Background: an optimization exercise with open tools, aiming at small area. Do not read the settings as production practice.
At most, simulation tests tie the RTL to the original design; equivalence was not proved.
Not every run is shown, and edits may drop behaviour that the tests do not exercise.
Only the layout flow was run in runs 4 to 9; the RTL was not checked for function there.

Run 1, routing congestion map:
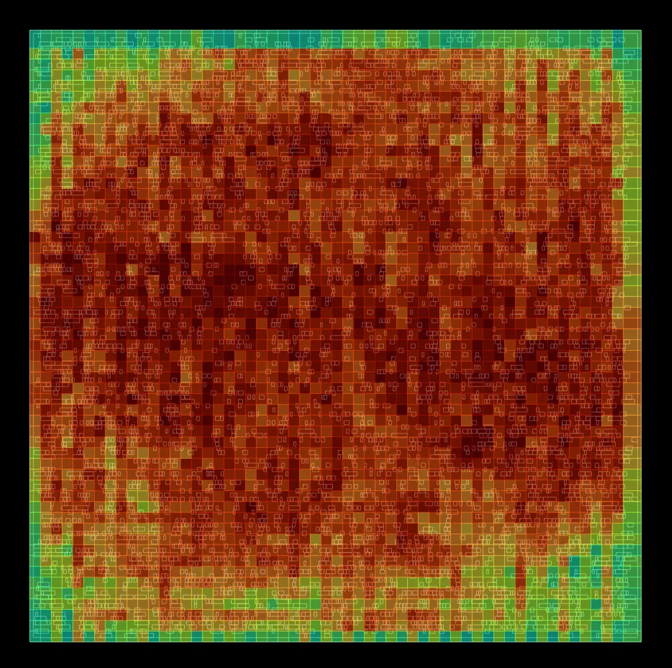
Run 1, PDN straps and rails:
Pins as bars on the die edge. Tap cells in gray.
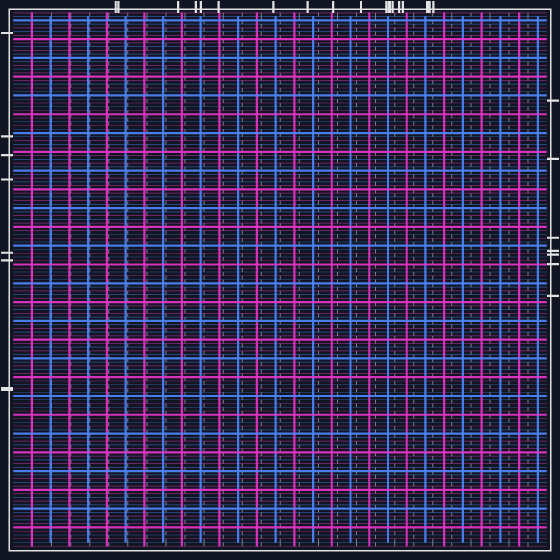
Run 1, routed metal per tile:
Bar = 100 microns. 39 x 39 tiles, from dark purple (low) to yellow (high), scaled to the fullest tile. Values are wire area over tile area, all layers added.
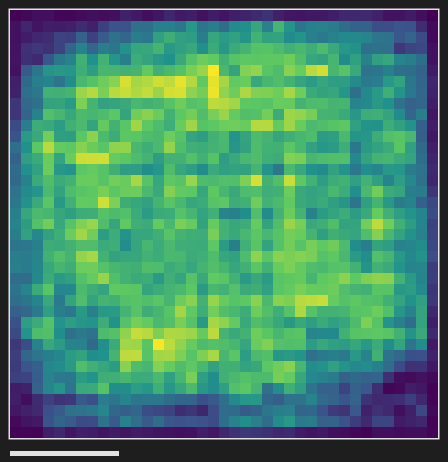
Run 1, register map, names as in the netlist:
Bar = 100 microns. Other sequential cells in the stronger gray, the rest of the logic in the fainter gray.
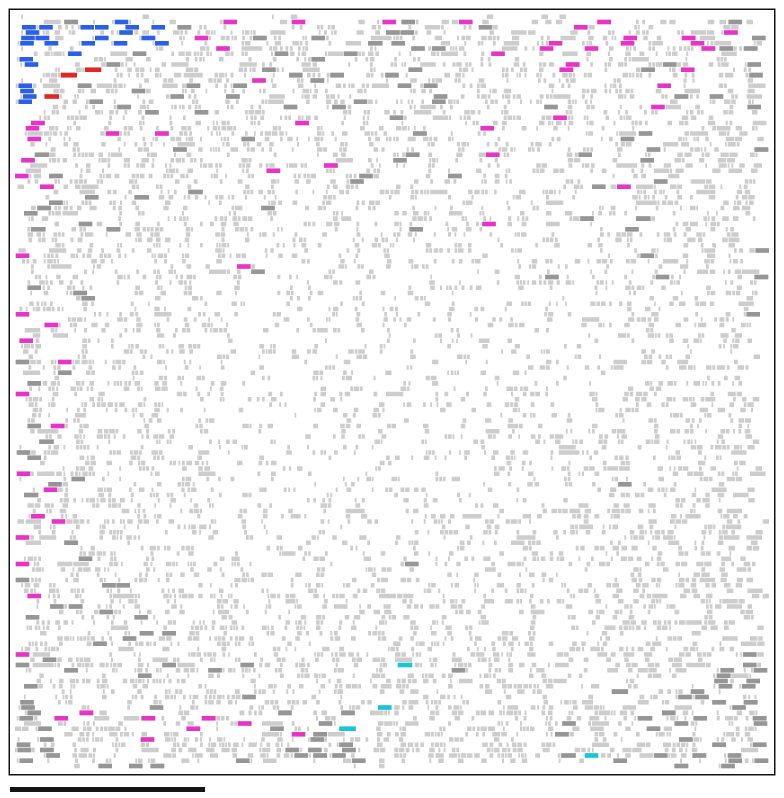
File: flow/config.mk
export PLATFORM = sky130hd
export DESIGN_NAME = the_game
export DESIGN_NICKNAME = the_game
export VERILOG_FILES = /design/flow/design.v
export SDC_FILE = /design/flow/constraint.sdc
export NUM_CORES = 8
export LEC_CHECK = 0
export CAP_MARGIN = 40
export CORE_MARGIN = 2
export CORE_UTILIZATION = 25
export PLACE_DENSITY = 0.35
export SLEW_MARGIN = 40
File: flow/constraint.sdc
create_clock -name core_clock -period 12.0 [get_ports {CLK}]
set_input_delay 2.4000 -clock core_clock [delete_from_list [all_inputs] [get_ports {CLK}]]
set_output_delay 2.4000 -clock core_clock [all_outputs]
set_load 0.01 [all_outputs]
File: flow/design.v
module func_1hz(	 
	input CLK,
	input rst,
	input pause,
	output reg time_1hz,
	output tick);
	reg [24:0] count;
	assign tick = (count > 25'd200) && !time_1hz;
	always @(posedge CLK) begin
		if (rst) begin
			count <= 25'b0;
			time_1hz <= 1'b0;
		end
		else if(count > 25'd200) begin
			count <= 25'b0;
			time_1hz <= ~time_1hz;
		end
		else if(~pause)
			count <= count + 1'b1;
	end
endmodule
module func_4hz(	 
	input CLK,
	input rst,
	input pause,
	output reg time_4hz,
	output tick);
	reg [24:0] count;
	assign tick = (count > 25'd50) && !time_4hz;
	always @(posedge CLK) begin
		if (rst) begin
			count <= 25'b0;
			time_4hz <= 1'b0;
		end
		else if(count > 25'd50) begin
			count <= 25'b0;
			time_4hz <= ~time_4hz;
		end
		else if(~pause)
			count <= count + 1'b1;
	end
endmodule
module func_1000hz(	 
	input CLK,
	input rst,
	output reg time_1000hz,
	output tick);
	reg [24:0] count;
	assign tick = (count > 25'd2) && !time_1000hz;
	always @(posedge CLK) begin
		if (rst) begin
			count <= 25'b0;
			time_1000hz <= 1'b0;
		end
		else if(count > 25'd2) begin
			count <= 25'b0;
			time_1000hz <= ~time_1000hz;
		end
		else
			count <= count + 1'b1;
	end
endmodule
module the_game(
	input CLK,
	input rst,	 
	input stage_plus,	 
	input shoot,	 
	input pause,	 
	input plate_move_r,plate_move_l,	 
	output [7:0] LightR,	 
	output [7:0] LightG,
	output [7:0] LightB,
	output reg [2:0] chooseCol,	 
	output enable	 
	);
	reg [63:0] LightR_reg, LightG_reg, LightB_reg;
	reg [2:0] stage;
	reg signed [3:0] ball_x, ball_y;
	reg [2:0] plate_xl, tmp_x, move_mode;
	reg shoot_confirm;
	wire time_1hz, time_4hz, time_1000hz;
	wire tick_1hz, tick_4hz, tick_1000hz;
	assign enable = 1'b1;
	assign LightR = LightR_reg[{chooseCol,3'b000} +: 8];
	assign LightG = LightG_reg[{chooseCol,3'b000} +: 8];
	assign LightB = LightB_reg[{chooseCol,3'b000} +: 8];
	func_1000hz f0(CLK,rst,time_1000hz,tick_1000hz);
	func_1hz f1(CLK,rst,pause,time_1hz,tick_1hz);
	func_4hz f2(CLK,rst,pause,time_4hz,tick_4hz);
	function rd;
		input [63:0] a;
		input signed [5:0] x, y;
		reg [63:0] sh;
		begin
			sh = a >> {x[2:0],y[2:0]};
			if (x >= 0 && x <= 7 && y >= 0 && y <= 7)
				rd = sh[0];
			else
				rd = 1'b1;
		end
	endfunction
	function [63:0] wr;
		input [63:0] a;
		input signed [5:0] x, y;
		input v;
		reg [63:0] m;
		begin
			if (x >= 0 && x <= 7 && y >= 0 && y <= 7)
				m = 64'd1 << {x[2:0],y[2:0]};
			else
				m = 64'd0;
			wr = v ? (a | m) : (a & ~m);
		end
	endfunction
	function [63:0] level;
		input [2:0] s;
		begin
			case (s)
			3'd0: level = {8'b11111111,8'b11001111,8'b10001111,8'b10011111,
			               8'b10011111,8'b10001111,8'b11001111,8'b11111111};
			3'd1: level = {8'b00001111,8'b00001111,8'b11001111,8'b01111111,
			               8'b01111111,8'b11001111,8'b00001111,8'b00001111};
			3'd2: level = {8'b00011111,8'b00011111,8'b00011111,8'b00011111,
			               8'b00011111,8'b00011111,8'b00011111,8'b00011111};
			3'd3: level = {8'b11101111,8'b11001111,8'b00101111,8'b10001111,
			               8'b00101111,8'b10001111,8'b00111111,8'b10111111};
			3'd4: level = {8'b00001111,8'b11011111,8'b00001111,8'b10111111,
			               8'b00001111,8'b01101111,8'b00001111,8'b11011111};
			3'd5: level = {8'b11111111,8'b11111111,8'b11101111,8'b11001111,
			               8'b10001111,8'b00001111,8'b00001111,8'b00001111};
			3'd6: level = {8'b00101111,8'b00001111,8'b10011111,8'b00001111,
			               8'b00001111,8'b10011111,8'b00001111,8'b01001111};
			default: level = {8'b10111111,8'b00011111,8'b10001111,8'b00011111,
			               8'b00011111,8'b10001111,8'b00011111,8'b10111111};
			endcase
		end
	endfunction
	reg [63:0] nR, nG, nB;
	reg [2:0] n_stage, n_mode;
	reg signed [3:0] bx, by;
	reg n_shot;
	wire signed [5:0] px = {3'b000, plate_xl};
	wire signed [5:0] tx = {3'b000, tmp_x};
	wire signed [5:0] X = {{2{ball_x[3]}}, ball_x};
	wire signed [5:0] Y = {{2{ball_y[3]}}, ball_y};
	task paddle;
		reg signed [5:0] cx;
		begin
			cx = {{2{bx[3]}}, bx};
			if (px+1 == cx) begin 	 
				by = by + 1;
				n_mode = 3'd0;
			end
			else if (px == cx) begin 	 
				bx = bx - 1;
				by = by + 1;
				n_mode = 3'd2;
			end
			else if (px+2 == cx) begin 	 
				bx = bx + 1;
				by = by + 1;
				n_mode = 3'd3;
			end
		end
	endtask
	task hit;
		input signed [5:0] x, y;
		begin
			nR = wr(nR, x, y, 1'b1);
			nG = wr(nG, x, y, 1'b1);
			nB = wr(nB, x, y, 1'b1);
		end
	endtask
	always @* begin
		nR = LightR_reg;
		nG = LightG_reg;
		nB = LightB_reg;
		n_stage = stage;
		n_mode = move_mode;
		n_shot = shoot_confirm;
		bx = ball_x;
		by = ball_y;
		nB = wr(nB, tx, 6'sd0, 1'b1);	 
		nB = wr(nB, tx+1, 6'sd0, 1'b1);
		nB = wr(nB, tx+2, 6'sd0, 1'b1);
		nG = wr(nG, X, Y, 1'b1);	 
		if (~pause) begin
			if (!shoot_confirm) begin
				if (stage_plus)
					n_stage = stage + 3'd1;
				nR = level(n_stage);
				nG = nR;
				nB = nR;
			end
		end
		if (~pause && shoot && !n_shot) begin 	 
			n_mode = 3'd0;
			n_shot = 1'b1;
		end
		if (~pause && n_shot) begin
			case (n_mode)
			3'd0:	 
			begin
				if (Y == 7) begin 	 
					by = by - 1;
					n_mode = 3'd1;
				end
				else if (rd(nR, X, Y+1) == 0) begin 	 
					hit(X, Y+1);
					by = by - 1;
					n_mode = 3'd1;
				end
				else begin
					by = by + 1;
				end
			end
			3'd1:	 
			begin
				if (Y == 1) begin
					paddle;
				end
				else if (rd(nR, X, Y-1) == 0) begin 	 
					hit(X, Y-1);
					by = by + 1;
					n_mode = 3'd0;
				end
				else begin
					by = by - 1;
				end
			end
			3'd2: 	 
			begin
				if (Y == 7) begin 	 
					if (X == 0) begin 	 
						bx = bx + 1;
						by = by - 1;
						n_mode = 3'd5;
					end
					else if (rd(nR, X-1, Y) == 0) begin 	 
						hit(X-1, Y);
						bx = bx + 1;
						by = by - 1;
						n_mode = 3'd5;
					end
					else if (rd(nR, X-1, Y-1) == 0) begin 	 
						hit(X-1, Y-1);
						bx = bx + 1;
						by = by - 1;
						n_mode = 3'd5;
					end
					else begin
						bx = bx - 1;
						by = by - 1;
						n_mode = 3'd4;
					end
				end
				else if (rd(nR, X, Y+1) == 0) begin 	 
					hit(X, Y+1);
					if (rd(nR, X-1, Y) == 0) begin 	 
						hit(X-1, Y);
						bx = bx + 1;
						by = by - 1;
						n_mode = 3'd5;
					end
					else if (rd(nR, X-1, Y-1) == 0) begin 	 
						hit(X-1, Y-1);
						bx = bx + 1;
						by = by - 1;
						n_mode = 3'd5;
					end
					else begin
						bx = bx - 1;
						by = by - 1;
						n_mode = 3'd4;
					end
				end
				else begin 	 
					if (rd(nR, X-1, Y) == 0) begin 	 
						hit(X-1, Y);
						if (rd(nR, X+1, Y+1) == 0) begin 	 
							hit(X+1, Y+1);
							bx = bx + 1;
							by = by - 1;
							n_mode = 3'd5;
						end
						else begin
							bx = bx + 1;
							by = by + 1;
							n_mode = 3'd3;
						end
					end
					else begin
						if (rd(nR, X-1, Y+1) == 0) begin 	 
							hit(X-1, Y+1);
							bx = bx + 1;
							by = by - 1;
							n_mode = 3'd5;
						end
						else begin
							bx = bx - 1;
							by = by + 1;
						end
					end
				end
			end
			3'd3:   
			begin
				if (Y == 7) begin 	 
					if (X == 7) begin 	 
						bx = bx - 1;
						by = by - 1;
						n_mode = 3'd4;
					end
					else if (rd(nR, X+1, Y) == 0) begin 	 
						hit(X+1, Y);
						bx = bx - 1;
						by = by - 1;
						n_mode = 3'd4;
					end
					else if (rd(nR, X+1, Y-1) == 0) begin 	 
						hit(X+1, Y-1);
						bx = bx - 1;
						by = by - 1;
						n_mode = 3'd4;
					end
					else begin
						bx = bx + 1;
						by = by - 1;
						n_mode = 3'd5;
					end
				end
				else if (rd(nR, X, Y+1) == 0) begin 	 
					hit(X, Y+1);
					if (rd(nR, X+1, Y) == 0) begin 	 
						hit(X+1, Y);
						bx = bx - 1;
						by = by - 1;
						n_mode = 3'd4;
					end
					else if (rd(nR, X+1, Y-1) == 0) begin 	 
						hit(X+1, Y-1);
						bx = bx - 1;
						by = by - 1;
						n_mode = 3'd4;
					end
					else begin
						bx = bx + 1;
						by = by - 1;
						n_mode = 3'd5;
					end
				end
				else begin 	 
					if (rd(nR, X+1, Y) == 0) begin 	 
						hit(X+1, Y);
						if (rd(nR, X-1, Y+1) == 0) begin 	 
							hit(X-1, Y+1);
							bx = bx - 1;
							by = by - 1;
							n_mode = 3'd4;
						end
						else begin
							bx = bx - 1;
							by = by + 1;
							n_mode = 3'd2;
						end
					end
					else begin
						if (rd(nR, X+1, Y+1) == 0) begin 	 
							hit(X+1, Y+1);
							bx = bx - 1;
							by = by - 1;
							n_mode = 3'd4;
						end
						else begin
							bx = bx + 1;
							by = by + 1;
						end
					end
				end
			end
			3'd4:   
			begin
				if (bx == 0) begin
					bx = bx + 1;
					by = by - 1;
					n_mode = 3'd4;
				end
				else begin
					bx = bx - 1;
					by = by - 1;
				end
				if (by == 1)
					paddle;
			end
			3'd5: 	 
			begin
				if (bx == 7) begin
					bx = bx + 1;
					by = by - 1;
					n_mode = 3'd4;
				end
				else begin
					bx = bx - 1;
					by = by - 1;
				end
				if (by == 1)
					paddle;
			end
			default: ;
			endcase
		end
		nB = wr(nB, px, 6'sd0, 1'b0);	 
		nB = wr(nB, px+1, 6'sd0, 1'b0);
		nB = wr(nB, px+2, 6'sd0, 1'b0);
		nG = wr(nG, {{2{bx[3]}}, bx}, {{2{by[3]}}, by}, 1'b0);	 
	end
	always @(posedge CLK) begin 	 
		if (rst) begin
			LightR_reg <= {64{1'b1}};
			LightG_reg <= {64{1'b1}};
			LightB_reg <= {64{1'b1}};
			stage <= 3'd0;
			ball_x <= 4'sd4;
			ball_y <= 4'sd1;
			move_mode <= 3'd0;
			shoot_confirm <= 1'b0;
			tmp_x <= 3'd3;
		end
		else if (tick_1hz) begin
			LightR_reg <= nR;
			LightG_reg <= nG;
			LightB_reg <= nB;
			stage <= n_stage;
			ball_x <= bx;
			ball_y <= by;
			move_mode <= n_mode;
			shoot_confirm <= n_shot;
			tmp_x <= plate_xl;
		end
	end
	always @(posedge CLK) begin 	 
		if (rst)
			plate_xl <= 3'd3;
		else if (tick_4hz) begin
			if (plate_move_l) begin
				if (plate_xl > 0)
					plate_xl <= plate_xl - 3'd1;
			end
			else if (plate_move_r) begin
				if (plate_xl < 5)
					plate_xl <= plate_xl + 3'd1;
			end
		end
	end
	always @(posedge CLK) begin 	 
		if (rst)
			chooseCol <= 3'd0;
		else if (tick_1000hz)
			chooseCol <= chooseCol + 3'd1;
	end
endmodule
File: flow/run.sh
#!/bin/bash
# synth_recipe.tcl (not shown) runs the flow's synth.tcl, then flattens the netlist and writes it again
# the make line also repeats each setting of config.mk as NAME=value (left out here)
make -C /OpenROAD-flow-scripts/flow DESIGN_CONFIG=/design/flow/config.mk WORK_HOME=/design/flow/orfs CLKGATE_MAP_FILE= SYNTH_SCRIPT=/design/flow/synth_recipe.tcl finish
==> impl_metrics.env, run 1 <==
export IMPL_rows=142
export IMPL_avgSynthCellArea_sq_um=6.57
export IMPL_synth_mux_area_fraction=0.0566
export IMPL_synth_common_cells="nor2_1 (665), o21ai_0 (628), a21oi_1 (580)"
export IMPL_num_nonclk_buffers=423
export IMPL_synth_compound_area_share=0.439
export IMPL_clk_pin_slew_ns=0.06
export IMPL_fin_ws_ns=1.97
export IMPL_synth_edf_count=0
export IMPL_synth_xor_area_share=0.0117
export IMPL_relSlewSlack=0.316
export IMPL_cp_cell_sequence="clkdlybuf4s50_1, mux2i_1, inv_1, ha_1, or3_1, a21o_1, a211oi_1, o21ai_0, nand3_1, a21boi_0, and3_2, a31o_2, a31oi_1, or2_1, nor3_2, buf_4, buf_4, nand3_1, a21oi_1, a21boi_0"
export IMPL_fin_util=0.295
export IMPL_slowest_delay_ns=0.80
export IMPL_yosysWarnings=4
export IMPL_die_h_microns=391
export IMPL_clock_skew_ns=0.0256
export IMPL_synth_area_top_cells="dfxtp_1 (16%), o21ai_0 (8.4%), a21oi_1 (7.8%), nor2_1 (6.7%), nand2_1 (5.7%)"
export IMPL_cts_resized=0
export IMPL_final_cell_mix="nor2_1 (615), o21ai_0 (612), a21oi_1 (570)"
export IMPL_hold_viol=0
export IMPL_synth_top_family_by_area="compound AO/OA/AOI/OAI gates"
export IMPL_grt_first_pass_wirelength_microns=549000
export IMPL_status="no timing/DRC/antenna violations"
export IMPL_worstMarginPinSlew_ns=1.03
export IMPL_dp_hpwl_microns=317000
export IMPL_gp_congestion=1.12
export IMPL_dieArea_sq_um=153000
export IMPL_slowest_stage="and3_2"
export IMPL_yosys_most_used_dff="dfxtp_1"
export IMPL_core_sq_um=149000
export IMPL_hold_depth=1
export IMPL_fin_tns_setup_ns=0
export IMPL_max_clock_freq_mhz=99.7
export IMPL_dr_pass1_iters=7
export IMPL_async_flop_share=0
export IMPL_synthAdderAreaFrac=0.0164
export IMPL_wl_met1_microns=158000
export IMPL_ctsLongestPathBuffers=3
export IMPL_min_delay_start="LightB_reg[17]"
export IMPL_critPathCaptureType="flop"
export IMPL_report_final_slew_viol_count=0
export IMPL_dp_cells=7530
export IMPL_ys_types=120
export IMPL_seq_cells=294
export IMPL_first_iter_violations=10900
export IMPL_cp_depth=20
export IMPL_antenna_cells=74
export IMPL_use_met3=0.275
export IMPL_path_buf_inv=4
export IMPL_synthSimpleGateAreaFrac=0.251
export IMPL_worstSkewPairLatency_ns=0.71
export IMPL_hold_ws_ns=0.444
export IMPL_cts_tree="yes"
export IMPL_rsz0062_at_grt="false"
export IMPL_syn_area_sq_um=37400
export IMPL_wl_microns=431000
export IMPL_grt_overflow=0
export IMPL_endpoint="LightG_reg[41]"
export IMPL_crit_family="compound AO/OA/AOI/OAI gates"
export IMPL_yosysTopAreaCell="dfxtp_1"
export IMPL_crit_required_ns=12.56
export IMPL_multi_input_area_share=0.684
export IMPL_yosysSeqAreaShare=0.157
export IMPL_postPlaceCellArea_sq_um=42000
export IMPL_grt_start_max_net_pins=73
Back to the opening pictures, 'routing congestion map':
drt wl/cell: 56.1 microns
met2 usage: 0.717
GR met1 Demand/Resource: 0.632

Back to the opening pictures, 'PDN straps and rails':
| net | color |
|---|---|
| VDD | blue |
| VSS | magenta |
signal pins: 35
met5 straps: 28
tap cells: 1944
met4 straps: 28
met1 rails: 143

Back to the opening pictures, 'routed metal per tile':
mean over tiles: 0.52
emptiest ninth of the die: bottom right
tiles over half the peak: 65%
nearly empty tiles: 0.90%
total track usage: 0.542
Via Count: 59200

Back to the opening pictures, 'register map, names as in the netlist':
| name in the netlist | color | sequential cells |
|---|---|---|
| LightB_reg | magenta | 64 |
| ball_x | cyan | 4 |
| chooseCol | red | 3 |
| f0.count | blue | 25 |
not colored: 198

Run 1, placement by cell class:
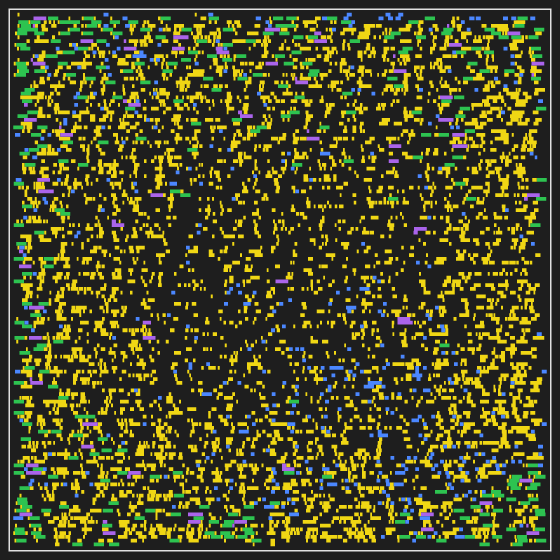

## Run 2: files that changed since run 1, shown whole
==> flow/design.v <==
module the_game_step(
	input signed [3:0] X, Y,	 
	input [2:0] M,	 
	input [2:0] px,	 
	input go,	 
	input bV, bS, bDS, bUS, bUO,	 
	output side,	 
	output signed [4:0] XS, XO,	 
	output signed [4:0] YU, YD, YV,	 
	output reg signed [3:0] bx, by,	 
	output reg [2:0] nm,	 
	output reg hV, hS, hDS, hUS, hUO	 
	);
	wire signed [4:0] X5 = {X[3], X};
	wire signed [4:0] Y5 = {Y[3], Y};
	assign side = (M == 3'd3);
	assign XS = side ? X5 + 5'sd1 : X5 - 5'sd1;
	assign XO = side ? X5 - 5'sd1 : X5 + 5'sd1;
	assign YU = Y5 + 5'sd1;
	assign YD = Y5 - 5'sd1;
	assign YV = (M == 3'd1) ? YD : YU;
	wire isU = (M == 3'd0), isD = (M == 3'd1), isL = (M == 3'd4), isR = (M == 3'd5);
	wire isUD = (M == 3'd2) | (M == 3'd3);
	wire Y7 = (Y == 4'sd7), Y1 = (Y == 4'sd1), Y2 = (Y == 4'sd2);
	wire X0 = (X == 4'sd0), X7 = (X == 4'sd7);
	wire A = Y7 | bV;
	wire ye = Y7 & (side ? X7 : X0);
	wire back = A ? (ye | bS | bDS) : (bS | bUS);
	wire down = A | (bS ? bUO : bUS);
	wire ep = (isL & X0) | (isR & X7);
	wire signed [3:0] Xp = X + 4'sd1, Xm = X - 4'sd1;
	wire signed [3:0] c = isD ? X : (ep ? Xp : Xm);
	wire [3:0] k = {1'b0, c[2:0]} - {1'b0, px};
	wire onpad = !c[3] && !k[3] && k[2:0] <= 3'd2;
	wire bounce = onpad & ((isD & Y1) | ((isL | isR) & Y2));
	always @* begin
		bx = X;
		by = Y;
		nm = M;
		hV = 1'b0; hS = 1'b0; hDS = 1'b0; hUS = 1'b0; hUO = 1'b0;
		if (go) begin
			if (bounce) begin
				by = 4'sd2;
				bx = (k[1:0] == 2'd0) ? c - 4'sd1 : (k[1:0] == 2'd1) ? c : c + 4'sd1;
				nm = (k[1:0] == 2'd0) ? 3'd2 : (k[1:0] == 2'd1) ? 3'd0 : 3'd3;
			end
			else if (isU | isD) begin
				if (isD & Y1) ;
				else if (isU ? A : ~bV) begin
					by = Y - 4'sd1;
					nm = 3'd1;
				end
				else begin
					by = Y + 4'sd1;
					nm = 3'd0;
				end
				hV = bV & ~(isU ? Y7 : Y1);
			end
			else if (isUD) begin
				bx = (back ^ side) ? Xp : Xm;
				by = down ? Y - 4'sd1 : Y + 4'sd1;
				nm = {down, ~down, back ^ side};
				hV = ~Y7 & bV;
				hS = A ? (~ye & bS) : bS;
				hDS = A & ~ye & ~bS & bDS;
				hUS = ~A & ~bS & bUS;
				hUO = ~A & bS & bUO;
			end
			else if (isL | isR) begin
				bx = c;
				by = Y - 4'sd1;
				nm = (isL | X7) ? 3'd4 : 3'd5;
			end
		end
	end
endmodule
module the_game(
	input CLK,
	input rst,	 
	input stage_plus,	 
	input shoot,	 
	input pause,	 
	input plate_move_r,plate_move_l,	 
	output [7:0] LightR,	 
	output [7:0] LightG,
	output [7:0] LightB,
	output [2:0] chooseCol,	 
	output enable	 
	);
	assign enable = 1'b1;
	reg [5:0] u;
	always @(posedge CLK)
		if (rst) u <= 6'd4;
		else u <= u + 6'd1;
	assign chooseCol = u[5:3];
	wire scan = &u[2:0];	 
	reg [7:0] gc;
	reg gt;
	wire gwrap = (gc == 8'd201);
	wire tick = gwrap & ~gt;
	always @(posedge CLK)
		if (rst) begin
			gc <= 8'd0;
			gt <= 1'b0;
		end
		else if (gwrap) begin
			gc <= 8'd0;
			gt <= ~gt;
		end
		else if (~pause)
			gc <= gc + 8'd1;
	reg [5:0] pc;
	reg pt;
	wire pwrap = (pc == 6'd51);
	wire ptick = pwrap & ~pt;
	always @(posedge CLK)
		if (rst) begin
			pc <= 6'd0;
			pt <= 1'b0;
		end
		else if (pwrap) begin
			pc <= 6'd0;
			pt <= ~pt;
		end
		else if (~pause)
			pc <= pc + 6'd1;
	reg [2:0] plate_xl;
	always @(posedge CLK)
		if (rst)
			plate_xl <= 3'd3;
		else if (ptick) begin
			if (plate_move_l) begin
				if (plate_xl != 3'd0)
					plate_xl <= plate_xl - 3'd1;
			end
			else if (plate_move_r) begin
				if (plate_xl < 3'd5)
					plate_xl <= plate_xl + 3'd1;
			end
		end
	reg started, lp, shot;
	wire loaded = lp | shot;
	reg [2:0] ms;	 
	reg signed [3:0] ball_x, ball_y;
	reg [2:0] tmp_x;	 
	wire [2:0] M = (shot & ~lp) ? ms : 3'd0;
	wire go = ~pause & (shot | shoot);	 
	reg [3:0] R [0:7];	 
	reg [3:0] E [0:7];	 
	function [3:0] lvl;	 
		input [2:0] s, c;
		reg [63:0] l;
		begin
			case (s)
			3'd0: l = {8'b11111111,8'b11001111,8'b10001111,8'b10011111,
			           8'b10011111,8'b10001111,8'b11001111,8'b11111111};
			3'd1: l = {8'b00001111,8'b00001111,8'b11001111,8'b01111111,
			           8'b01111111,8'b11001111,8'b00001111,8'b00001111};
			3'd2: l = {8'b00011111,8'b00011111,8'b00011111,8'b00011111,
			           8'b00011111,8'b00011111,8'b00011111,8'b00011111};
			3'd3: l = {8'b11101111,8'b11001111,8'b00101111,8'b10001111,
			           8'b00101111,8'b10001111,8'b00111111,8'b10111111};
			3'd4: l = {8'b00001111,8'b11011111,8'b00001111,8'b10111111,
			           8'b00001111,8'b01101111,8'b00001111,8'b11011111};
			3'd5: l = {8'b11111111,8'b11111111,8'b11101111,8'b11001111,
			           8'b10001111,8'b00001111,8'b00001111,8'b00001111};
			3'd6: l = {8'b00101111,8'b00001111,8'b10011111,8'b00001111,
			           8'b00001111,8'b10011111,8'b00001111,8'b01001111};
			default: l = {8'b10111111,8'b00011111,8'b10001111,8'b00011111,
			           8'b00011111,8'b10001111,8'b00011111,8'b10111111};
			endcase
			lvl = l[{c,3'b100} +: 4];
		end
	endfunction
	reg h1v, h2v;
	reg [2:0] h1c, h2c;
	reg [1:0] h1r, h2r;
	wire [3:0] hitnow;
	genvar gi;
	generate for (gi = 0; gi < 4; gi = gi + 1) begin : g_hit
		assign hitnow[gi] = (h1v && h1c == chooseCol && h1r == gi) ||
		                    (h2v && h2c == chooseCol && h2r == gi);
	end endgenerate
	wire [3:0] Rv = lp ? lvl(ms, chooseCol) : (R[0] | hitnow);
	wire [3:0] Ev = lp ? 4'd0 : E[0];
	wire ballcol = started && !ball_x[3] && ball_x[2:0] == chooseCol;
	wire [7:0] ballrow;
	generate for (gi = 0; gi < 8; gi = gi + 1) begin : g_ball
		assign ballrow[gi] = ballcol && ball_y == gi;
	end endgenerate
	integer i;
	always @(posedge CLK)
		if (scan) begin
			for (i = 0; i < 7; i = i + 1) begin
				R[i] <= R[i+1];
				E[i] <= E[i+1];
			end
			R[7] <= Rv;
			E[7] <= Ev | ballrow[7:4];
		end
	wire [3:0] top = loaded ? Rv : 4'hf;
	wire paddle_here = started && chooseCol >= tmp_x && chooseCol <= tmp_x + 3'd2;
	assign LightR = {top, 4'hf};
	assign LightB = {top, 3'b111, ~paddle_here};
	assign LightG = {top | Ev, 4'hf} & ~ballrow;
	wire side;
	wire signed [4:0] XS, XO, YU, YD, YV;
	wire signed [3:0] bx, by;
	wire [2:0] nm;
	wire hV, hS, hDS, hUS, hUO;
	reg cV, cS, cDS, cUS, cUO;	 
	function brick;	 
		input [3:0] v;
		input signed [4:0] r;
		brick = (r >= 5'sd4) && (r <= 5'sd7) && !v[r[1:0]];
	endfunction
	function onb;	 
		input signed [4:0] x;
		onb = (x >= 5'sd0) && (x <= 5'sd7);
	endfunction
	the_game_step st(
		.X(ball_x), .Y(ball_y), .M(M), .px(plate_xl), .go(go),
		.bV(cV & onb({ball_x[3], ball_x})), .bS(cS & onb(XS)), .bDS(cDS & onb(XS)),
		.bUS(cUS & onb(XS)), .bUO(cUO & onb(XO)),
		.side(side), .XS(XS), .XO(XO), .YU(YU), .YD(YD), .YV(YV),
		.bx(bx), .by(by), .nm(nm),
		.hV(hV), .hS(hS), .hDS(hDS), .hUS(hUS), .hUO(hUO));
	always @(posedge CLK) begin
		if (chooseCol == ball_x[2:0])
			cV <= brick(Rv, YV);
		if (chooseCol == XS[2:0]) begin
			cS <= brick(Rv, {ball_y[3], ball_y});
			cDS <= brick(Rv, YD);
			cUS <= brick(Rv, YU);
		end
		if (chooseCol == XO[2:0])
			cUO <= brick(Rv, YU);
	end
	always @(posedge CLK)
		if (rst) begin
			started <= 1'b0;
			lp <= 1'b0;
			shot <= 1'b0;
			ms <= 3'd0;
			ball_x <= 4'sd4;
			ball_y <= 4'sd1;
		end
		else if (tick) begin
			started <= 1'b1;
			lp <= ~shot & (lp | ~pause);
			shot <= shot | (~pause & shoot);
			if (shot)
				ms <= nm;
			else if (~pause)
				ms <= ms + {2'b00, stage_plus};
			ball_x <= bx;
			ball_y <= by;
		end
	always @(posedge CLK)
		if (tick) begin
			tmp_x <= plate_xl;
			h1v <= hV | hUO;
			h1c <= hV ? ball_x[2:0] : XO[2:0];
			h1r <= hV ? YV[1:0] : YU[1:0];
			h2v <= hS | hDS | hUS;
			h2c <= XS[2:0];
			h2r <= hS ? ball_y[1:0] : hDS ? YD[1:0] : YU[1:0];
		end
endmodule
==> flow/config.mk <==
export PLATFORM = sky130hd
export DESIGN_NAME = the_game
export DESIGN_NICKNAME = the_game
export VERILOG_FILES = /design/flow/design.v
export SDC_FILE = /design/flow/constraint.sdc
export NUM_CORES = 8
export LEC_CHECK = 0
export ABC_AREA = 1
export CAP_MARGIN = 40
export CORE_MARGIN = 2
export CORE_UTILIZATION = 25
export PLACE_DENSITY = 0.35
export SLEW_MARGIN = 40
Run 2, placement by cell class:
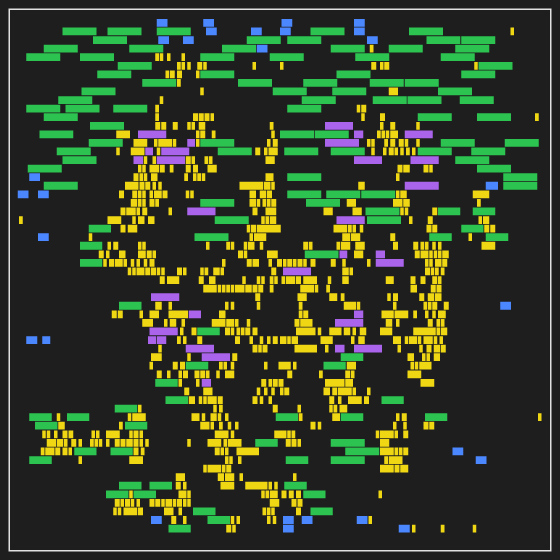
| class | color | cells | share of their area |
|---|---|---|---|
| flip-flops | green | 123 | 43% |
| clock drivers and dummy loads | purple | 31 | 7.7% |
| all other logic | yellow | 646 | 46% |
| other buffers and delay cells | blue | 28 | 3.6% |

Run 2, routed metal per tile:
Bar = 50 microns. 34 x 34 tiles, from dark purple (low) to yellow (high), scaled to the fullest tile. Values are wire area over tile area, all layers added.
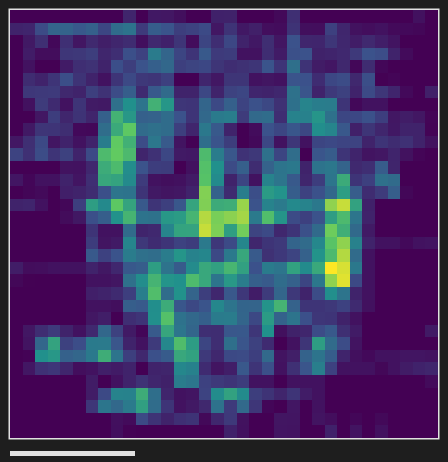
mean over tiles: 0.097
densest ninth of the die: middle
fullest tile: 0.53
total track usage: 0.132
Detailed Route WL: 18400 microns

==> impl_metrics.env, run 2 <==
export IMPL_slowest_delay_ns=0.79
export IMPL_yosys_most_used_dff="edfxtp_1"
export IMPL_synth_compound_area_share=0.108
export IMPL_dp_hpwl_microns=13600
export IMPL_postCtsSetupBuffers=0
export IMPL_ctsLongestPathBuffers=2
export IMPL_first_iter_violations=352
export IMPL_gp_congestion=0.851
export IMPL_cp_cell_sequence="fa_1, a31oi_1, o21ai_0, a31oi_1, o21ai_0, nand2_1, inv_1, nand3_1, nand2_1, inv_1, clkdlybuf4s50_1"
export IMPL_synth_xor_area_share=0.0313
export IMPL_status="no timing/DRC/antenna violations"
export IMPL_synth_common_cells="nand2_1 (156), inv_1 (100), edfxtp_1 (84)"
export IMPL_yosysSeqAreaShare=0.472
export IMPL_synth_top_family_by_area="simple AND/OR/NAND/NOR gates"
export IMPL_slowest_stage="dfxtp_1"
export IMPL_hold_class="flop to flop"
export IMPL_postPlaceCellArea_sq_um=7560
export IMPL_min_delay_start="R[4][3]"
export IMPL_use_met2=0.214
export IMPL_wl_met1_microns=8950
export IMPL_relSlewSlack=0.510
export IMPL_final_cell_mix="nand2_1 (156), inv_1 (100), edfxtp_1 (84)"
export IMPL_cts_tree="yes"
export IMPL_wl_per_cell_microns=15.3
export IMPL_yosysWarnings=4
export IMPL_cp_depth=11
export IMPL_rows=61
export IMPL_synth_area_top_cells="edfxtp_1 (36%), dfxtp_1 (11%), nand2_1 (8.4%), inv_1 (5.4%), ha_1 (5.0%)"
export IMPL_via_count=5368
export IMPL_grt_use_met1=0.178
export IMPL_synthAdderAreaFrac=0.0586
export IMPL_synth_edf_count=84
export IMPL_hold_viol=0
export IMPL_async_flop_share=0
export IMPL_crit_start="ms[2]"
export IMPL_avgSynthCellArea_sq_um=8.79
export IMPL_fin_tns_setup_ns=0
export IMPL_fin_ws_ns=6.14
export IMPL_ant_nets=0
export IMPL_path_buf_inv=3
export IMPL_antenna_cells=0
export IMPL_drc=0
export IMPL_dieArea_sq_um=29400
export IMPL_synthSimpleGateAreaFrac=0.233
export IMPL_grt_first_pass_wirelength_microns=29300
export IMPL_fin_util=0.294
export IMPL_clock_skew_ns=0.0143
export IMPL_worstSkewPairLatency_ns=0.42
export IMPL_num_nonclk_buffers=28
export IMPL_synth_mux_area_fraction=0
export IMPL_seq_cells=123
export IMPL_use_met3=0.0235
export IMPL_hold_ws_ns=0.412
export IMPL_crit_family="flip-flops"
export IMPL_dr_pass1_iters=5
export IMPL_rsz0062_at_grt="false"
export IMPL_clk_pin_slew_ns=0.06
export IMPL_critPathCaptureType="primary output"
export IMPL_endpoint="LightG[5]"
export IMPL_hold_depth=0
export IMPL_report_final_slew_viol_count=0
export IMPL_syn_area_sq_um=7000
export IMPL_worstMarginPinSlew_ns=0.734
export IMPL_grt_overflow=0
export IMPL_core_sq_um=27700
export IMPL_dp_cells=1175
export IMPL_crit_required_ns=9.60
Run 2, register map, names as in the netlist:
Bar = 50 microns. Other sequential cells in the stronger gray, the rest of the logic in the fainter gray.
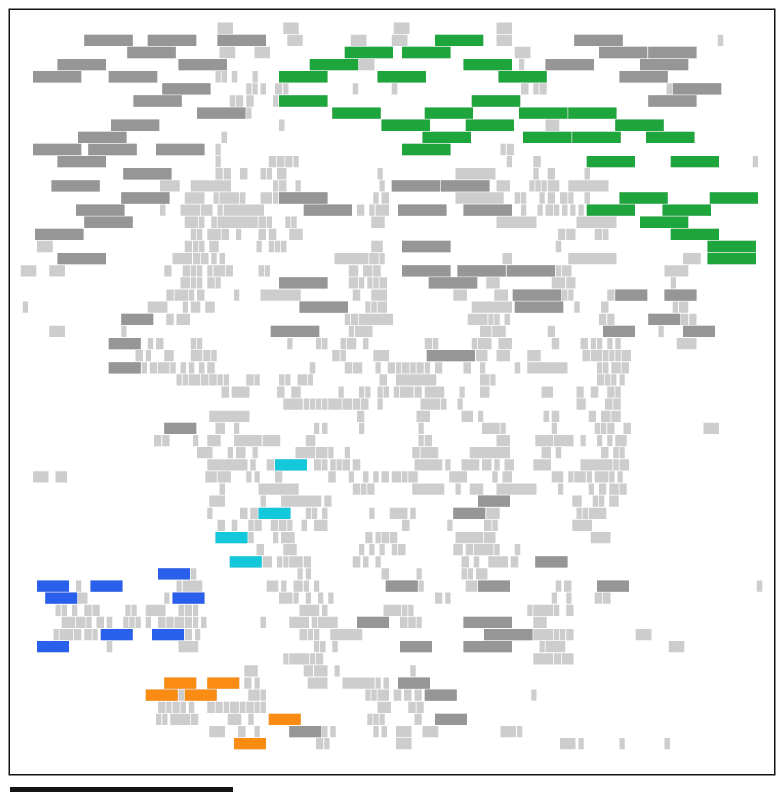

==> run 2 -> run 3 <==
--- a/flow/config.mk
+++ b/flow/config.mk
@@ -6,5 +6,4 @@
 export NUM_CORES = 8
 export LEC_CHECK = 0
-export ABC_AREA = 1
 export CAP_MARGIN = 40
 export CORE_MARGIN = 2
Run 3, register map, names as in the netlist:
Bar = 50 microns. Other sequential cells in the stronger gray, the rest of the logic in the fainter gray.
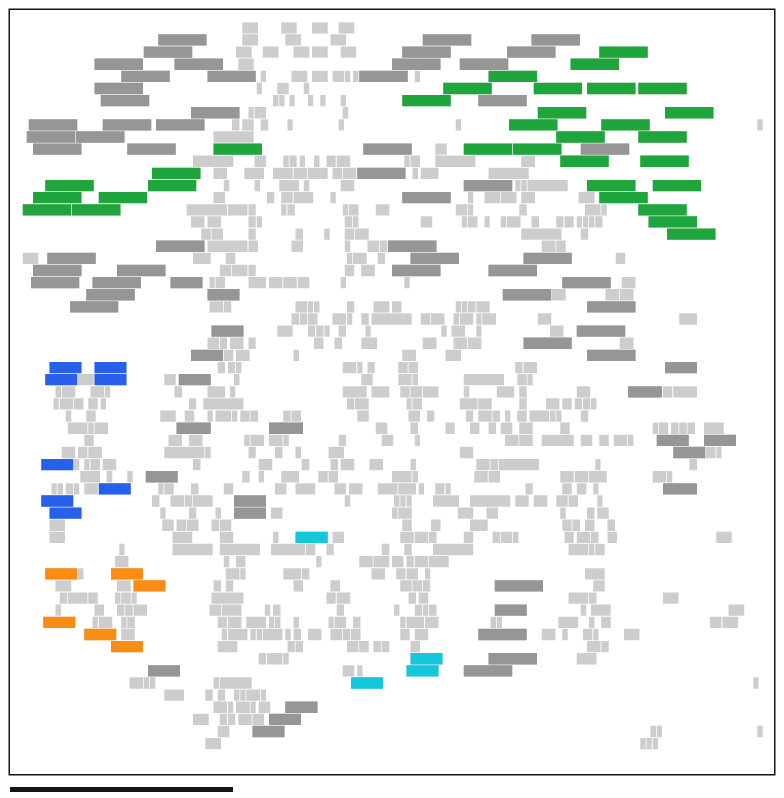
| name in the netlist | color | sequential cells | where |
|---|---|---|---|
| pc | orange | 6 | bottom left |
| ball_x | cyan | 4 | bottom middle |
| R | green | 32 | a horizontal strip, top |
| gc | blue | 8 | left middle |
not colored: 73
Seq area share: 0.405
Util after Layout: 0.295
Seq. cell area: 3310 sq um

==> impl_metrics.env, run 3 <==
export IMPL_fin_tns_setup_ns=0
export IMPL_wl_microns=19600
export IMPL_rows=61
export IMPL_relSlewSlack=0.429
export IMPL_drc=0
export IMPL_slowest_delay_ns=0.63
export IMPL_die_h_microns=171
export IMPL_fin_ws_ns=5.98
export IMPL_hold_class="flop to flop"
export IMPL_clk_pin_slew_ns=0.07
export IMPL_final_cell_mix="edfxtp_1 (84), nor2_1 (58), nand2_1 (55)"
export IMPL_gp_congestion=0.841
export IMPL_dp_hpwl_microns=14000
export IMPL_yosysTopAreaCell="edfxtp_1"
export IMPL_critPathCaptureType="primary output"
export IMPL_hold_depth=0
export IMPL_path_buf_inv=2
export IMPL_status="no timing/DRC/antenna violations"
export IMPL_synth_area_top_cells="edfxtp_1 (36%), dfxtp_1 (11%), ha_1 (5.0%), xnor2_1 (3.9%), nor2_1 (3.1%)"
export IMPL_synth_compound_area_share=0.169
export IMPL_yosysSeqAreaShare=0.472
export IMPL_syn_area_sq_um=7000
export IMPL_synth_xor_area_share=0.0538
export IMPL_yosys_most_used_dff="edfxtp_1"
export IMPL_worstMarginPinSlew_ns=0.854
export IMPL_num_nonclk_buffers=33
export IMPL_report_final_slew_viol_count=0
export IMPL_grt_start_max_net_pins=65
export IMPL_synth_mux_area_fraction=0.0179
export IMPL_slowest_stage="dfxtp_2"
export IMPL_yosysWarnings=4
export IMPL_rsz0062_at_grt="false"
export IMPL_postPlaceCellArea_sq_um=7570
export IMPL_first_iter_violations=271
export IMPL_crit_required_ns=9.60
export IMPL_seq_cells=123
export IMPL_endpoint="LightG[5]"
export IMPL_hold_viol=0
export IMPL_grt_overflow=0
Run 3, routed metal per tile:
Bar = 50 microns. 34 x 34 tiles, from dark purple (low) to yellow (high), scaled to the fullest tile. Values are wire area over tile area, all layers added.
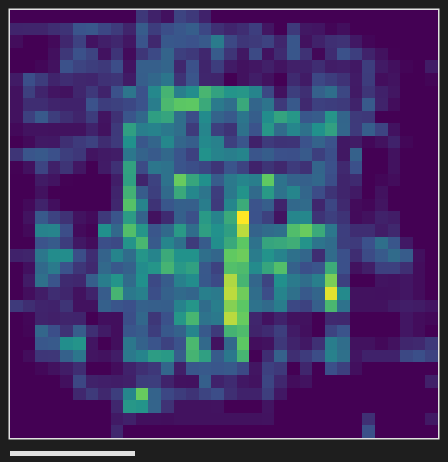
densest ninth of the die: middle
emptiest ninth of the die: bottom right
tiles over half the peak: 8.5%
fullest tile: 0.54
mean over tiles: 0.10
drt wl/cell: 17.7 microns
Via Count: 5330
total track usage: 0.139

Run 3, routing congestion map:
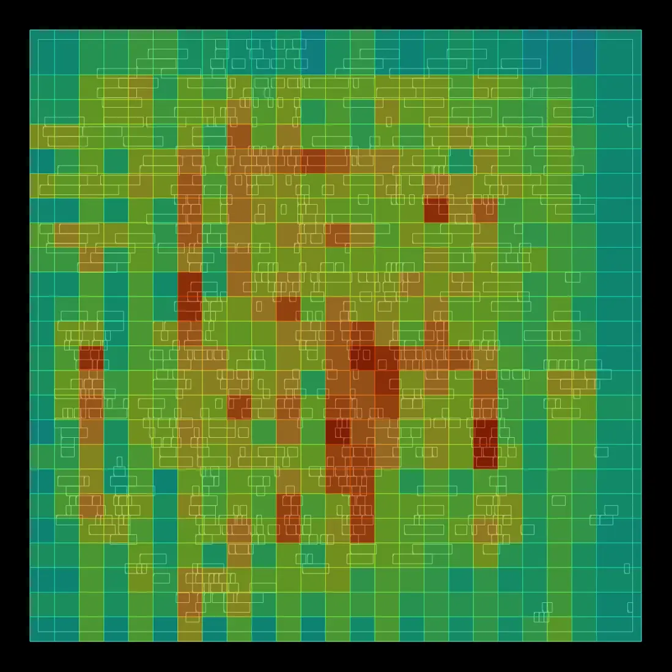

==> run 3 -> run 4 <==
--- a/flow/design.v
+++ b/flow/design.v
@@ -190,13 +190,16 @@
 	end endgenerate
 	integer i;
-	always @(posedge CLK)
+	always @(posedge CLK) begin
+		for (i = 1; i < 7; i = i + 1) begin
+			R[i] <= R[i+1];
+			E[i] <= E[i+1];
+		end
+		R[7] <= scan ? Rv : R[1];
+		E[7] <= scan ? (Ev | ballrow[7:4]) : E[1];
 		if (scan) begin
-			for (i = 0; i < 7; i = i + 1) begin
-				R[i] <= R[i+1];
-				E[i] <= E[i+1];
-			end
-			R[7] <= Rv;
-			E[7] <= Ev | ballrow[7:4];
-		end
+			R[0] <= R[1];
+			E[0] <= E[1];
+		end
+	end
 	wire [3:0] top = loaded ? Rv : 4'hf;
 	wire paddle_here = started && chooseCol >= tmp_x && chooseCol <= tmp_x + 3'd2;
--- a/flow/config.mk
+++ b/flow/config.mk
@@ -6,4 +6,6 @@
 export NUM_CORES = 8
 export LEC_CHECK = 0
+export ABC_AREA = 1
+export ABC_CLOCK_PERIOD_IN_PS = 12000
 export CAP_MARGIN = 40
 export CORE_MARGIN = 2
Run 4, routing congestion map:
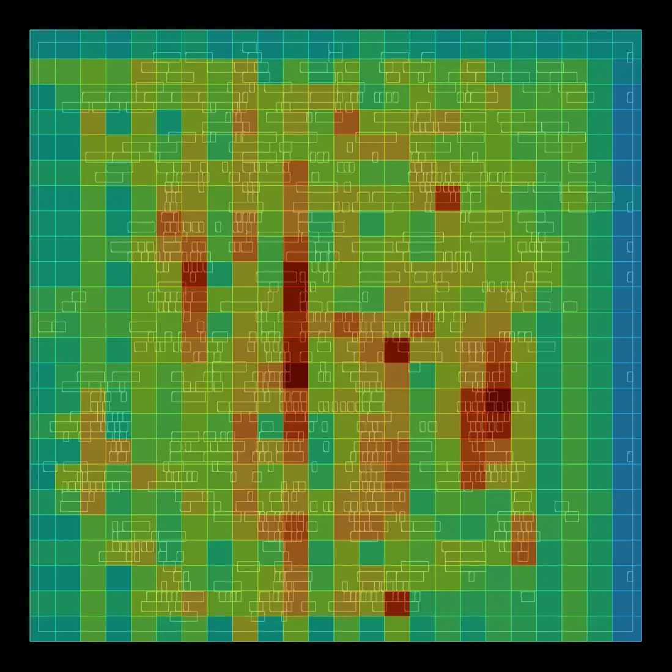
met2 usage: 0.215
drt wl/cell: 15.4 microns
Util after Layout: 0.296
GR met1 Demand/Resource: 0.182
busiest metal layer after global routing: met2

==> impl_metrics.env, run 4 <==
export IMPL_status="no timing/DRC/antenna violations"
export IMPL_hold_class="flop to flop"
export IMPL_ant_nets=0
export IMPL_fin_area_sq_um=7690
export IMPL_clock_skew_ns=0.0152
export IMPL_crit_type="flop to primary output"
export IMPL_grt_start_max_net_pins=20
export IMPL_grt_usage=0.136
export IMPL_postPlaceCellArea_sq_um=7090
export IMPL_die_h_microns=167
export IMPL_drc=0
export IMPL_first_iter_violations=305
export IMPL_syn_area_sq_um=6610
export IMPL_cp_cell_sequence="inv_1, o211ai_1, o221ai_1, o21ai_0, nand3_1, nand2_1, inv_1, clkdlybuf4s50_1"
export IMPL_yosysWarnings=4
export IMPL_portBuffers=26
export IMPL_cp_arrival_ns=3.51
export IMPL_h_tree_depth=4
export IMPL_dp_hpwl_microns=13600
export IMPL_multi_input_cells=550
export IMPL_yosysSeqAreaShare=0.415
export IMPL_crit_family="compound AO/OA/AOI/OAI gates"
export IMPL_cp_depth=8
export IMPL_async_flop_share=0
export IMPL_fillCellCount=2726
export IMPL_yosysTopAreaCell="dfxtp_1"
export IMPL_max_clock_freq_mhz=169
export IMPL_report_final_slew_viol_count=0
export IMPL_gp_congestion=0.829
export IMPL_core_sq_um=26000
export IMPL_dp_slack_ns=6.56
export IMPL_hold_viol=0
export IMPL_num_nonclk_buffers=27
export IMPL_seq_cells=123
export IMPL_clk_pin_slew_ns=0.07
export IMPL_r2r_setup_slack_ns=8.11
export IMPL_maxCapViolCount=0
export IMPL_synth_mux_area_fraction=0
export IMPL_die_w_microns=167
export IMPL_dr_pass1_iters=5
export IMPL_synth_xor_area_share=0.0331
export IMPL_multi_input_area_sq_um=3240
export IMPL_rsz0062_at_grt="false"
export IMPL_min_delay_start="E[3][3]"
export IMPL_synthAdderAreaFrac=0.0602
export IMPL_use_met3=0.0280
export IMPL_critPathCaptureType="primary output"
export IMPL_dp_cells=1141
export IMPL_relSlewSlack=0.426
export IMPL_synth_top_family_by_area="simple AND/OR/NAND/NOR gates"
export IMPL_fin_tns_setup_ns=0
export IMPL_seq_share=0.357
export IMPL_cts_sinks=123
export IMPL_rows=59
export IMPL_grt_first_pass_wirelength_microns=29400
export IMPL_dieArea_sq_um=27700
export IMPL_slowest_stage="dfxtp_1"
export IMPL_wl_microns=18000
export IMPL_endpoint="LightG[7]"
export IMPL_grt_overflow=0
export IMPL_fin_ws_ns=6.09
export IMPL_antenna_found_initial=0
export IMPL_slowest_delay_ns=0.69
export IMPL_worstSkewPairLatency_ns=0.42
export IMPL_timing_rr_start="ball_x[0]"
export IMPL_hold_ws_ns=0.322
export IMPL_register_area_sq_um=2740
export IMPL_wl_met3_microns=610
export IMPL_cts_tree="yes"
export IMPL_synth_common_cells="nand2_1 (151), dfxtp_1 (95), inv_1 (91)"
export IMPL_antenna_cells=0
export IMPL_hold_depth=0
export IMPL_synth_edf_count=28
export IMPL_crit_start="u[3]"
export IMPL_synthToLayoutAreaGrowth_pct=16.3
export IMPL_fin_crit_ns=5.91
export IMPL_cts_resized=0
export IMPL_synthSimpleGateAreaFrac=0.263
export IMPL_clock_buffers=18
export IMPL_synth_compound_area_share=0.127
export IMPL_worstMarginPinSlew_ns=0.853
export IMPL_postCtsSetupBuffers=0
export IMPL_finalSetupViolations=0
export IMPL_final_cell_mix="nand2_1 (151), dfxtp_1 (95), inv_1 (91)"
export IMPL_ys_types=55
export IMPL_wl_met1_microns=8750
export IMPL_multi_input_area_share=0.421
export IMPL_start_util=0.254
export IMPL_avgSynthCellArea_sq_um=8.19
export IMPL_yosys_most_used_dff="dfxtp_1"
export IMPL_crit_required_ns=9.60
export IMPL_via_count=5416
export IMPL_ctsLongestPathBuffers=2
export IMPL_synth_area_top_cells="dfxtp_1 (29%), edfxtp_1 (13%), nand2_1 (8.6%), inv_1 (5.2%), ha_1 (5.1%)"
export IMPL_numCtsBuffers=17
export IMPL_path_buf_inv=3
Run 4, register map, names as in the netlist:
Bar = 50 microns. Other sequential cells in the stronger gray, the rest of the logic in the fainter gray.
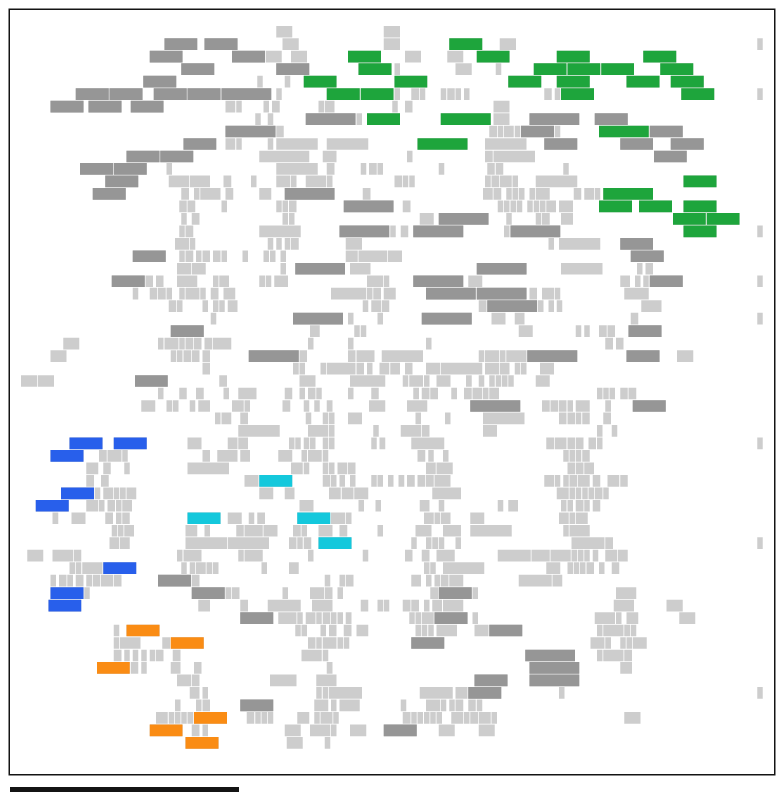
| name in the netlist | color | sequential cells |
|---|---|---|
| pc | orange | 6 |
| gc | blue | 8 |
| ball_x | cyan | 4 |
| R | green | 32 |

Run 4, routed metal per tile:
Bar = 50 microns. 33 x 33 tiles, from dark purple (low) to yellow (high), scaled to the fullest tile. Values are wire area over tile area, all layers added.
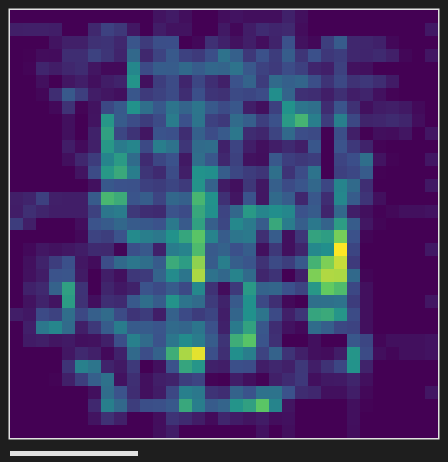

==> run 4 -> run 5 <==
--- a/flow/config.mk
+++ b/flow/config.mk
@@ -6,5 +6,4 @@
 export NUM_CORES = 8
 export LEC_CHECK = 0
-export ABC_AREA = 1
 export ABC_CLOCK_PERIOD_IN_PS = 12000
 export CAP_MARGIN = 40
Run 5, routed metal per tile:
Bar = 50 microns. 33 x 33 tiles, from dark purple (low) to yellow (high), scaled to the fullest tile. Values are wire area over tile area, all layers added.
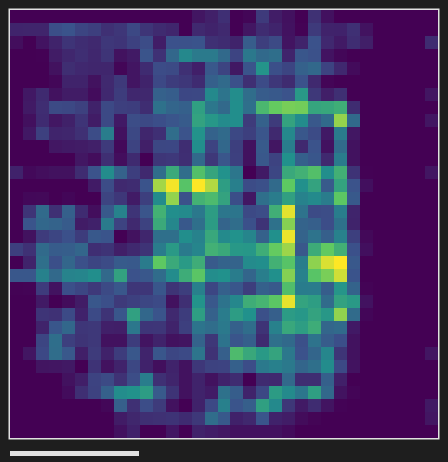
mean over tiles: 0.11
nearly empty tiles: 29%
tiles over half the peak: 9.9%
densest ninth of the die: middle
fullest tile: 0.54

==> impl_metrics.env, run 5 <==
export IMPL_grt_busiest_layer="met2"
export IMPL_seq_cells=123
export IMPL_synth_top_family_by_area="simple AND/OR/NAND/NOR gates"
export IMPL_min_delay_start="R[4][3]"
export IMPL_clock_buffers=17
export IMPL_ctsLongestPathBuffers=2
export IMPL_ant_nets=0
export IMPL_hold_ws_ns=0.324
export IMPL_antenna_found_initial=1
export IMPL_avgSynthCellArea_sq_um=9.23
export IMPL_grt_overflow=0
export IMPL_antenna_cells=1
export IMPL_dieArea_sq_um=27500
export IMPL_report_final_slew_viol_count=0
export IMPL_crit_type="flop to primary output"
export IMPL_fin_ws_ns=6.29
export IMPL_slowest_delay_ns=0.69
export IMPL_maxCapViolCount=0
export IMPL_crit_required_ns=9.60
export IMPL_cts_resized=0
export IMPL_critPathCaptureType="primary output"
export IMPL_dp_slack_ns=6.51
export IMPL_grt_usage=0.138
export IMPL_fillCellCount=2723
export IMPL_num_nonclk_buffers=28
export IMPL_synth_compound_area_share=0.181
export IMPL_synth_xor_area_share=0.0589
export IMPL_multi_input_cells=507
export IMPL_grt_first_pass_wirelength_microns=29700
export IMPL_rows=59
export IMPL_r2r_setup_slack_ns=6.81
export IMPL_grt_use_met1=0.183
export IMPL_synthSimpleGateAreaFrac=0.191
export IMPL_cts_tree="yes"
export IMPL_gp_congestion=0.828
export IMPL_cp_depth=8
export IMPL_endpoint="LightG[4]"
export IMPL_async_flop_share=0
export IMPL_numCtsBuffers=17
export IMPL_fin_crit_ns=5.71
export IMPL_fin_util=0.295
export IMPL_postCtsSetupBuffers=0
export IMPL_wl_met1_microns=9140
export IMPL_slowest_stage="dfxtp_2"
export IMPL_crit_family="buffers and inverters"
export IMPL_wl_microns=18800
export IMPL_path_buf_inv=2
export IMPL_synth_edf_count=28
export IMPL_clk_pin_slew_ns=0.06
export IMPL_yosysSeqAreaShare=0.419
export IMPL_worstSkewPairLatency_ns=0.42
export IMPL_register_area_sq_um=2750
export IMPL_multi_input_area_share=0.451
export IMPL_multi_input_area_sq_um=3440
export IMPL_synthAdderAreaFrac=0.0608
export IMPL_final_cell_mix="dfxtp_1 (90), nor2_1 (70), nand2_1 (52)"
export IMPL_hold_class="flop to flop"
export IMPL_cts_sinks=123
export IMPL_rsz0062_at_grt="false"
export IMPL_synthToLayoutAreaGrowth_pct=16.7
export IMPL_seq_share=0.360
export IMPL_via_count=5191
export IMPL_relSlewSlack=0.449
export IMPL_hold_depth=0
export IMPL_yosys_most_used_dff="dfxtp_1"
export IMPL_use_met3=0.0307
export IMPL_wl_met3_microns=697
export IMPL_dp_hpwl_microns=13400
export IMPL_synth_mux_area_fraction=0.0292
export IMPL_max_clock_freq_mhz=175
export IMPL_cp_cell_sequence="clkinv_1, ha_1, nand2_1, o211ai_1, a21oi_1, or3_1, a22oi_1, clkdlybuf4s50_1"
export IMPL_clock_skew_ns=0.0195
export IMPL_status="no timing/DRC/antenna violations"
export IMPL_portBuffers=26
export IMPL_grt_start_max_net_pins=31
export IMPL_start_util=0.253
export IMPL_use_met2=0.222
Run 5, PDN straps and rails:
Pins as bars on the die edge. Tap cells in gray.
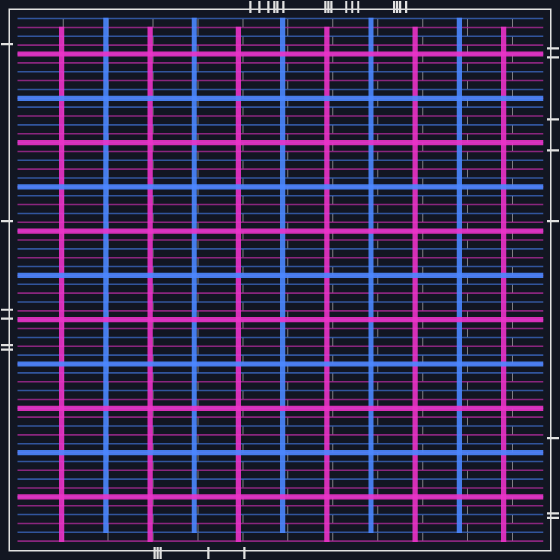
| net | color |
|---|---|
| VSS | magenta |
| VDD | blue |
tap cells: 335
met1 rails: 60
met5 straps: 11
Core Region: 25900 sq um
Die H: 166 microns
Die Span X: 166 microns

Run 5, routing congestion map:
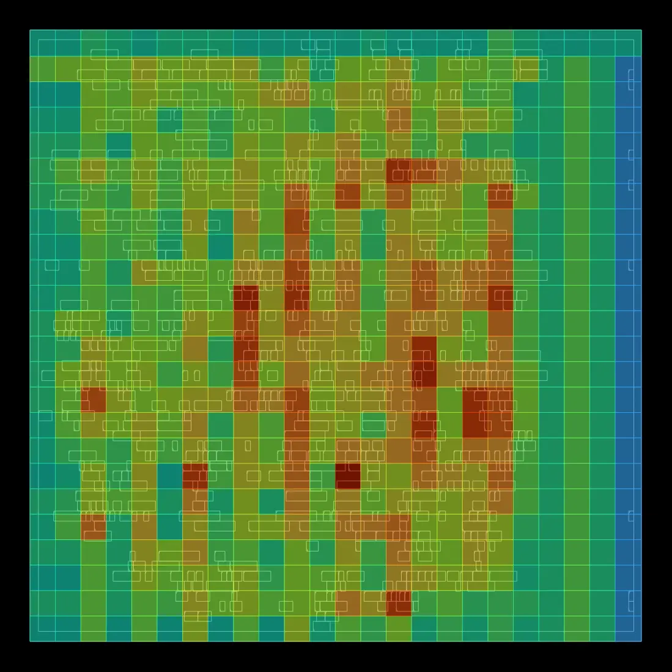

## Run 6: large edit since run 5, in outline
flow/design.v: 272 -> 1208 lines; modules unchanged: 0
  the_game: edited, 196 -> 1208 lines
  removed: the_game_step
--- a/flow/config.mk
+++ b/flow/config.mk
@@ -6,4 +6,5 @@
 export NUM_CORES = 8
 export LEC_CHECK = 0
+export ABC_AREA = 1
 export ABC_CLOCK_PERIOD_IN_PS = 12000
 export CAP_MARGIN = 40
Run 6, routing congestion map:
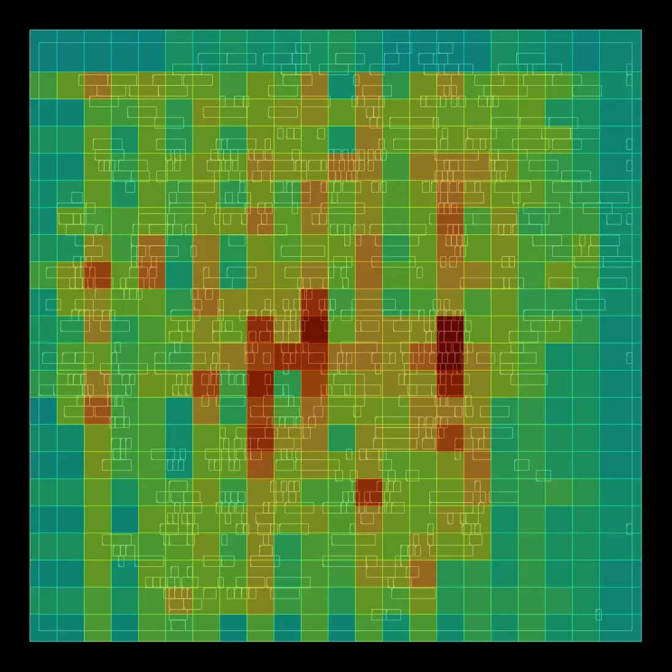
Util after Layout: 0.302
met2 usage: 0.204

==> impl_metrics.env, run 6 <==
export IMPL_yosys_most_used_dff="dfxtp_1"
export IMPL_wl_met1_microns=7180
export IMPL_ant_nets=0
export IMPL_endpoint="LightG[5]"
export IMPL_cts_sinks=123
export IMPL_drc=0
export IMPL_async_flop_share=0
export IMPL_hold_depth=0
export IMPL_dp_cells=977
export IMPL_die_w_microns=156
export IMPL_slowest_stage="clkdlybuf4s50_1"
export IMPL_grt_usage=0.129
export IMPL_slowest_delay_ns=0.52
export IMPL_synth_top_family_by_area="simple AND/OR/NAND/NOR gates"
export IMPL_timing_rr_start="ms[2]"
export IMPL_antenna_found_initial=0
export IMPL_multi_input_cells=455
export IMPL_portBuffers=26
export IMPL_maxCapViolCount=0
export IMPL_wl_met3_microns=465
export IMPL_core_sq_um=22600
export IMPL_wl_per_cell_microns=14.5
export IMPL_clock_skew_ns=0.00817
export IMPL_start_util=0.254
export IMPL_relSlewSlack=0.499
export IMPL_synthAdderAreaFrac=0.0872
export IMPL_grt_busiest_layer="met2"
export IMPL_postPlaceCellArea_sq_um=6270
export IMPL_synth_edf_count=28
export IMPL_ys_types=44
export IMPL_cp_depth=12
export IMPL_fin_crit_ns=5.65
export IMPL_crit_family="buffers and inverters"
export IMPL_postCtsSetupBuffers=0
export IMPL_final_cell_mix="nand2_1 (161), dfxtp_1 (95), inv_1 (77)"
export IMPL_num_nonclk_buffers=29
export IMPL_dieArea_sq_um=24200
export IMPL_status="no timing/DRC/antenna violations"
export IMPL_r2r_setup_slack_ns=8.78
export IMPL_numCtsBuffers=17
export IMPL_dp_slack_ns=6.74
export IMPL_synth_compound_area_share=0.0992
export IMPL_min_delay_start="E[7][3]"
export IMPL_critPathCaptureType="primary output"
export IMPL_ctsLongestPathBuffers=2
export IMPL_seq_cells=123
export IMPL_via_count=4416
export IMPL_dp_hpwl_microns=10800
export IMPL_rsz0062_at_grt="false"
export IMPL_h_tree_depth=4
export IMPL_crit_start="chooseCol[1]"
export IMPL_crit_required_ns=9.60
export IMPL_synth_xor_area_share=0.0290
export IMPL_path_buf_inv=3
export IMPL_gp_congestion=0.879
export IMPL_grt_use_met1=0.169
export IMPL_synth_common_cells="nand2_1 (161), dfxtp_1 (95), inv_1 (77)"
export IMPL_worstMarginPinSlew_ns=0.749
export IMPL_fin_ws_ns=6.35
export IMPL_syn_area_sq_um=5740
export IMPL_rows=55
export IMPL_worstSkewPairLatency_ns=0.41
export IMPL_cp_cell_sequence="clkinv_1, ha_1, nand3_1, nand2_1, nor3_1, nand2_1, o2111ai_1, nand2_1, nand3_1, nand2_1, inv_1, clkdlybuf4s50_1"
export IMPL_antenna_cells=0
export IMPL_cts_resized=0
export IMPL_max_clock_freq_mhz=177
export IMPL_hold_class="flop to flop"
Run 6, placement by cell class:
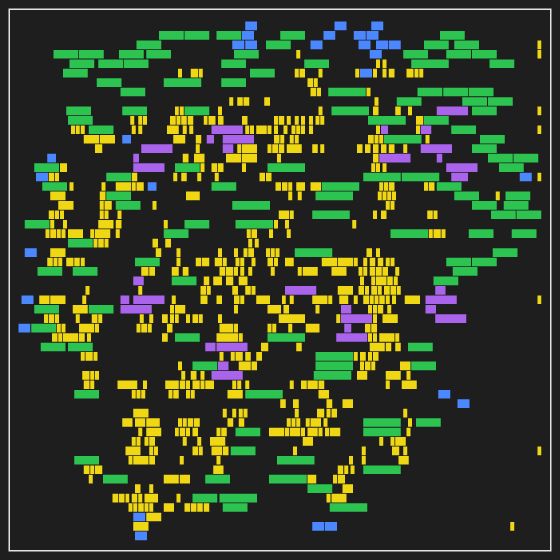
| class | color | cells | share of their area |
|---|---|---|---|
| clock drivers and dummy loads | purple | 32 | 8.4% |
| all other logic | yellow | 540 | 45% |
| flip-flops | green | 123 | 42% |
| other buffers and delay cells | blue | 29 | 4.4% |

Run 6, routed metal per tile:
Bar = 50 microns. 31 x 31 tiles, from dark purple (low) to yellow (high), scaled to the fullest tile. Values are wire area over tile area, all layers added.
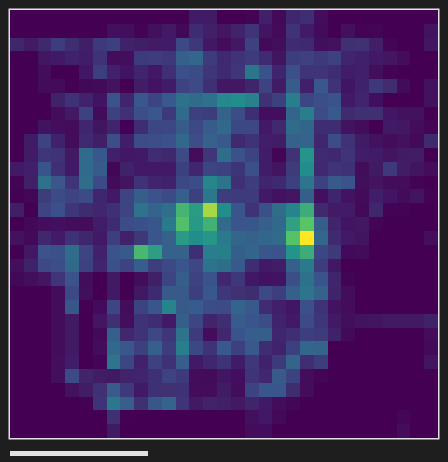

==> run 6 -> run 7 <==
==> flow/flow/run.sh (new file) <==
#!/bin/bash
# Standard layout, with the port buffers made of buf_1 and a clock tree of
# clkbuf_8 without dummy loads.
export BUFFER_PORTS_ARGS="-buffer_cell sky130_fd_sc_hd__buf_1"
export CTS_ARGS="-sink_clustering_enable -repair_clock_nets -dont_use_dummy_load -buf_list sky130_fd_sc_hd__clkbuf_8 -root_buf sky130_fd_sc_hd__clkbuf_8"
bash standard.sh > standard.log 2>&1
==> flow/standard.sh (new file) <==
#!/bin/bash
# synth_recipe.tcl (not shown) runs the flow's synth.tcl, then flattens the netlist and writes it again
# the make line also repeats each setting of config.mk as NAME=value (left out here)
make -C /OpenROAD-flow-scripts/flow DESIGN_CONFIG=/design/flow/config.mk WORK_HOME=/design/flow/orfs CLKGATE_MAP_FILE= SYNTH_SCRIPT=/design/flow/synth_recipe.tcl "${@:-finish}"
--- a/flow/config.mk
+++ b/flow/config.mk
@@ -8,7 +8,7 @@
 export ABC_AREA = 1
 export ABC_CLOCK_PERIOD_IN_PS = 12000
-export CAP_MARGIN = 40
+export CAP_MARGIN = 20
 export CORE_MARGIN = 2
-export CORE_UTILIZATION = 25
-export PLACE_DENSITY = 0.35
-export SLEW_MARGIN = 40
+export CORE_UTILIZATION = 60
+export PLACE_DENSITY = 0.7
+export SLEW_MARGIN = 20
removed: flow/run.sh
Run 7, routed metal per tile:
Bar = 20 microns. 20 x 20 tiles, from dark purple (low) to yellow (high), scaled to the fullest tile. Values are wire area over tile area, all layers added.
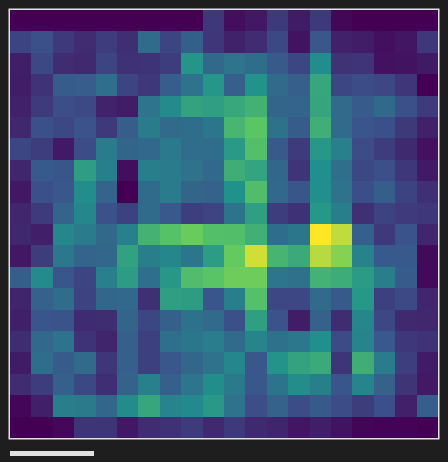
fullest tile: 0.66
tiles over half the peak: 14%
densest ninth of the die: middle
emptiest ninth of the die: top left
nearly empty tiles: 5.8%

Run 7, placement by cell class:
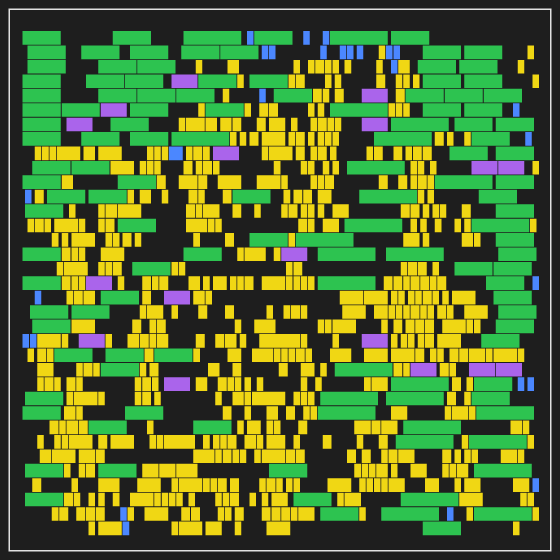
| class | color | cells | share of their area |
|---|---|---|---|
| other buffers and delay cells | blue | 27 | 1.8% |
| flip-flops | green | 123 | 46% |
| cells driving clock nets | purple | 17 | 3.9% |
| all other logic | yellow | 540 | 48% |

==> impl_metrics.env, run 7 <==
export IMPL_status="no timing/DRC/antenna violations"
export IMPL_timing_rr_start="ms[2]"
export IMPL_gp_congestion=0.956
export IMPL_die_w_microns=102
export IMPL_seq_share=0.448
export IMPL_crit_type="flop to primary output"
export IMPL_yosys_most_used_dff="dfxtp_1"
export IMPL_multi_input_area_sq_um=2560
export IMPL_report_final_slew_viol_count=0
export IMPL_first_iter_violations=308
export IMPL_wl_met3_microns=690
export IMPL_wl_per_cell_microns=15.2
export IMPL_cts_tree="yes"
export IMPL_yosysSeqAreaShare=0.478
export IMPL_fin_util=0.660
export IMPL_final_cell_mix="nand2_1 (161), dfxtp_1 (95), inv_1 (77)"
export IMPL_max_clock_freq_mhz=192
export IMPL_fin_crit_ns=5.21
export IMPL_grt_usage=0.262
export IMPL_rsz0062_at_grt="false"
export IMPL_async_flop_share=0
export IMPL_relSlewSlack=0.294
export IMPL_use_met3=0.0670
export IMPL_h_tree_depth=4
export IMPL_use_met2=0.425
export IMPL_grt_start_max_net_pins=22
export IMPL_ant_nets=0
export IMPL_synth_compound_area_share=0.0992
export IMPL_clock_buffers=17
export IMPL_multi_input_area_share=0.418
export IMPL_synthToLayoutAreaGrowth_pct=6.73
export IMPL_dp_cells=819
export IMPL_drc=0
export IMPL_slowest_stage="dfxtp_1"
export IMPL_grt_overflow=0
export IMPL_synth_edf_count=28
export IMPL_core_sq_um=9280
export IMPL_dr_pass1_iters=6
export IMPL_register_area_sq_um=2740
export IMPL_antenna_found_initial=0
export IMPL_start_util=0.618
export IMPL_synth_xor_area_share=0.0290
export IMPL_num_nonclk_buffers=27
export IMPL_clock_skew_ns=0.0247
export IMPL_crit_family="simple AND/OR/NAND/NOR gates"
export IMPL_postCtsSetupBuffers=0
export IMPL_wl_microns=12700
export IMPL_hold_depth=0
export IMPL_worstMarginPinSlew_ns=1.06
export IMPL_via_count=4430
export IMPL_numCtsBuffers=17
export IMPL_synthSimpleGateAreaFrac=0.224
export IMPL_syn_area_sq_um=5740
export IMPL_endpoint="LightG[5]"
export IMPL_clk_pin_slew_ns=0.08
export IMPL_postPlaceCellArea_sq_um=5890
export IMPL_cp_cell_sequence="clkinv_1, ha_1, nand3_1, nand2_1, nor3_1, nand2_1, o2111ai_1, nand2_1, nand3_1, nand2_1, inv_1, buf_1"
export IMPL_avgSynthCellArea_sq_um=8.47
Run 7, routing congestion map:
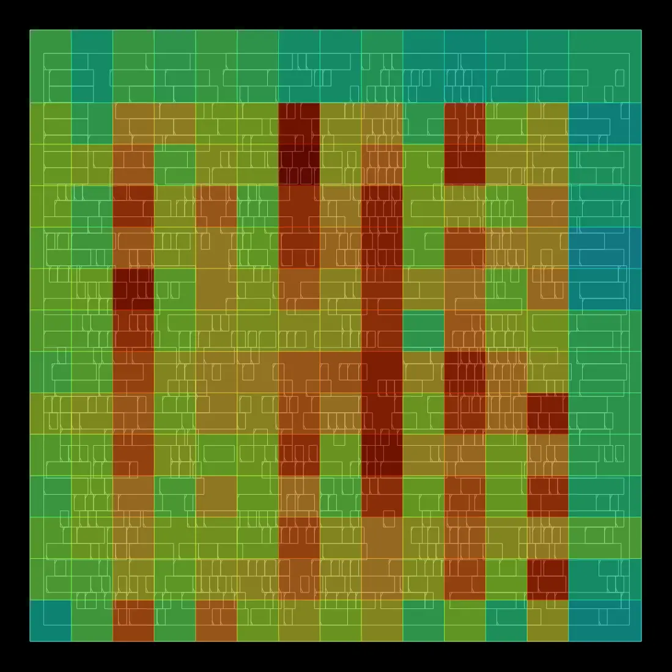

==> run 7 -> run 8 <==
==> flow/flow/run.sh (replaced) <==
#!/bin/bash
# Standard layout, with the port buffers made of buf_1 and a clock tree of
# clkbuf_4 without dummy loads.
export BUFFER_PORTS_ARGS="-buffer_cell sky130_fd_sc_hd__buf_1"
export CTS_ARGS="-sink_clustering_enable -repair_clock_nets -dont_use_dummy_load -buf_list sky130_fd_sc_hd__clkbuf_4 -sink_clustering_size 20 -sink_clustering_max_diameter 60"
bash standard.sh > standard.log 2>&1
Run 8, routing congestion map:
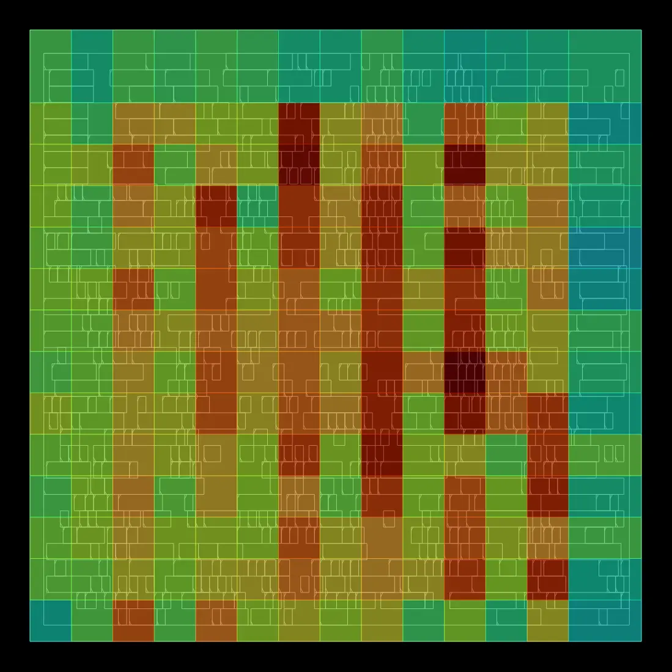
drt wl/cell: 15.2 microns
met2 usage: 0.423
met3 GRT Util: 0.0616
Util after Layout: 0.649
GR met1 Demand/Resource: 0.339

Run 8, register map, names as in the netlist:
Bar = 20 microns. Other sequential cells in the stronger gray, the rest of the logic in the fainter gray.
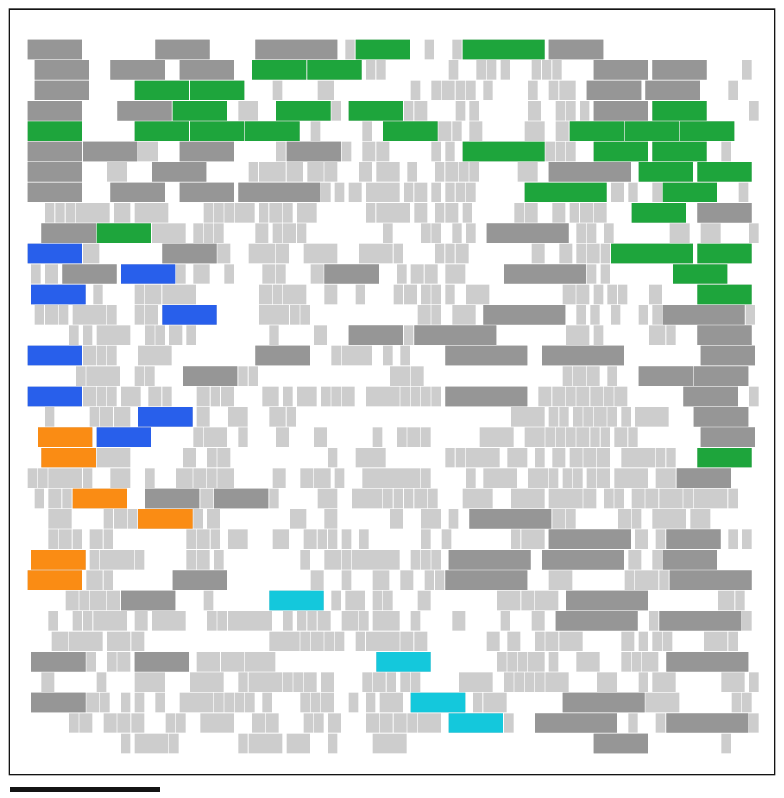
| name in the netlist | color | sequential cells |
|---|---|---|
| R | green | 32 |
| gc | blue | 8 |
| ball_x | cyan | 4 |
| pc | orange | 6 |

==> impl_metrics.env, run 8 <==
export IMPL_wl_microns=12700
export IMPL_yosysSeqAreaShare=0.478
export IMPL_yosysTopAreaCell="dfxtp_1"
export IMPL_rsz0062_at_grt="false"
export IMPL_synth_xor_area_share=0.0290
export IMPL_seq_cells=123
export IMPL_h_tree_depth=4
export IMPL_grt_overflow=0
export IMPL_dp_slack_ns=7.16
export IMPL_report_final_slew_viol_count=0
export IMPL_rows=35
export IMPL_min_delay_start="E[5][0]"
export IMPL_status="no timing/DRC/antenna violations"
export IMPL_antenna_found_initial=0
export IMPL_first_iter_violations=273
export IMPL_start_util=0.618
export IMPL_die_h_microns=102
export IMPL_yosys_most_used_dff="dfxtp_1"
export IMPL_fin_area_sq_um=6020
export IMPL_synthToLayoutAreaGrowth_pct=4.88
export IMPL_synth_top_family_by_area="simple AND/OR/NAND/NOR gates"
export IMPL_core_sq_um=9280
export IMPL_crit_start="chooseCol[1]"
export IMPL_portBuffers=26
export IMPL_slowest_stage="dfxtp_1"
export IMPL_path_buf_inv=3
export IMPL_via_count=4478
export IMPL_synth_area_top_cells="dfxtp_1 (33%), edfxtp_1 (15%), nand2_1 (11%), ha_1 (8.7%), inv_1 (5.0%)"
export IMPL_ant_nets=0
export IMPL_cp_arrival_ns=2.89
export IMPL_relSlewSlack=0.291
export IMPL_dieArea_sq_um=10400
export IMPL_synth_compound_area_share=0.0992
export IMPL_gp_congestion=0.956
export IMPL_cp_cell_sequence="clkinv_1, ha_1, nand3_1, nand2_1, nor3_1, nand2_1, o2111ai_1, nand2_1, nand3_1, nand2_1, inv_1, buf_1"
export IMPL_endpoint="LightG[5]"
export IMPL_seq_share=0.455
export IMPL_multi_input_area_share=0.426
export IMPL_slowest_delay_ns=0.51
export IMPL_r2r_setup_slack_ns=8.81
export IMPL_timing_rr_start="ms[2]"
export IMPL_max_clock_freq_mhz=189
export IMPL_worstSkewPairLatency_ns=0.51
export IMPL_wl_met1_microns=5940
export IMPL_multi_input_cells=455
export IMPL_antenna_cells=0
export IMPL_postPlaceCellArea_sq_um=5890
export IMPL_crit_type="flop to primary output"
export IMPL_dp_cells=819
export IMPL_hold_viol=0
export IMPL_synth_common_cells="nand2_1 (161), dfxtp_1 (95), inv_1 (77)"
export IMPL_cts_sinks=123
export IMPL_synthSimpleGateAreaFrac=0.224
export IMPL_synth_edf_count=28
export IMPL_crit_family="simple AND/OR/NAND/NOR gates"
export IMPL_crit_required_ns=9.60
export IMPL_critPathCaptureType="primary output"
export IMPL_ctsLongestPathBuffers=2
export IMPL_fin_crit_ns=5.29
export IMPL_maxCapViolCount=0
export IMPL_syn_area_sq_um=5740
export IMPL_drc=0
export IMPL_async_flop_share=0
export IMPL_grt_busiest_layer="met2"
export IMPL_numCtsBuffers=17
export IMPL_fillCellCount=809
export IMPL_hold_depth=0
export IMPL_die_w_microns=102
export IMPL_grt_usage=0.261
export IMPL_cts_resized=0
export IMPL_clock_skew_ns=0.0350
export IMPL_fin_tns_setup_ns=0
export IMPL_hold_class="flop to flop"
export IMPL_clk_pin_slew_ns=0.11
Run 8, PDN straps and rails:
Pins as bars on the die edge. Tap cells in gray.
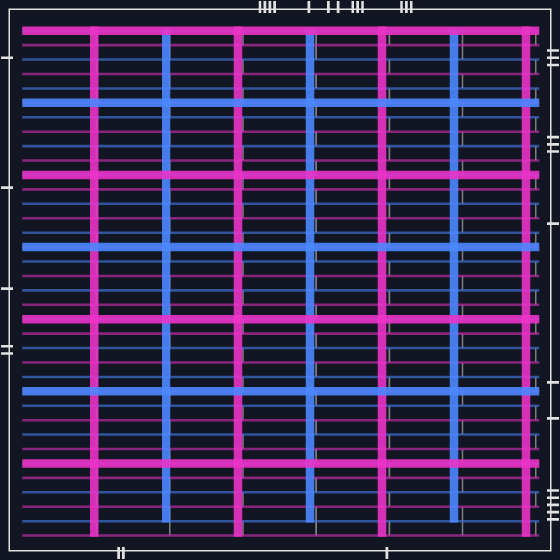

==> run 8 -> run 9 <==
==> flow/flow/run.sh (replaced) <==
#!/bin/bash
# Own layout flow: the standard synthesis, its combinational logic re-mapped
# for area (flip-flops untouched), then the standard layout with port buffers
# of buf_1 and a clock tree of clkbuf_4 without dummy loads.
set -u
R=orfs/results/sky130hd/the_game/base
LIB=$FLOW_HOME/platforms/sky130hd/lib/sky130_fd_sc_hd__tt_025C_1v80.lib
bash standard.sh synth > standard_synth.log 2>&1 || exit 1
cp $LIB lib.lib
python3 flow/prep.py lib.lib $R/1_2_yosys.v prep.v > prep.log 2>&1
if yosys -s flow/resynth.ys > resynth.log 2>&1 &&
   python3 flow/prep.py lib.lib resynth.v resynth_assigns.v > prep2.log 2>&1 &&
   yosys -s flow/equiv.ys > equiv.log 2>&1; then
	cp $R/1_2_yosys.v standard_1_2_yosys.v
	cp resynth.v $R/1_2_yosys.v
	rm -f $R/1_synth.odb
	echo "re-mapped netlist used" > resynth_used.txt
else
	echo "re-mapping failed; standard netlist kept" > resynth_used.txt
fi
rm -f lib.lib
export BUFFER_PORTS_ARGS="-buffer_cell sky130_fd_sc_hd__buf_1"
export CTS_ARGS="-sink_clustering_enable -repair_clock_nets -dont_use_dummy_load -buf_list sky130_fd_sc_hd__clkbuf_8 -sink_clustering_size 20 -sink_clustering_max_diameter 60"
bash standard.sh > standard.log 2>&1
==> flow/flow/equiv.ys (new file) <==
# The re-mapped netlist against the standard one, both with their cells
# written as assigns and the flip-flops modelled in ffmodels.v.
read_verilog flow/ffmodels.v
read_verilog prep.v
rename the_game gold
read_verilog resynth_assigns.v
rename the_game gate
proc
flatten gold gate
rename -hide gold/w:_*_ gate/w:_*_
opt_clean
equiv_make gold gate equiv
hierarchy -top equiv
equiv_simple
equiv_induct
equiv_status -assert
==> flow/flow/ffmodels.v (new file) <==
module sky130_fd_sc_hd__dfxtp_1(input CLK, input D, output reg Q); always @(posedge CLK) Q <= D; endmodule
module sky130_fd_sc_hd__edfxtp_1(input CLK, input D, input DE, output reg Q); always @(posedge CLK) if (DE) Q <= D; endmodule
==> flow/flow/prep.py (new file) <==
#!/usr/bin/env python3
"""Read a yosys netlist mapped to sky130_fd_sc_hd cells. Write it back with every
combinational cell replaced by an assign of its liberty function; flip-flops
(and anything without a plain function) stay as they are."""
import re, sys
lib_path, src_path, out_path = sys.argv[1:4]
lib = open(lib_path).read()

def block(text, start):
    i = start; depth = 1
    while depth:
        c = text[i]
        if c == '{': depth += 1
        elif c == '}': depth -= 1
        i += 1
    return text[start:i]

funcs = {}   # cell -> {outpin: verilog expr over pin names} for combinational cells
for m in re.finditer(r'\bcell\s*\(\s*"?(sky130_fd_sc_hd__\w+)"?\s*\)\s*\{', lib):
    body = block(lib, m.end())
    if re.search(r'\b(ff|latch|statetable)\s*\(', body):
        continue
    outs = {}
    ok = True
    for pm in re.finditer(r'(?<![\w])pin\s*\(\s*"?(\w+)"?\s*\)\s*\{', body):
        pb = block(body, pm.end())
        d = re.search(r'direction\s*:\s*"?(\w+)', pb)
        if d and d.group(1) == 'output':
            f = re.search(r'function\s*:\s*"([^"]+)"', pb)
            if not f: ok = False; break
            e = f.group(1).replace('!', '~').replace('*', '&').replace('+', '|')
            e = re.sub(r'(\w|\))\s+(?=[\w(~])', r'\1 & ', e)
            outs[pm.group(1)] = e
    if ok and outs:
        funcs[m.group(1)] = outs

src = open(src_path).read()
inst_re = re.compile(r'^\s*(sky130_fd_sc_hd__\w+)\s+(\S+)\s*\((.*?)\);', re.S | re.M)
out = []
pos = 0
n_conv = 0
for m in inst_re.finditer(src):
    cell, name, conns = m.group(1), m.group(2), m.group(3)
    if cell not in funcs:
        continue
    pins = dict(re.findall(r'\.(\w+)\s*\(\s*(.*?)\s*\)\s*(?:,|$)', conns.strip(), re.S))
    text = ''
    for o, e in funcs[cell].items():
        if o not in pins or pins[o] == '':
            continue
        expr = re.sub(r'\b([A-Z]\w*)\b', lambda mm: '(' + pins[mm.group(1)] + ' )' if mm.group(1) in pins else mm.group(0), e)
        text += '  assign %s = %s;\n' % (pins[o] + ' ', expr)
    out.append(src[pos:m.start()])
    out.append(text)
    pos = m.end()
    n_conv += 1
out.append(src[pos:])
open(out_path, 'w').write(''.join(out))
print('converted', n_conv, 'cells', file=sys.stderr)
==> flow/flow/resynth.ys (new file) <==
# Re-map the combinational logic of the standard synthesis netlist (prep.v:
# its combinational cells written as assigns, its flip-flops kept as they are)
# with an area-oriented ABC script.
read_liberty -lib lib.lib
read_verilog prep.v
hierarchy -top the_game
proc
opt_clean
techmap
opt -fast
abc -liberty lib.lib -dont_use sky130_fd_sc_hd__probe_p_8 -dont_use sky130_fd_sc_hd__probec_p_8 -dont_use sky130_fd_sc_hd__lpflow_* -dont_use sky130_fd_sc_hd__ha_* -dont_use sky130_fd_sc_hd__fa_* -script +strash;dch,-f;amap;topo
opt_clean -purge
hilomap -singleton -hicell sky130_fd_sc_hd__conb_1 HI -locell sky130_fd_sc_hd__conb_1 LO
insbuf -buf sky130_fd_sc_hd__buf_4 A X
opt_clean -purge
stat -liberty lib.lib
check -assert -mapped
write_verilog -noattr -nohex -nodec resynth.v
Run 9, PDN straps and rails:
Pins as bars on the die edge. Tap cells in gray.
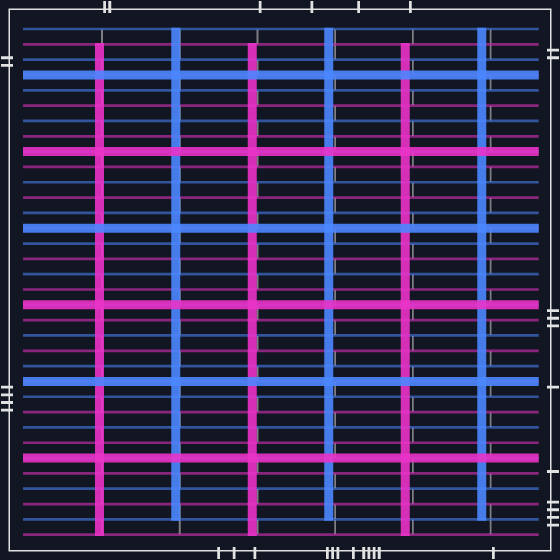
| net | color |
|---|---|
| VDD | blue |
| VSS | magenta |
met5 straps: 6
tap cells: 105
rows: 33
met1 rails: 34
Core Region: 8220 sq um
Die Span X: 95.9 microns

==> impl_metrics.env, run 9 <==
export IMPL_report_final_slew_viol_count=0
export IMPL_seq_cells=123
export IMPL_fillCellCount=682
export IMPL_crit_start="chooseCol[0]"
export IMPL_syn_area_sq_um=5060
export IMPL_fin_area_sq_um=5470
export IMPL_h_tree_depth=4
export IMPL_fin_tns_setup_ns=0
export IMPL_min_delay_start="R[6][2]"
export IMPL_portBuffers=26
export IMPL_start_util=0.616
export IMPL_fin_crit_ns=5.81
export IMPL_seq_share=0.501
export IMPL_max_clock_freq_mhz=172
export IMPL_dr_pass1_iters=5
export IMPL_cp_cell_sequence="clkinv_1, o21ai_0, clkinv_1, nor3_1, nor2_1, o21ai_0, nand3_1, o41ai_1, o21ai_0, nor2_1, nor2_1, buf_1"
export IMPL_grt_overflow=0
export IMPL_worstMarginPinSlew_ns=0.900
export IMPL_postCtsSetupBuffers=0
export IMPL_postPlaceCellArea_sq_um=5240
export IMPL_crit_type="flop to primary output"
export IMPL_synthToLayoutAreaGrowth_pct=8.03
export IMPL_grt_start_max_net_pins=24
export IMPL_relSlewSlack=0.396
export IMPL_wl_met3_microns=887
export IMPL_gp_congestion=1.09
export IMPL_avgSynthCellArea_sq_um=8.79
export IMPL_use_met3=0.0705
export IMPL_crit_family="compound AO/OA/AOI/OAI gates"
export IMPL_dp_cells=703
export IMPL_grt_busiest_layer="met2"
export IMPL_rows=33
export IMPL_status="no timing/DRC/antenna violations"
export IMPL_slowest_delay_ns=0.53
export IMPL_finalSetupViolations=0
export IMPL_clk_pin_slew_ns=0.08
export IMPL_rsz0062_at_grt="false"
export IMPL_endpoint="LightG[4]"
export IMPL_hold_viol=0
export IMPL_antenna_cells=0
export IMPL_hold_depth=0
export IMPL_first_iter_violations=320
export IMPL_grt_first_pass_wirelength_microns=18600
export IMPL_cts_resized=0
export IMPL_slowest_stage="o21ai_0"
export IMPL_numCtsBuffers=17
export IMPL_min_period_over_period=0.484
export IMPL_drc=0
export IMPL_multi_input_cells=386
export IMPL_final_cell_mix="nor2_1 (110), dfxtp_1 (95), clkinv_1 (61)"
export IMPL_num_nonclk_buffers=28
export IMPL_grt_use_met1=0.383
export IMPL_wl_met2_microns=5280
export IMPL_crit_required_ns=9.60
export IMPL_hold_ws_ns=0.311
export IMPL_dp_slack_ns=6.70
export IMPL_clock_skew_ns=0.0391
export IMPL_inverters_excl_clock=61
export IMPL_ctsLongestPathBuffers=2
export IMPL_r2r_setup_slack_ns=6.93
export IMPL_fin_ws_ns=6.19
export IMPL_maxCapViolCount=0
export IMPL_path_buf_inv=3
export IMPL_timing_rr_start="shot"
export IMPL_dieArea_sq_um=9190
export IMPL_cp_depth=12
export IMPL_register_area_sq_um=2740
export IMPL_dp_hpwl_microns=8750
export IMPL_clock_buffers=17
export IMPL_hold_class="flop to flop"
export IMPL_fin_nets=624
export IMPL_yosysWarnings=1
export IMPL_cts_sinks=123
export IMPL_worstSkewPairLatency_ns=0.43
export IMPL_multi_input_area_sq_um=2020
export IMPL_use_met2=0.407
export IMPL_multi_input_area_share=0.369
export IMPL_cts_tree="yes"
export IMPL_antenna_found_initial=0
Run 9, routed metal per tile:
Bar = 20 microns. 19 x 19 tiles, from dark purple (low) to yellow (high), scaled to the fullest tile. Values are wire area over tile area, all layers added.
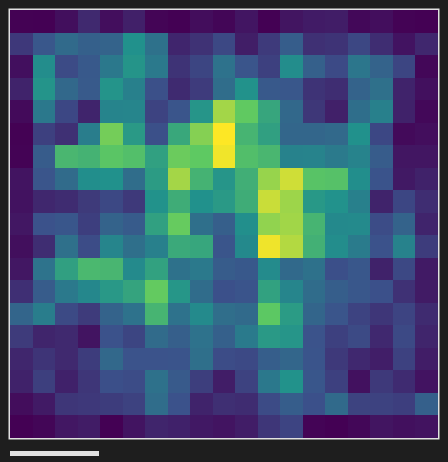
fullest tile: 0.69
tiles over half the peak: 19%
densest ninth of the die: middle
nearly empty tiles: 4.7%
Detailed Route WL: 11900 microns
drt wl/cell: 16.5 microns
total track usage: 0.274
Via Count: 4316

Run 9, routing congestion map:
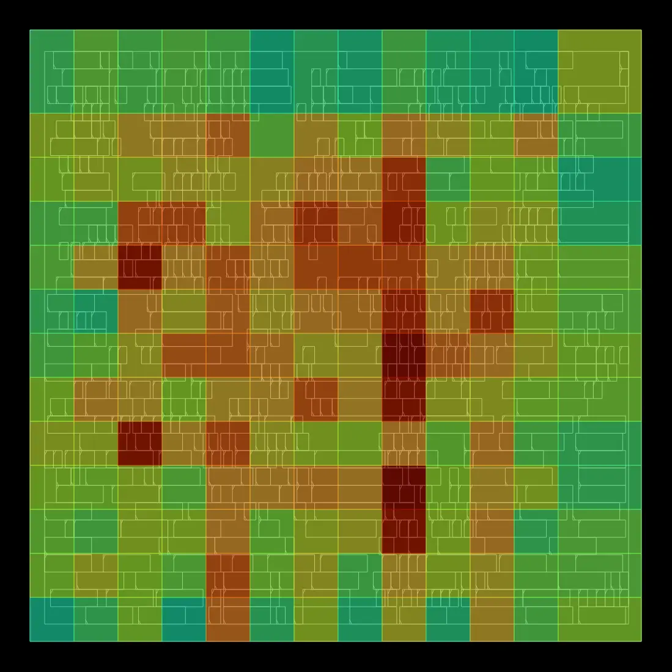

==> run 10: too many edits to list; what changed since run 9 <==
flow/design.v: 1208 -> 1147 lines; modules unchanged: 0
  the_game: edited, 1208 -> 1147 lines
--- a/flow/flow/run.sh
+++ b/flow/flow/run.sh
@@ -21,4 +21,4 @@
 rm -f lib.lib
 export BUFFER_PORTS_ARGS="-buffer_cell sky130_fd_sc_hd__buf_1"
-export CTS_ARGS="-sink_clustering_enable -repair_clock_nets -dont_use_dummy_load -buf_list sky130_fd_sc_hd__clkbuf_8 -sink_clustering_size 20 -sink_clustering_max_diameter 60"
+export CTS_ARGS="-sink_clustering_enable -repair_clock_nets -dont_use_dummy_load -buf_list sky130_fd_sc_hd__clkbuf_4 -sink_buffer_max_cap_derate 0.5"
 bash standard.sh > standard.log 2>&1
--- a/flow/flow/resynth.ys
+++ b/flow/flow/resynth.ys
@@ -9,5 +9,5 @@
 techmap
 opt -fast
-abc -liberty lib.lib -dont_use sky130_fd_sc_hd__probe_p_8 -dont_use sky130_fd_sc_hd__probec_p_8 -dont_use sky130_fd_sc_hd__lpflow_* -dont_use sky130_fd_sc_hd__ha_* -dont_use sky130_fd_sc_hd__fa_* -script +strash;dch,-f;amap;topo
+abc -liberty lib.lib -dont_use sky130_fd_sc_hd__probe_p_8 -dont_use sky130_fd_sc_hd__probec_p_8 -dont_use sky130_fd_sc_hd__lpflow_* -dont_use sky130_fd_sc_hd__ha_* -dont_use sky130_fd_sc_hd__fa_* -script +strash;dc2;dch,-f;amap;strash;dc2;dch,-f;amap;topo
 opt_clean -purge
 hilomap -singleton -hicell sky130_fd_sc_hd__conb_1 HI -locell sky130_fd_sc_hd__conb_1 LO
Run 10, routing congestion map:
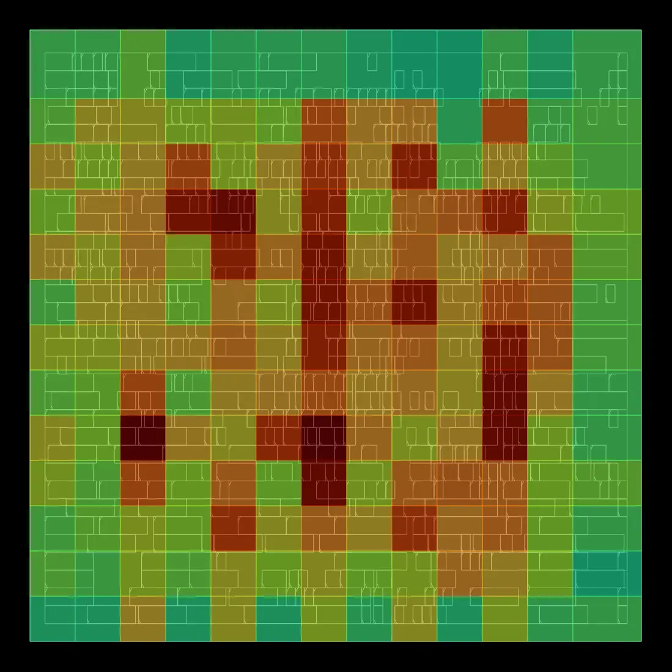
met2 usage: 0.460
met3 GRT Util: 0.0685
Util after Layout: 0.657
drt wl/cell: 17.0 microns
GR met1 Demand/Resource: 0.378

==> impl_metrics.env, run 10 <==
export IMPL_multi_input_area_sq_um=1920
export IMPL_min_period_over_period=0.546
export IMPL_yosysWarnings=1
export IMPL_syn_area_sq_um=4780
export IMPL_crit_required_ns=9.60
export IMPL_start_util=0.619
export IMPL_status="no timing/DRC/antenna violations"
export IMPL_synthToLayoutAreaGrowth_pct=6.25
export IMPL_grt_usage=0.287
export IMPL_ctsLongestPathBuffers=2
export IMPL_core_sq_um=7730
export IMPL_endpoint="LightG[7]"
export IMPL_crit_type="flop to primary output"
export IMPL_multi_input_area_share=0.379
export IMPL_num_nonclk_buffers=27
export IMPL_timing_rr_start="ms[0]"
export IMPL_final_cell_mix="nor2_1 (112), dfxtp_1 (95), clkinv_1 (54)"
export IMPL_grt_overflow=0
export IMPL_portBuffers=26
export IMPL_first_iter_violations=551
export IMPL_clock_buffers=17
export IMPL_fin_crit_ns=6.55
export IMPL_cp_cell_sequence="clkinv_1, o22ai_1, clkinv_1, o22ai_1, nor2b_1, o21ai_0, a221oi_1, o21ai_0, o22ai_1, a2111oi_0, a31oi_1, o21bai_1, nor2_1, nor2_1, buf_1"
export IMPL_slowest_delay_ns=0.57
export IMPL_hold_ws_ns=0.303
export IMPL_dieArea_sq_um=8700
export IMPL_rows=32
export IMPL_dp_slack_ns=6.09
export IMPL_ant_nets=0
export IMPL_cts_resized=0
export IMPL_antenna_cells=0
export IMPL_avgSynthCellArea_sq_um=8.76
export IMPL_rsz0062_at_grt="false"
export IMPL_register_area_sq_um=2590
export IMPL_maxCapViolCount=0
export IMPL_hold_class="flop to flop"
export IMPL_critPathCaptureType="primary output"
export IMPL_antenna_found_initial=0
export IMPL_wl_met2_microns=5440
export IMPL_crit_family="compound AO/OA/AOI/OAI gates"
export IMPL_dp_cells=670
export IMPL_grt_busiest_layer="met2"
export IMPL_cp_depth=15
export IMPL_seq_cells=118
export IMPL_clock_skew_ns=0.0568
export IMPL_crit_start="chooseCol[2]"
export IMPL_numCtsBuffers=17
export IMPL_path_buf_inv=3
export IMPL_h_tree_depth=4
export IMPL_cp_max_fo=10
export IMPL_die_h_microns=93.3
export IMPL_worstMarginPinSlew_ns=0.811
export IMPL_min_delay_start="R[2][0]"
export IMPL_fin_area_sq_um=5080
export IMPL_finalSetupViolations=0
export IMPL_postCtsSetupBuffers=0
export IMPL_seq_share=0.510
export IMPL_fin_ws_ns=5.45
export IMPL_r2r_setup_slack_ns=6.41
export IMPL_dp_hpwl_microns=8590
export IMPL_die_w_microns=93.3
export IMPL_report_final_slew_viol_count=0
export IMPL_relSlewSlack=0.459
export IMPL_max_clock_freq_mhz=153
export IMPL_multi_input_cells=369
export IMPL_inverters_excl_clock=54
export IMPL_hold_depth=0
export IMPL_dr_pass1_iters=6
export IMPL_wl_met3_microns=926
export IMPL_gp_congestion=0.943
export IMPL_clk_pin_slew_ns=0.11
export IMPL_postPlaceCellArea_sq_um=4950
export IMPL_slowest_stage="dfxtp_1"
export IMPL_grt_first_pass_wirelength_microns=19100
export IMPL_wl_met1_microns=4990
export IMPL_hold_viol=0
export IMPL_fin_tns_setup_ns=0
export IMPL_drc=0
export IMPL_fillCellCount=664
export IMPL_cp_arrival_ns=4.15
export IMPL_grt_start_max_net_pins=19
export IMPL_ios=35
export IMPL_cts_tree="yes"
export IMPL_via_count=4187
Run 10, placement by cell class:
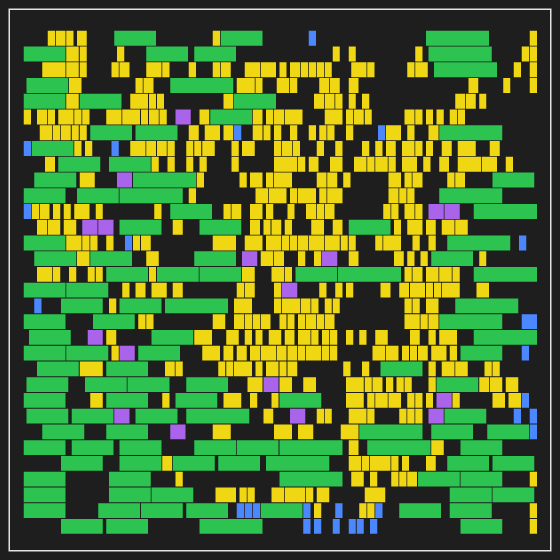
| class | color | cells | share of their area |
|---|---|---|---|
| all other logic | yellow | 423 | 43% |
| other buffers and delay cells | blue | 27 | 2.1% |
| cells driving clock nets | purple | 17 | 2.6% |
| flip-flops | green | 118 | 52% |

Run 10, register map, names as in the netlist:
Bar = 20 microns. Other sequential cells in the stronger gray, the rest of the logic in the fainter gray.
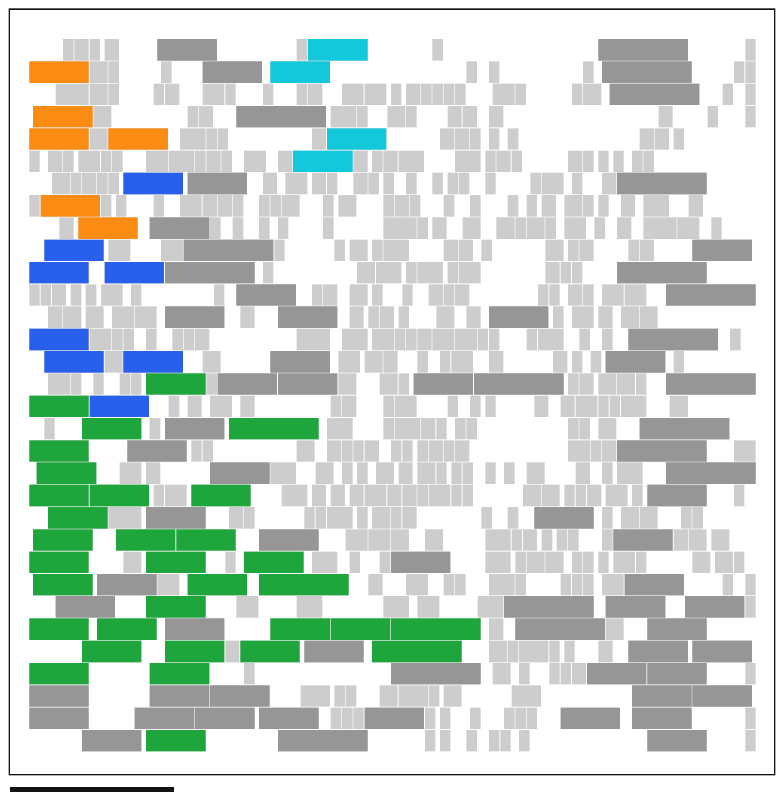

==> run 10 -> run 11 <==
--- a/flow/flow/run.sh
+++ b/flow/flow/run.sh
@@ -21,4 +21,4 @@
 rm -f lib.lib
 export BUFFER_PORTS_ARGS="-buffer_cell sky130_fd_sc_hd__buf_1"
-export CTS_ARGS="-sink_clustering_enable -repair_clock_nets -dont_use_dummy_load -buf_list sky130_fd_sc_hd__clkbuf_4 -sink_buffer_max_cap_derate 0.5"
+export CTS_ARGS="-sink_clustering_enable -repair_clock_nets -dont_use_dummy_load -buf_list sky130_fd_sc_hd__clkbuf_8"
 bash standard.sh > standard.log 2>&1
Run 11, register map, names as in the netlist:
Bar = 20 microns. Other sequential cells in the stronger gray, the rest of the logic in the fainter gray.
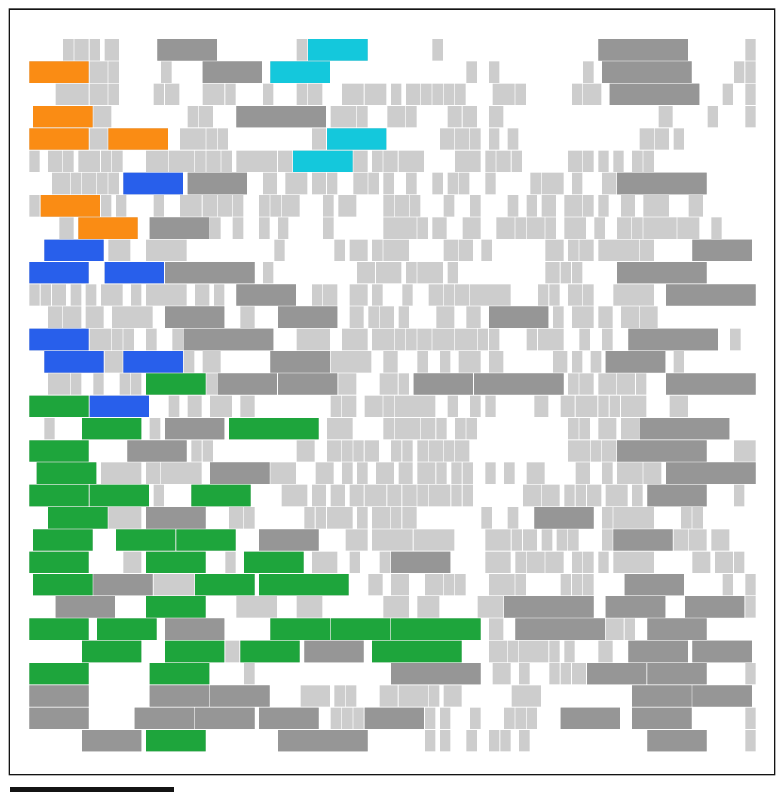
| name in the netlist | color | sequential cells |
|---|---|---|
| pc | orange | 6 |
| gc | blue | 8 |
| R | green | 32 |
| ball_x | cyan | 4 |
not colored: 68
Seq area share: 0.500
Util after Layout: 0.671
Seq. cell area: 2590 sq um

==> impl_metrics.env, run 11 <==
export IMPL_core_sq_um=7730
export IMPL_dieArea_sq_um=8700
export IMPL_slowest_stage="dfxtp_1"
export IMPL_fin_nets=594
export IMPL_die_h_microns=93.3
export IMPL_wl_per_cell_microns=17.2
export IMPL_antenna_cells=0
export IMPL_cts_sinks=118
export IMPL_hold_class="flop to flop"
export IMPL_ctsLongestPathBuffers=2
export IMPL_dr_pass1_iters=6
export IMPL_grt_overflow=0
export IMPL_maxCapViolCount=0
export IMPL_cp_max_fo=10
export IMPL_cp_arrival_ns=4.08
export IMPL_fin_crit_ns=6.48
export IMPL_wl_microns=11800
export IMPL_inverters_excl_clock=54
export IMPL_hold_ws_ns=0.313
export IMPL_portBuffers=26
export IMPL_synthToLayoutAreaGrowth_pct=8.48
export IMPL_via_count=4206
export IMPL_drc=0
export IMPL_antenna_found_initial=0
export IMPL_grt_busiest_layer="met2"
export IMPL_min_period_over_period=0.540
export IMPL_critPathCaptureType="primary output"
export IMPL_status="no timing/DRC/antenna violations"
export IMPL_die_w_microns=93.3
export IMPL_timing_rr_start="ms[0]"
export IMPL_multi_input_area_sq_um=1920
export IMPL_worstSkewPairLatency_ns=0.43
export IMPL_avgSynthCellArea_sq_um=8.76
export IMPL_crit_start="chooseCol[2]"
export IMPL_grt_start_max_net_pins=19
export IMPL_wl_met2_microns=5440
export IMPL_dp_slack_ns=6.09
export IMPL_grt_usage=0.289
Run 11, placement by cell class:
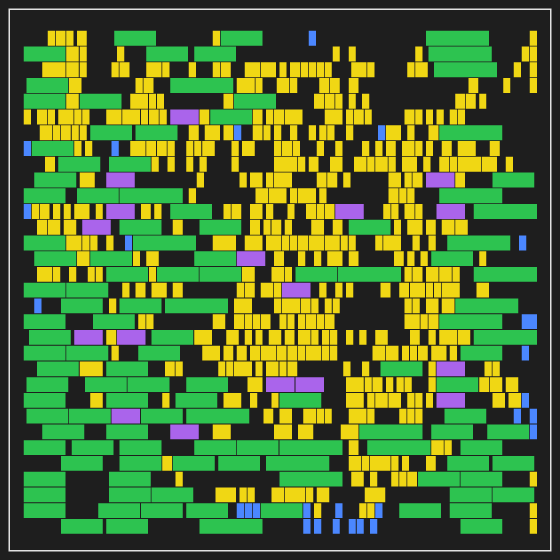
| class | color | cells | share of their area |
|---|---|---|---|
| cells driving clock nets | purple | 17 | 4.6% |
| flip-flops | green | 118 | 51% |
| all other logic | yellow | 423 | 42% |
| other buffers and delay cells | blue | 27 | 2.1% |
row cnt: 32
post-route cell area: 5190 sq um


==> screenshots <==
Placement by cell class.
picture 1
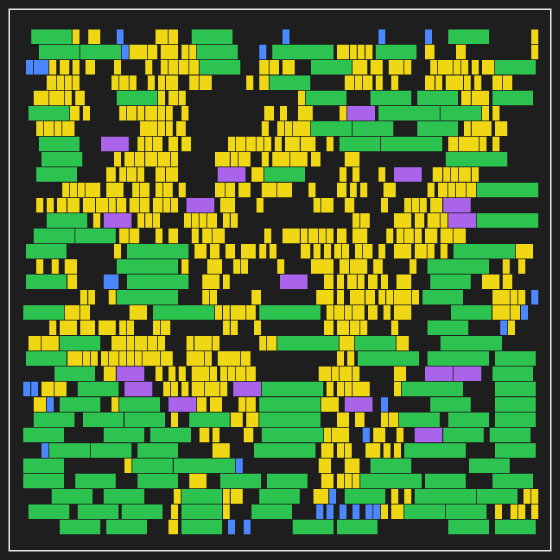
picture 2
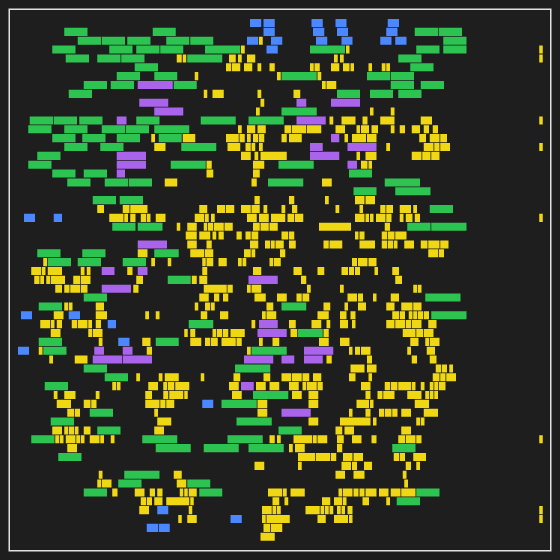
picture 3
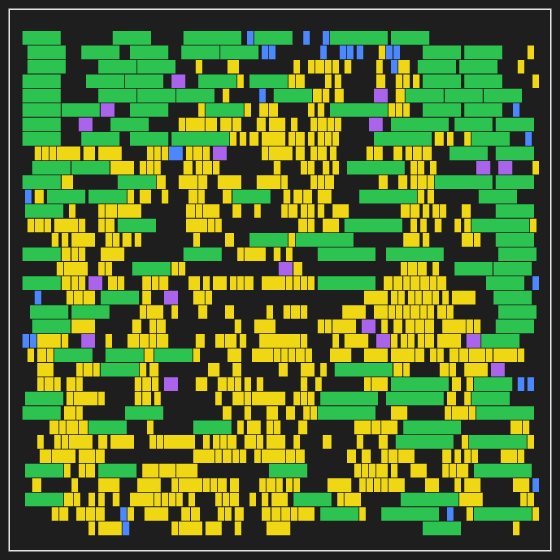
picture 4
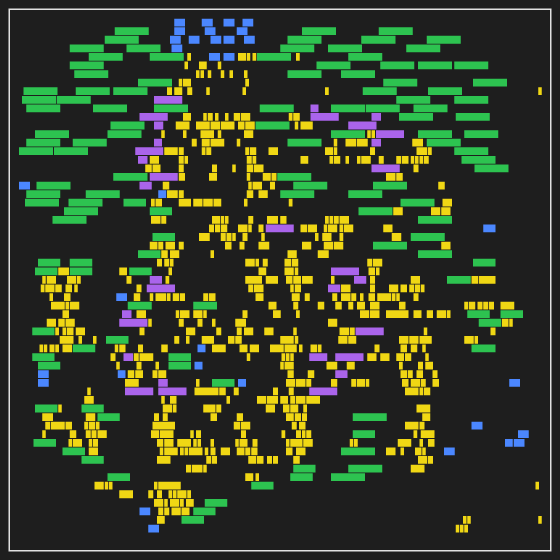
picture 5
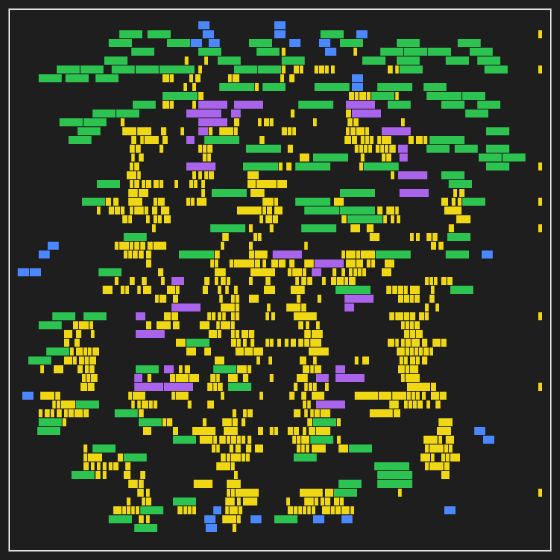
run 8 -> picture 3
run 3 -> picture 4
run 4 -> picture 5
run 5 -> picture 2
run 9 -> picture 1
- fewest cells: picture 1

Key to picture 4:
| class | color | cells | share of their area |
|---|---|---|---|
| other buffers and delay cells | blue | 33 | 4.1% |
| clock drivers and dummy loads | purple | 32 | 7.5% |
| flip-flops | green | 123 | 43% |
| all other logic | yellow | 540 | 45% |


## Gallery

Register map, names as in the netlist.
panel A
Bar = 50 microns. Other sequential cells in the stronger gray, the rest of the logic in the fainter gray.
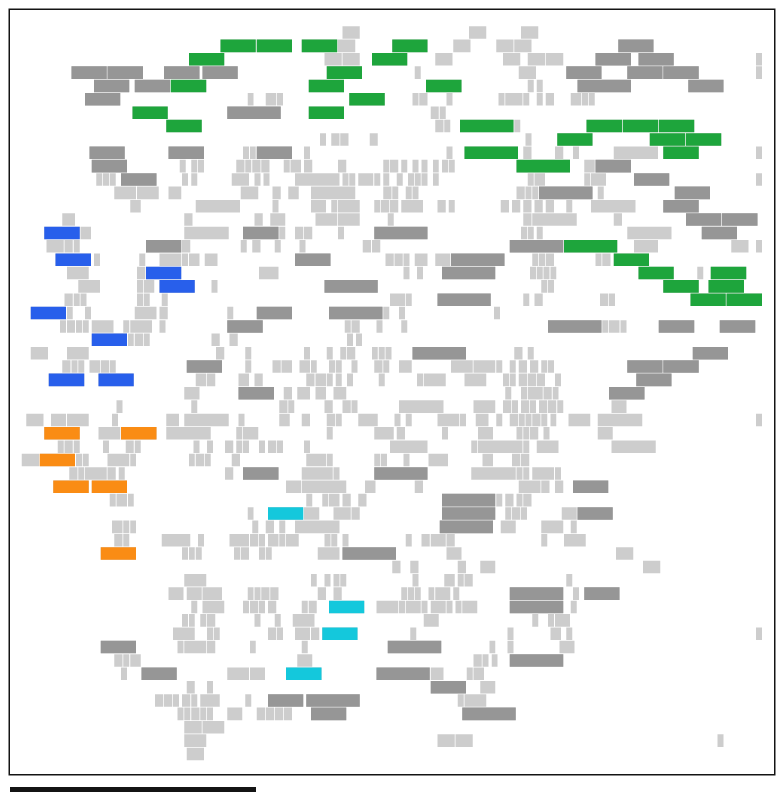
panel B
Bar = 20 microns. Other sequential cells in the stronger gray, the rest of the logic in the fainter gray.
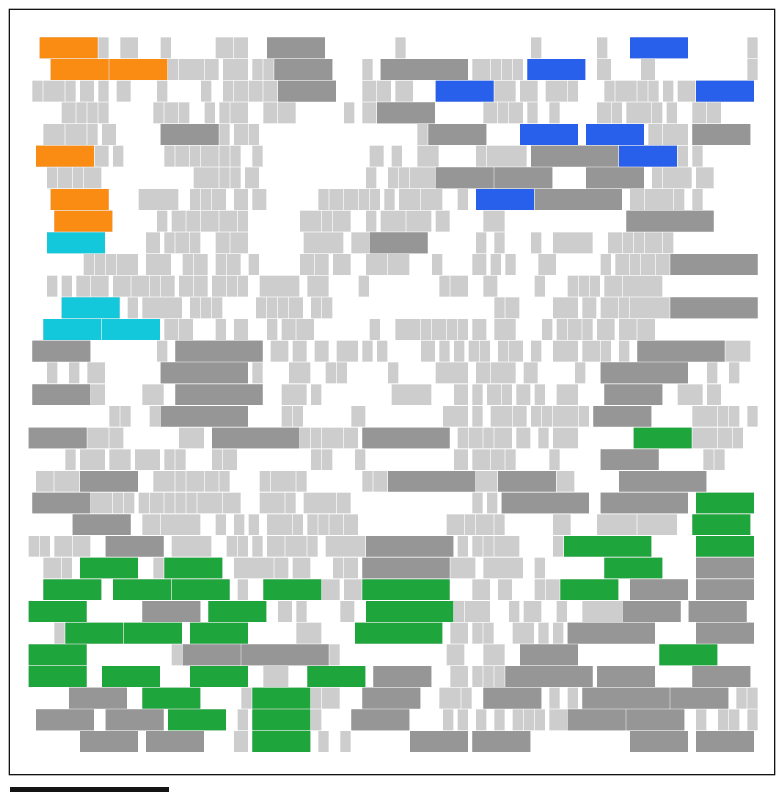
panel C
Bar = 50 microns. Other sequential cells in the stronger gray, the rest of the logic in the fainter gray.
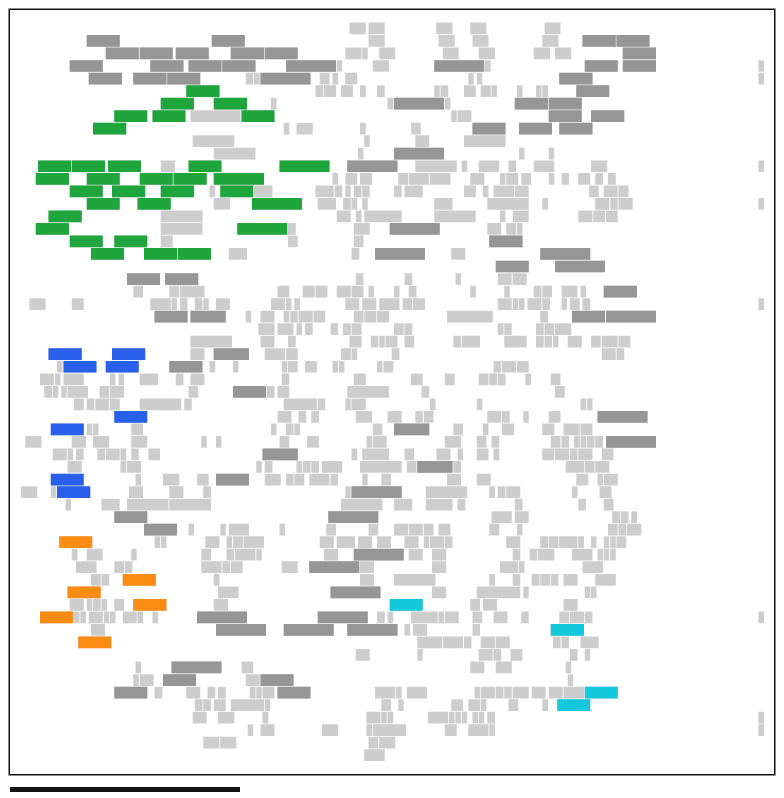
- fewest cells: panel B
- smallest die: panel B
| picture | from |
|---|---|
| panel C | run 5 |
| panel A | run 6 |
| panel B | run 9 |

-- port drivers added, routing unchanged --
The results above use ideal ports. As a check the final layouts listed here were re-extracted and re-timed, cells and wires unchanged. Step 1: set_driving_cell puts a clkbuf_16 on CLK and a buf_2 on each other input, an assumption about the parent block. Step 2 also shifts input and output timing later by t, the mid clock arrival at the registers, as if the neighbouring blocks saw the same clock. Three values: ideal ports, drivers, drivers and shift; two values: the first two.
| run | t (ns) | setup slack, ns | worst hold slack (ns) | slew at the worst register clock pin (ns) | worst slew at a driven data input, ns |
|---|---|---|---|---|---|
| run 1 | 0.784 | 1.966 / 2.027 / 1.243 | 0.444 / 0.444 / 0.444 | 0.08 / 0.08 | 0.09 |
| run 2 | 0.466 | 6.137 / 6.087 / 6.553 | 0.412 / 0.412 / 0.412 | 0.07 / 0.07 | 0.03 |
| run 3 | 0.468 | 5.976 / 5.933 / 6.401 | 0.416 / 0.416 / 0.416 | 0.07 / 0.07 | 0.05 |
| run 4 | 0.461 | 6.095 / 6.050 / 6.511 | 0.322 / 0.322 / 0.322 | 0.07 / 0.07 | 0.04 |
| run 5 | 0.459 | 6.295 / 6.250 / 6.702 | 0.324 / 0.324 / 0.324 | 0.07 / 0.07 | 0.04 |
| run 6 | 0.455 | 6.353 / 6.307 / 6.717 | 0.319 / 0.319 / 0.319 | 0.06 / 0.06 | 0.03 |
| run 7 | 0.454 | 6.786 / 6.753 / 7.136 | 0.312 / 0.312 / 0.312 | 0.08 / 0.08 | 0.03 |
| run 8 | 0.527 | 6.706 / 6.673 / 7.148 | 0.310 / 0.310 / 0.310 | 0.11 / 0.11 | 0.03 |
| run 9 | 0.440 | 6.192 / 6.158 / 6.598 | 0.311 / 0.311 / 0.311 | 0.08 / 0.08 | 0.03 |
| run 10 | 0.518 | 5.450 / 5.418 / 5.937 | 0.303 / 0.303 / 0.303 | 0.12 / 0.13 | 0.04 |
| run 11 | 0.444 | 5.523 / 5.489 / 5.933 | 0.313 / 0.313 / 0.313 | 0.08 / 0.08 | 0.04 |
After both steps every run listed still meets setup and hold. For run 1, which loses most, drivers alone change the setup slack by +0.061 ns; drivers and shift together by -0.723 ns.
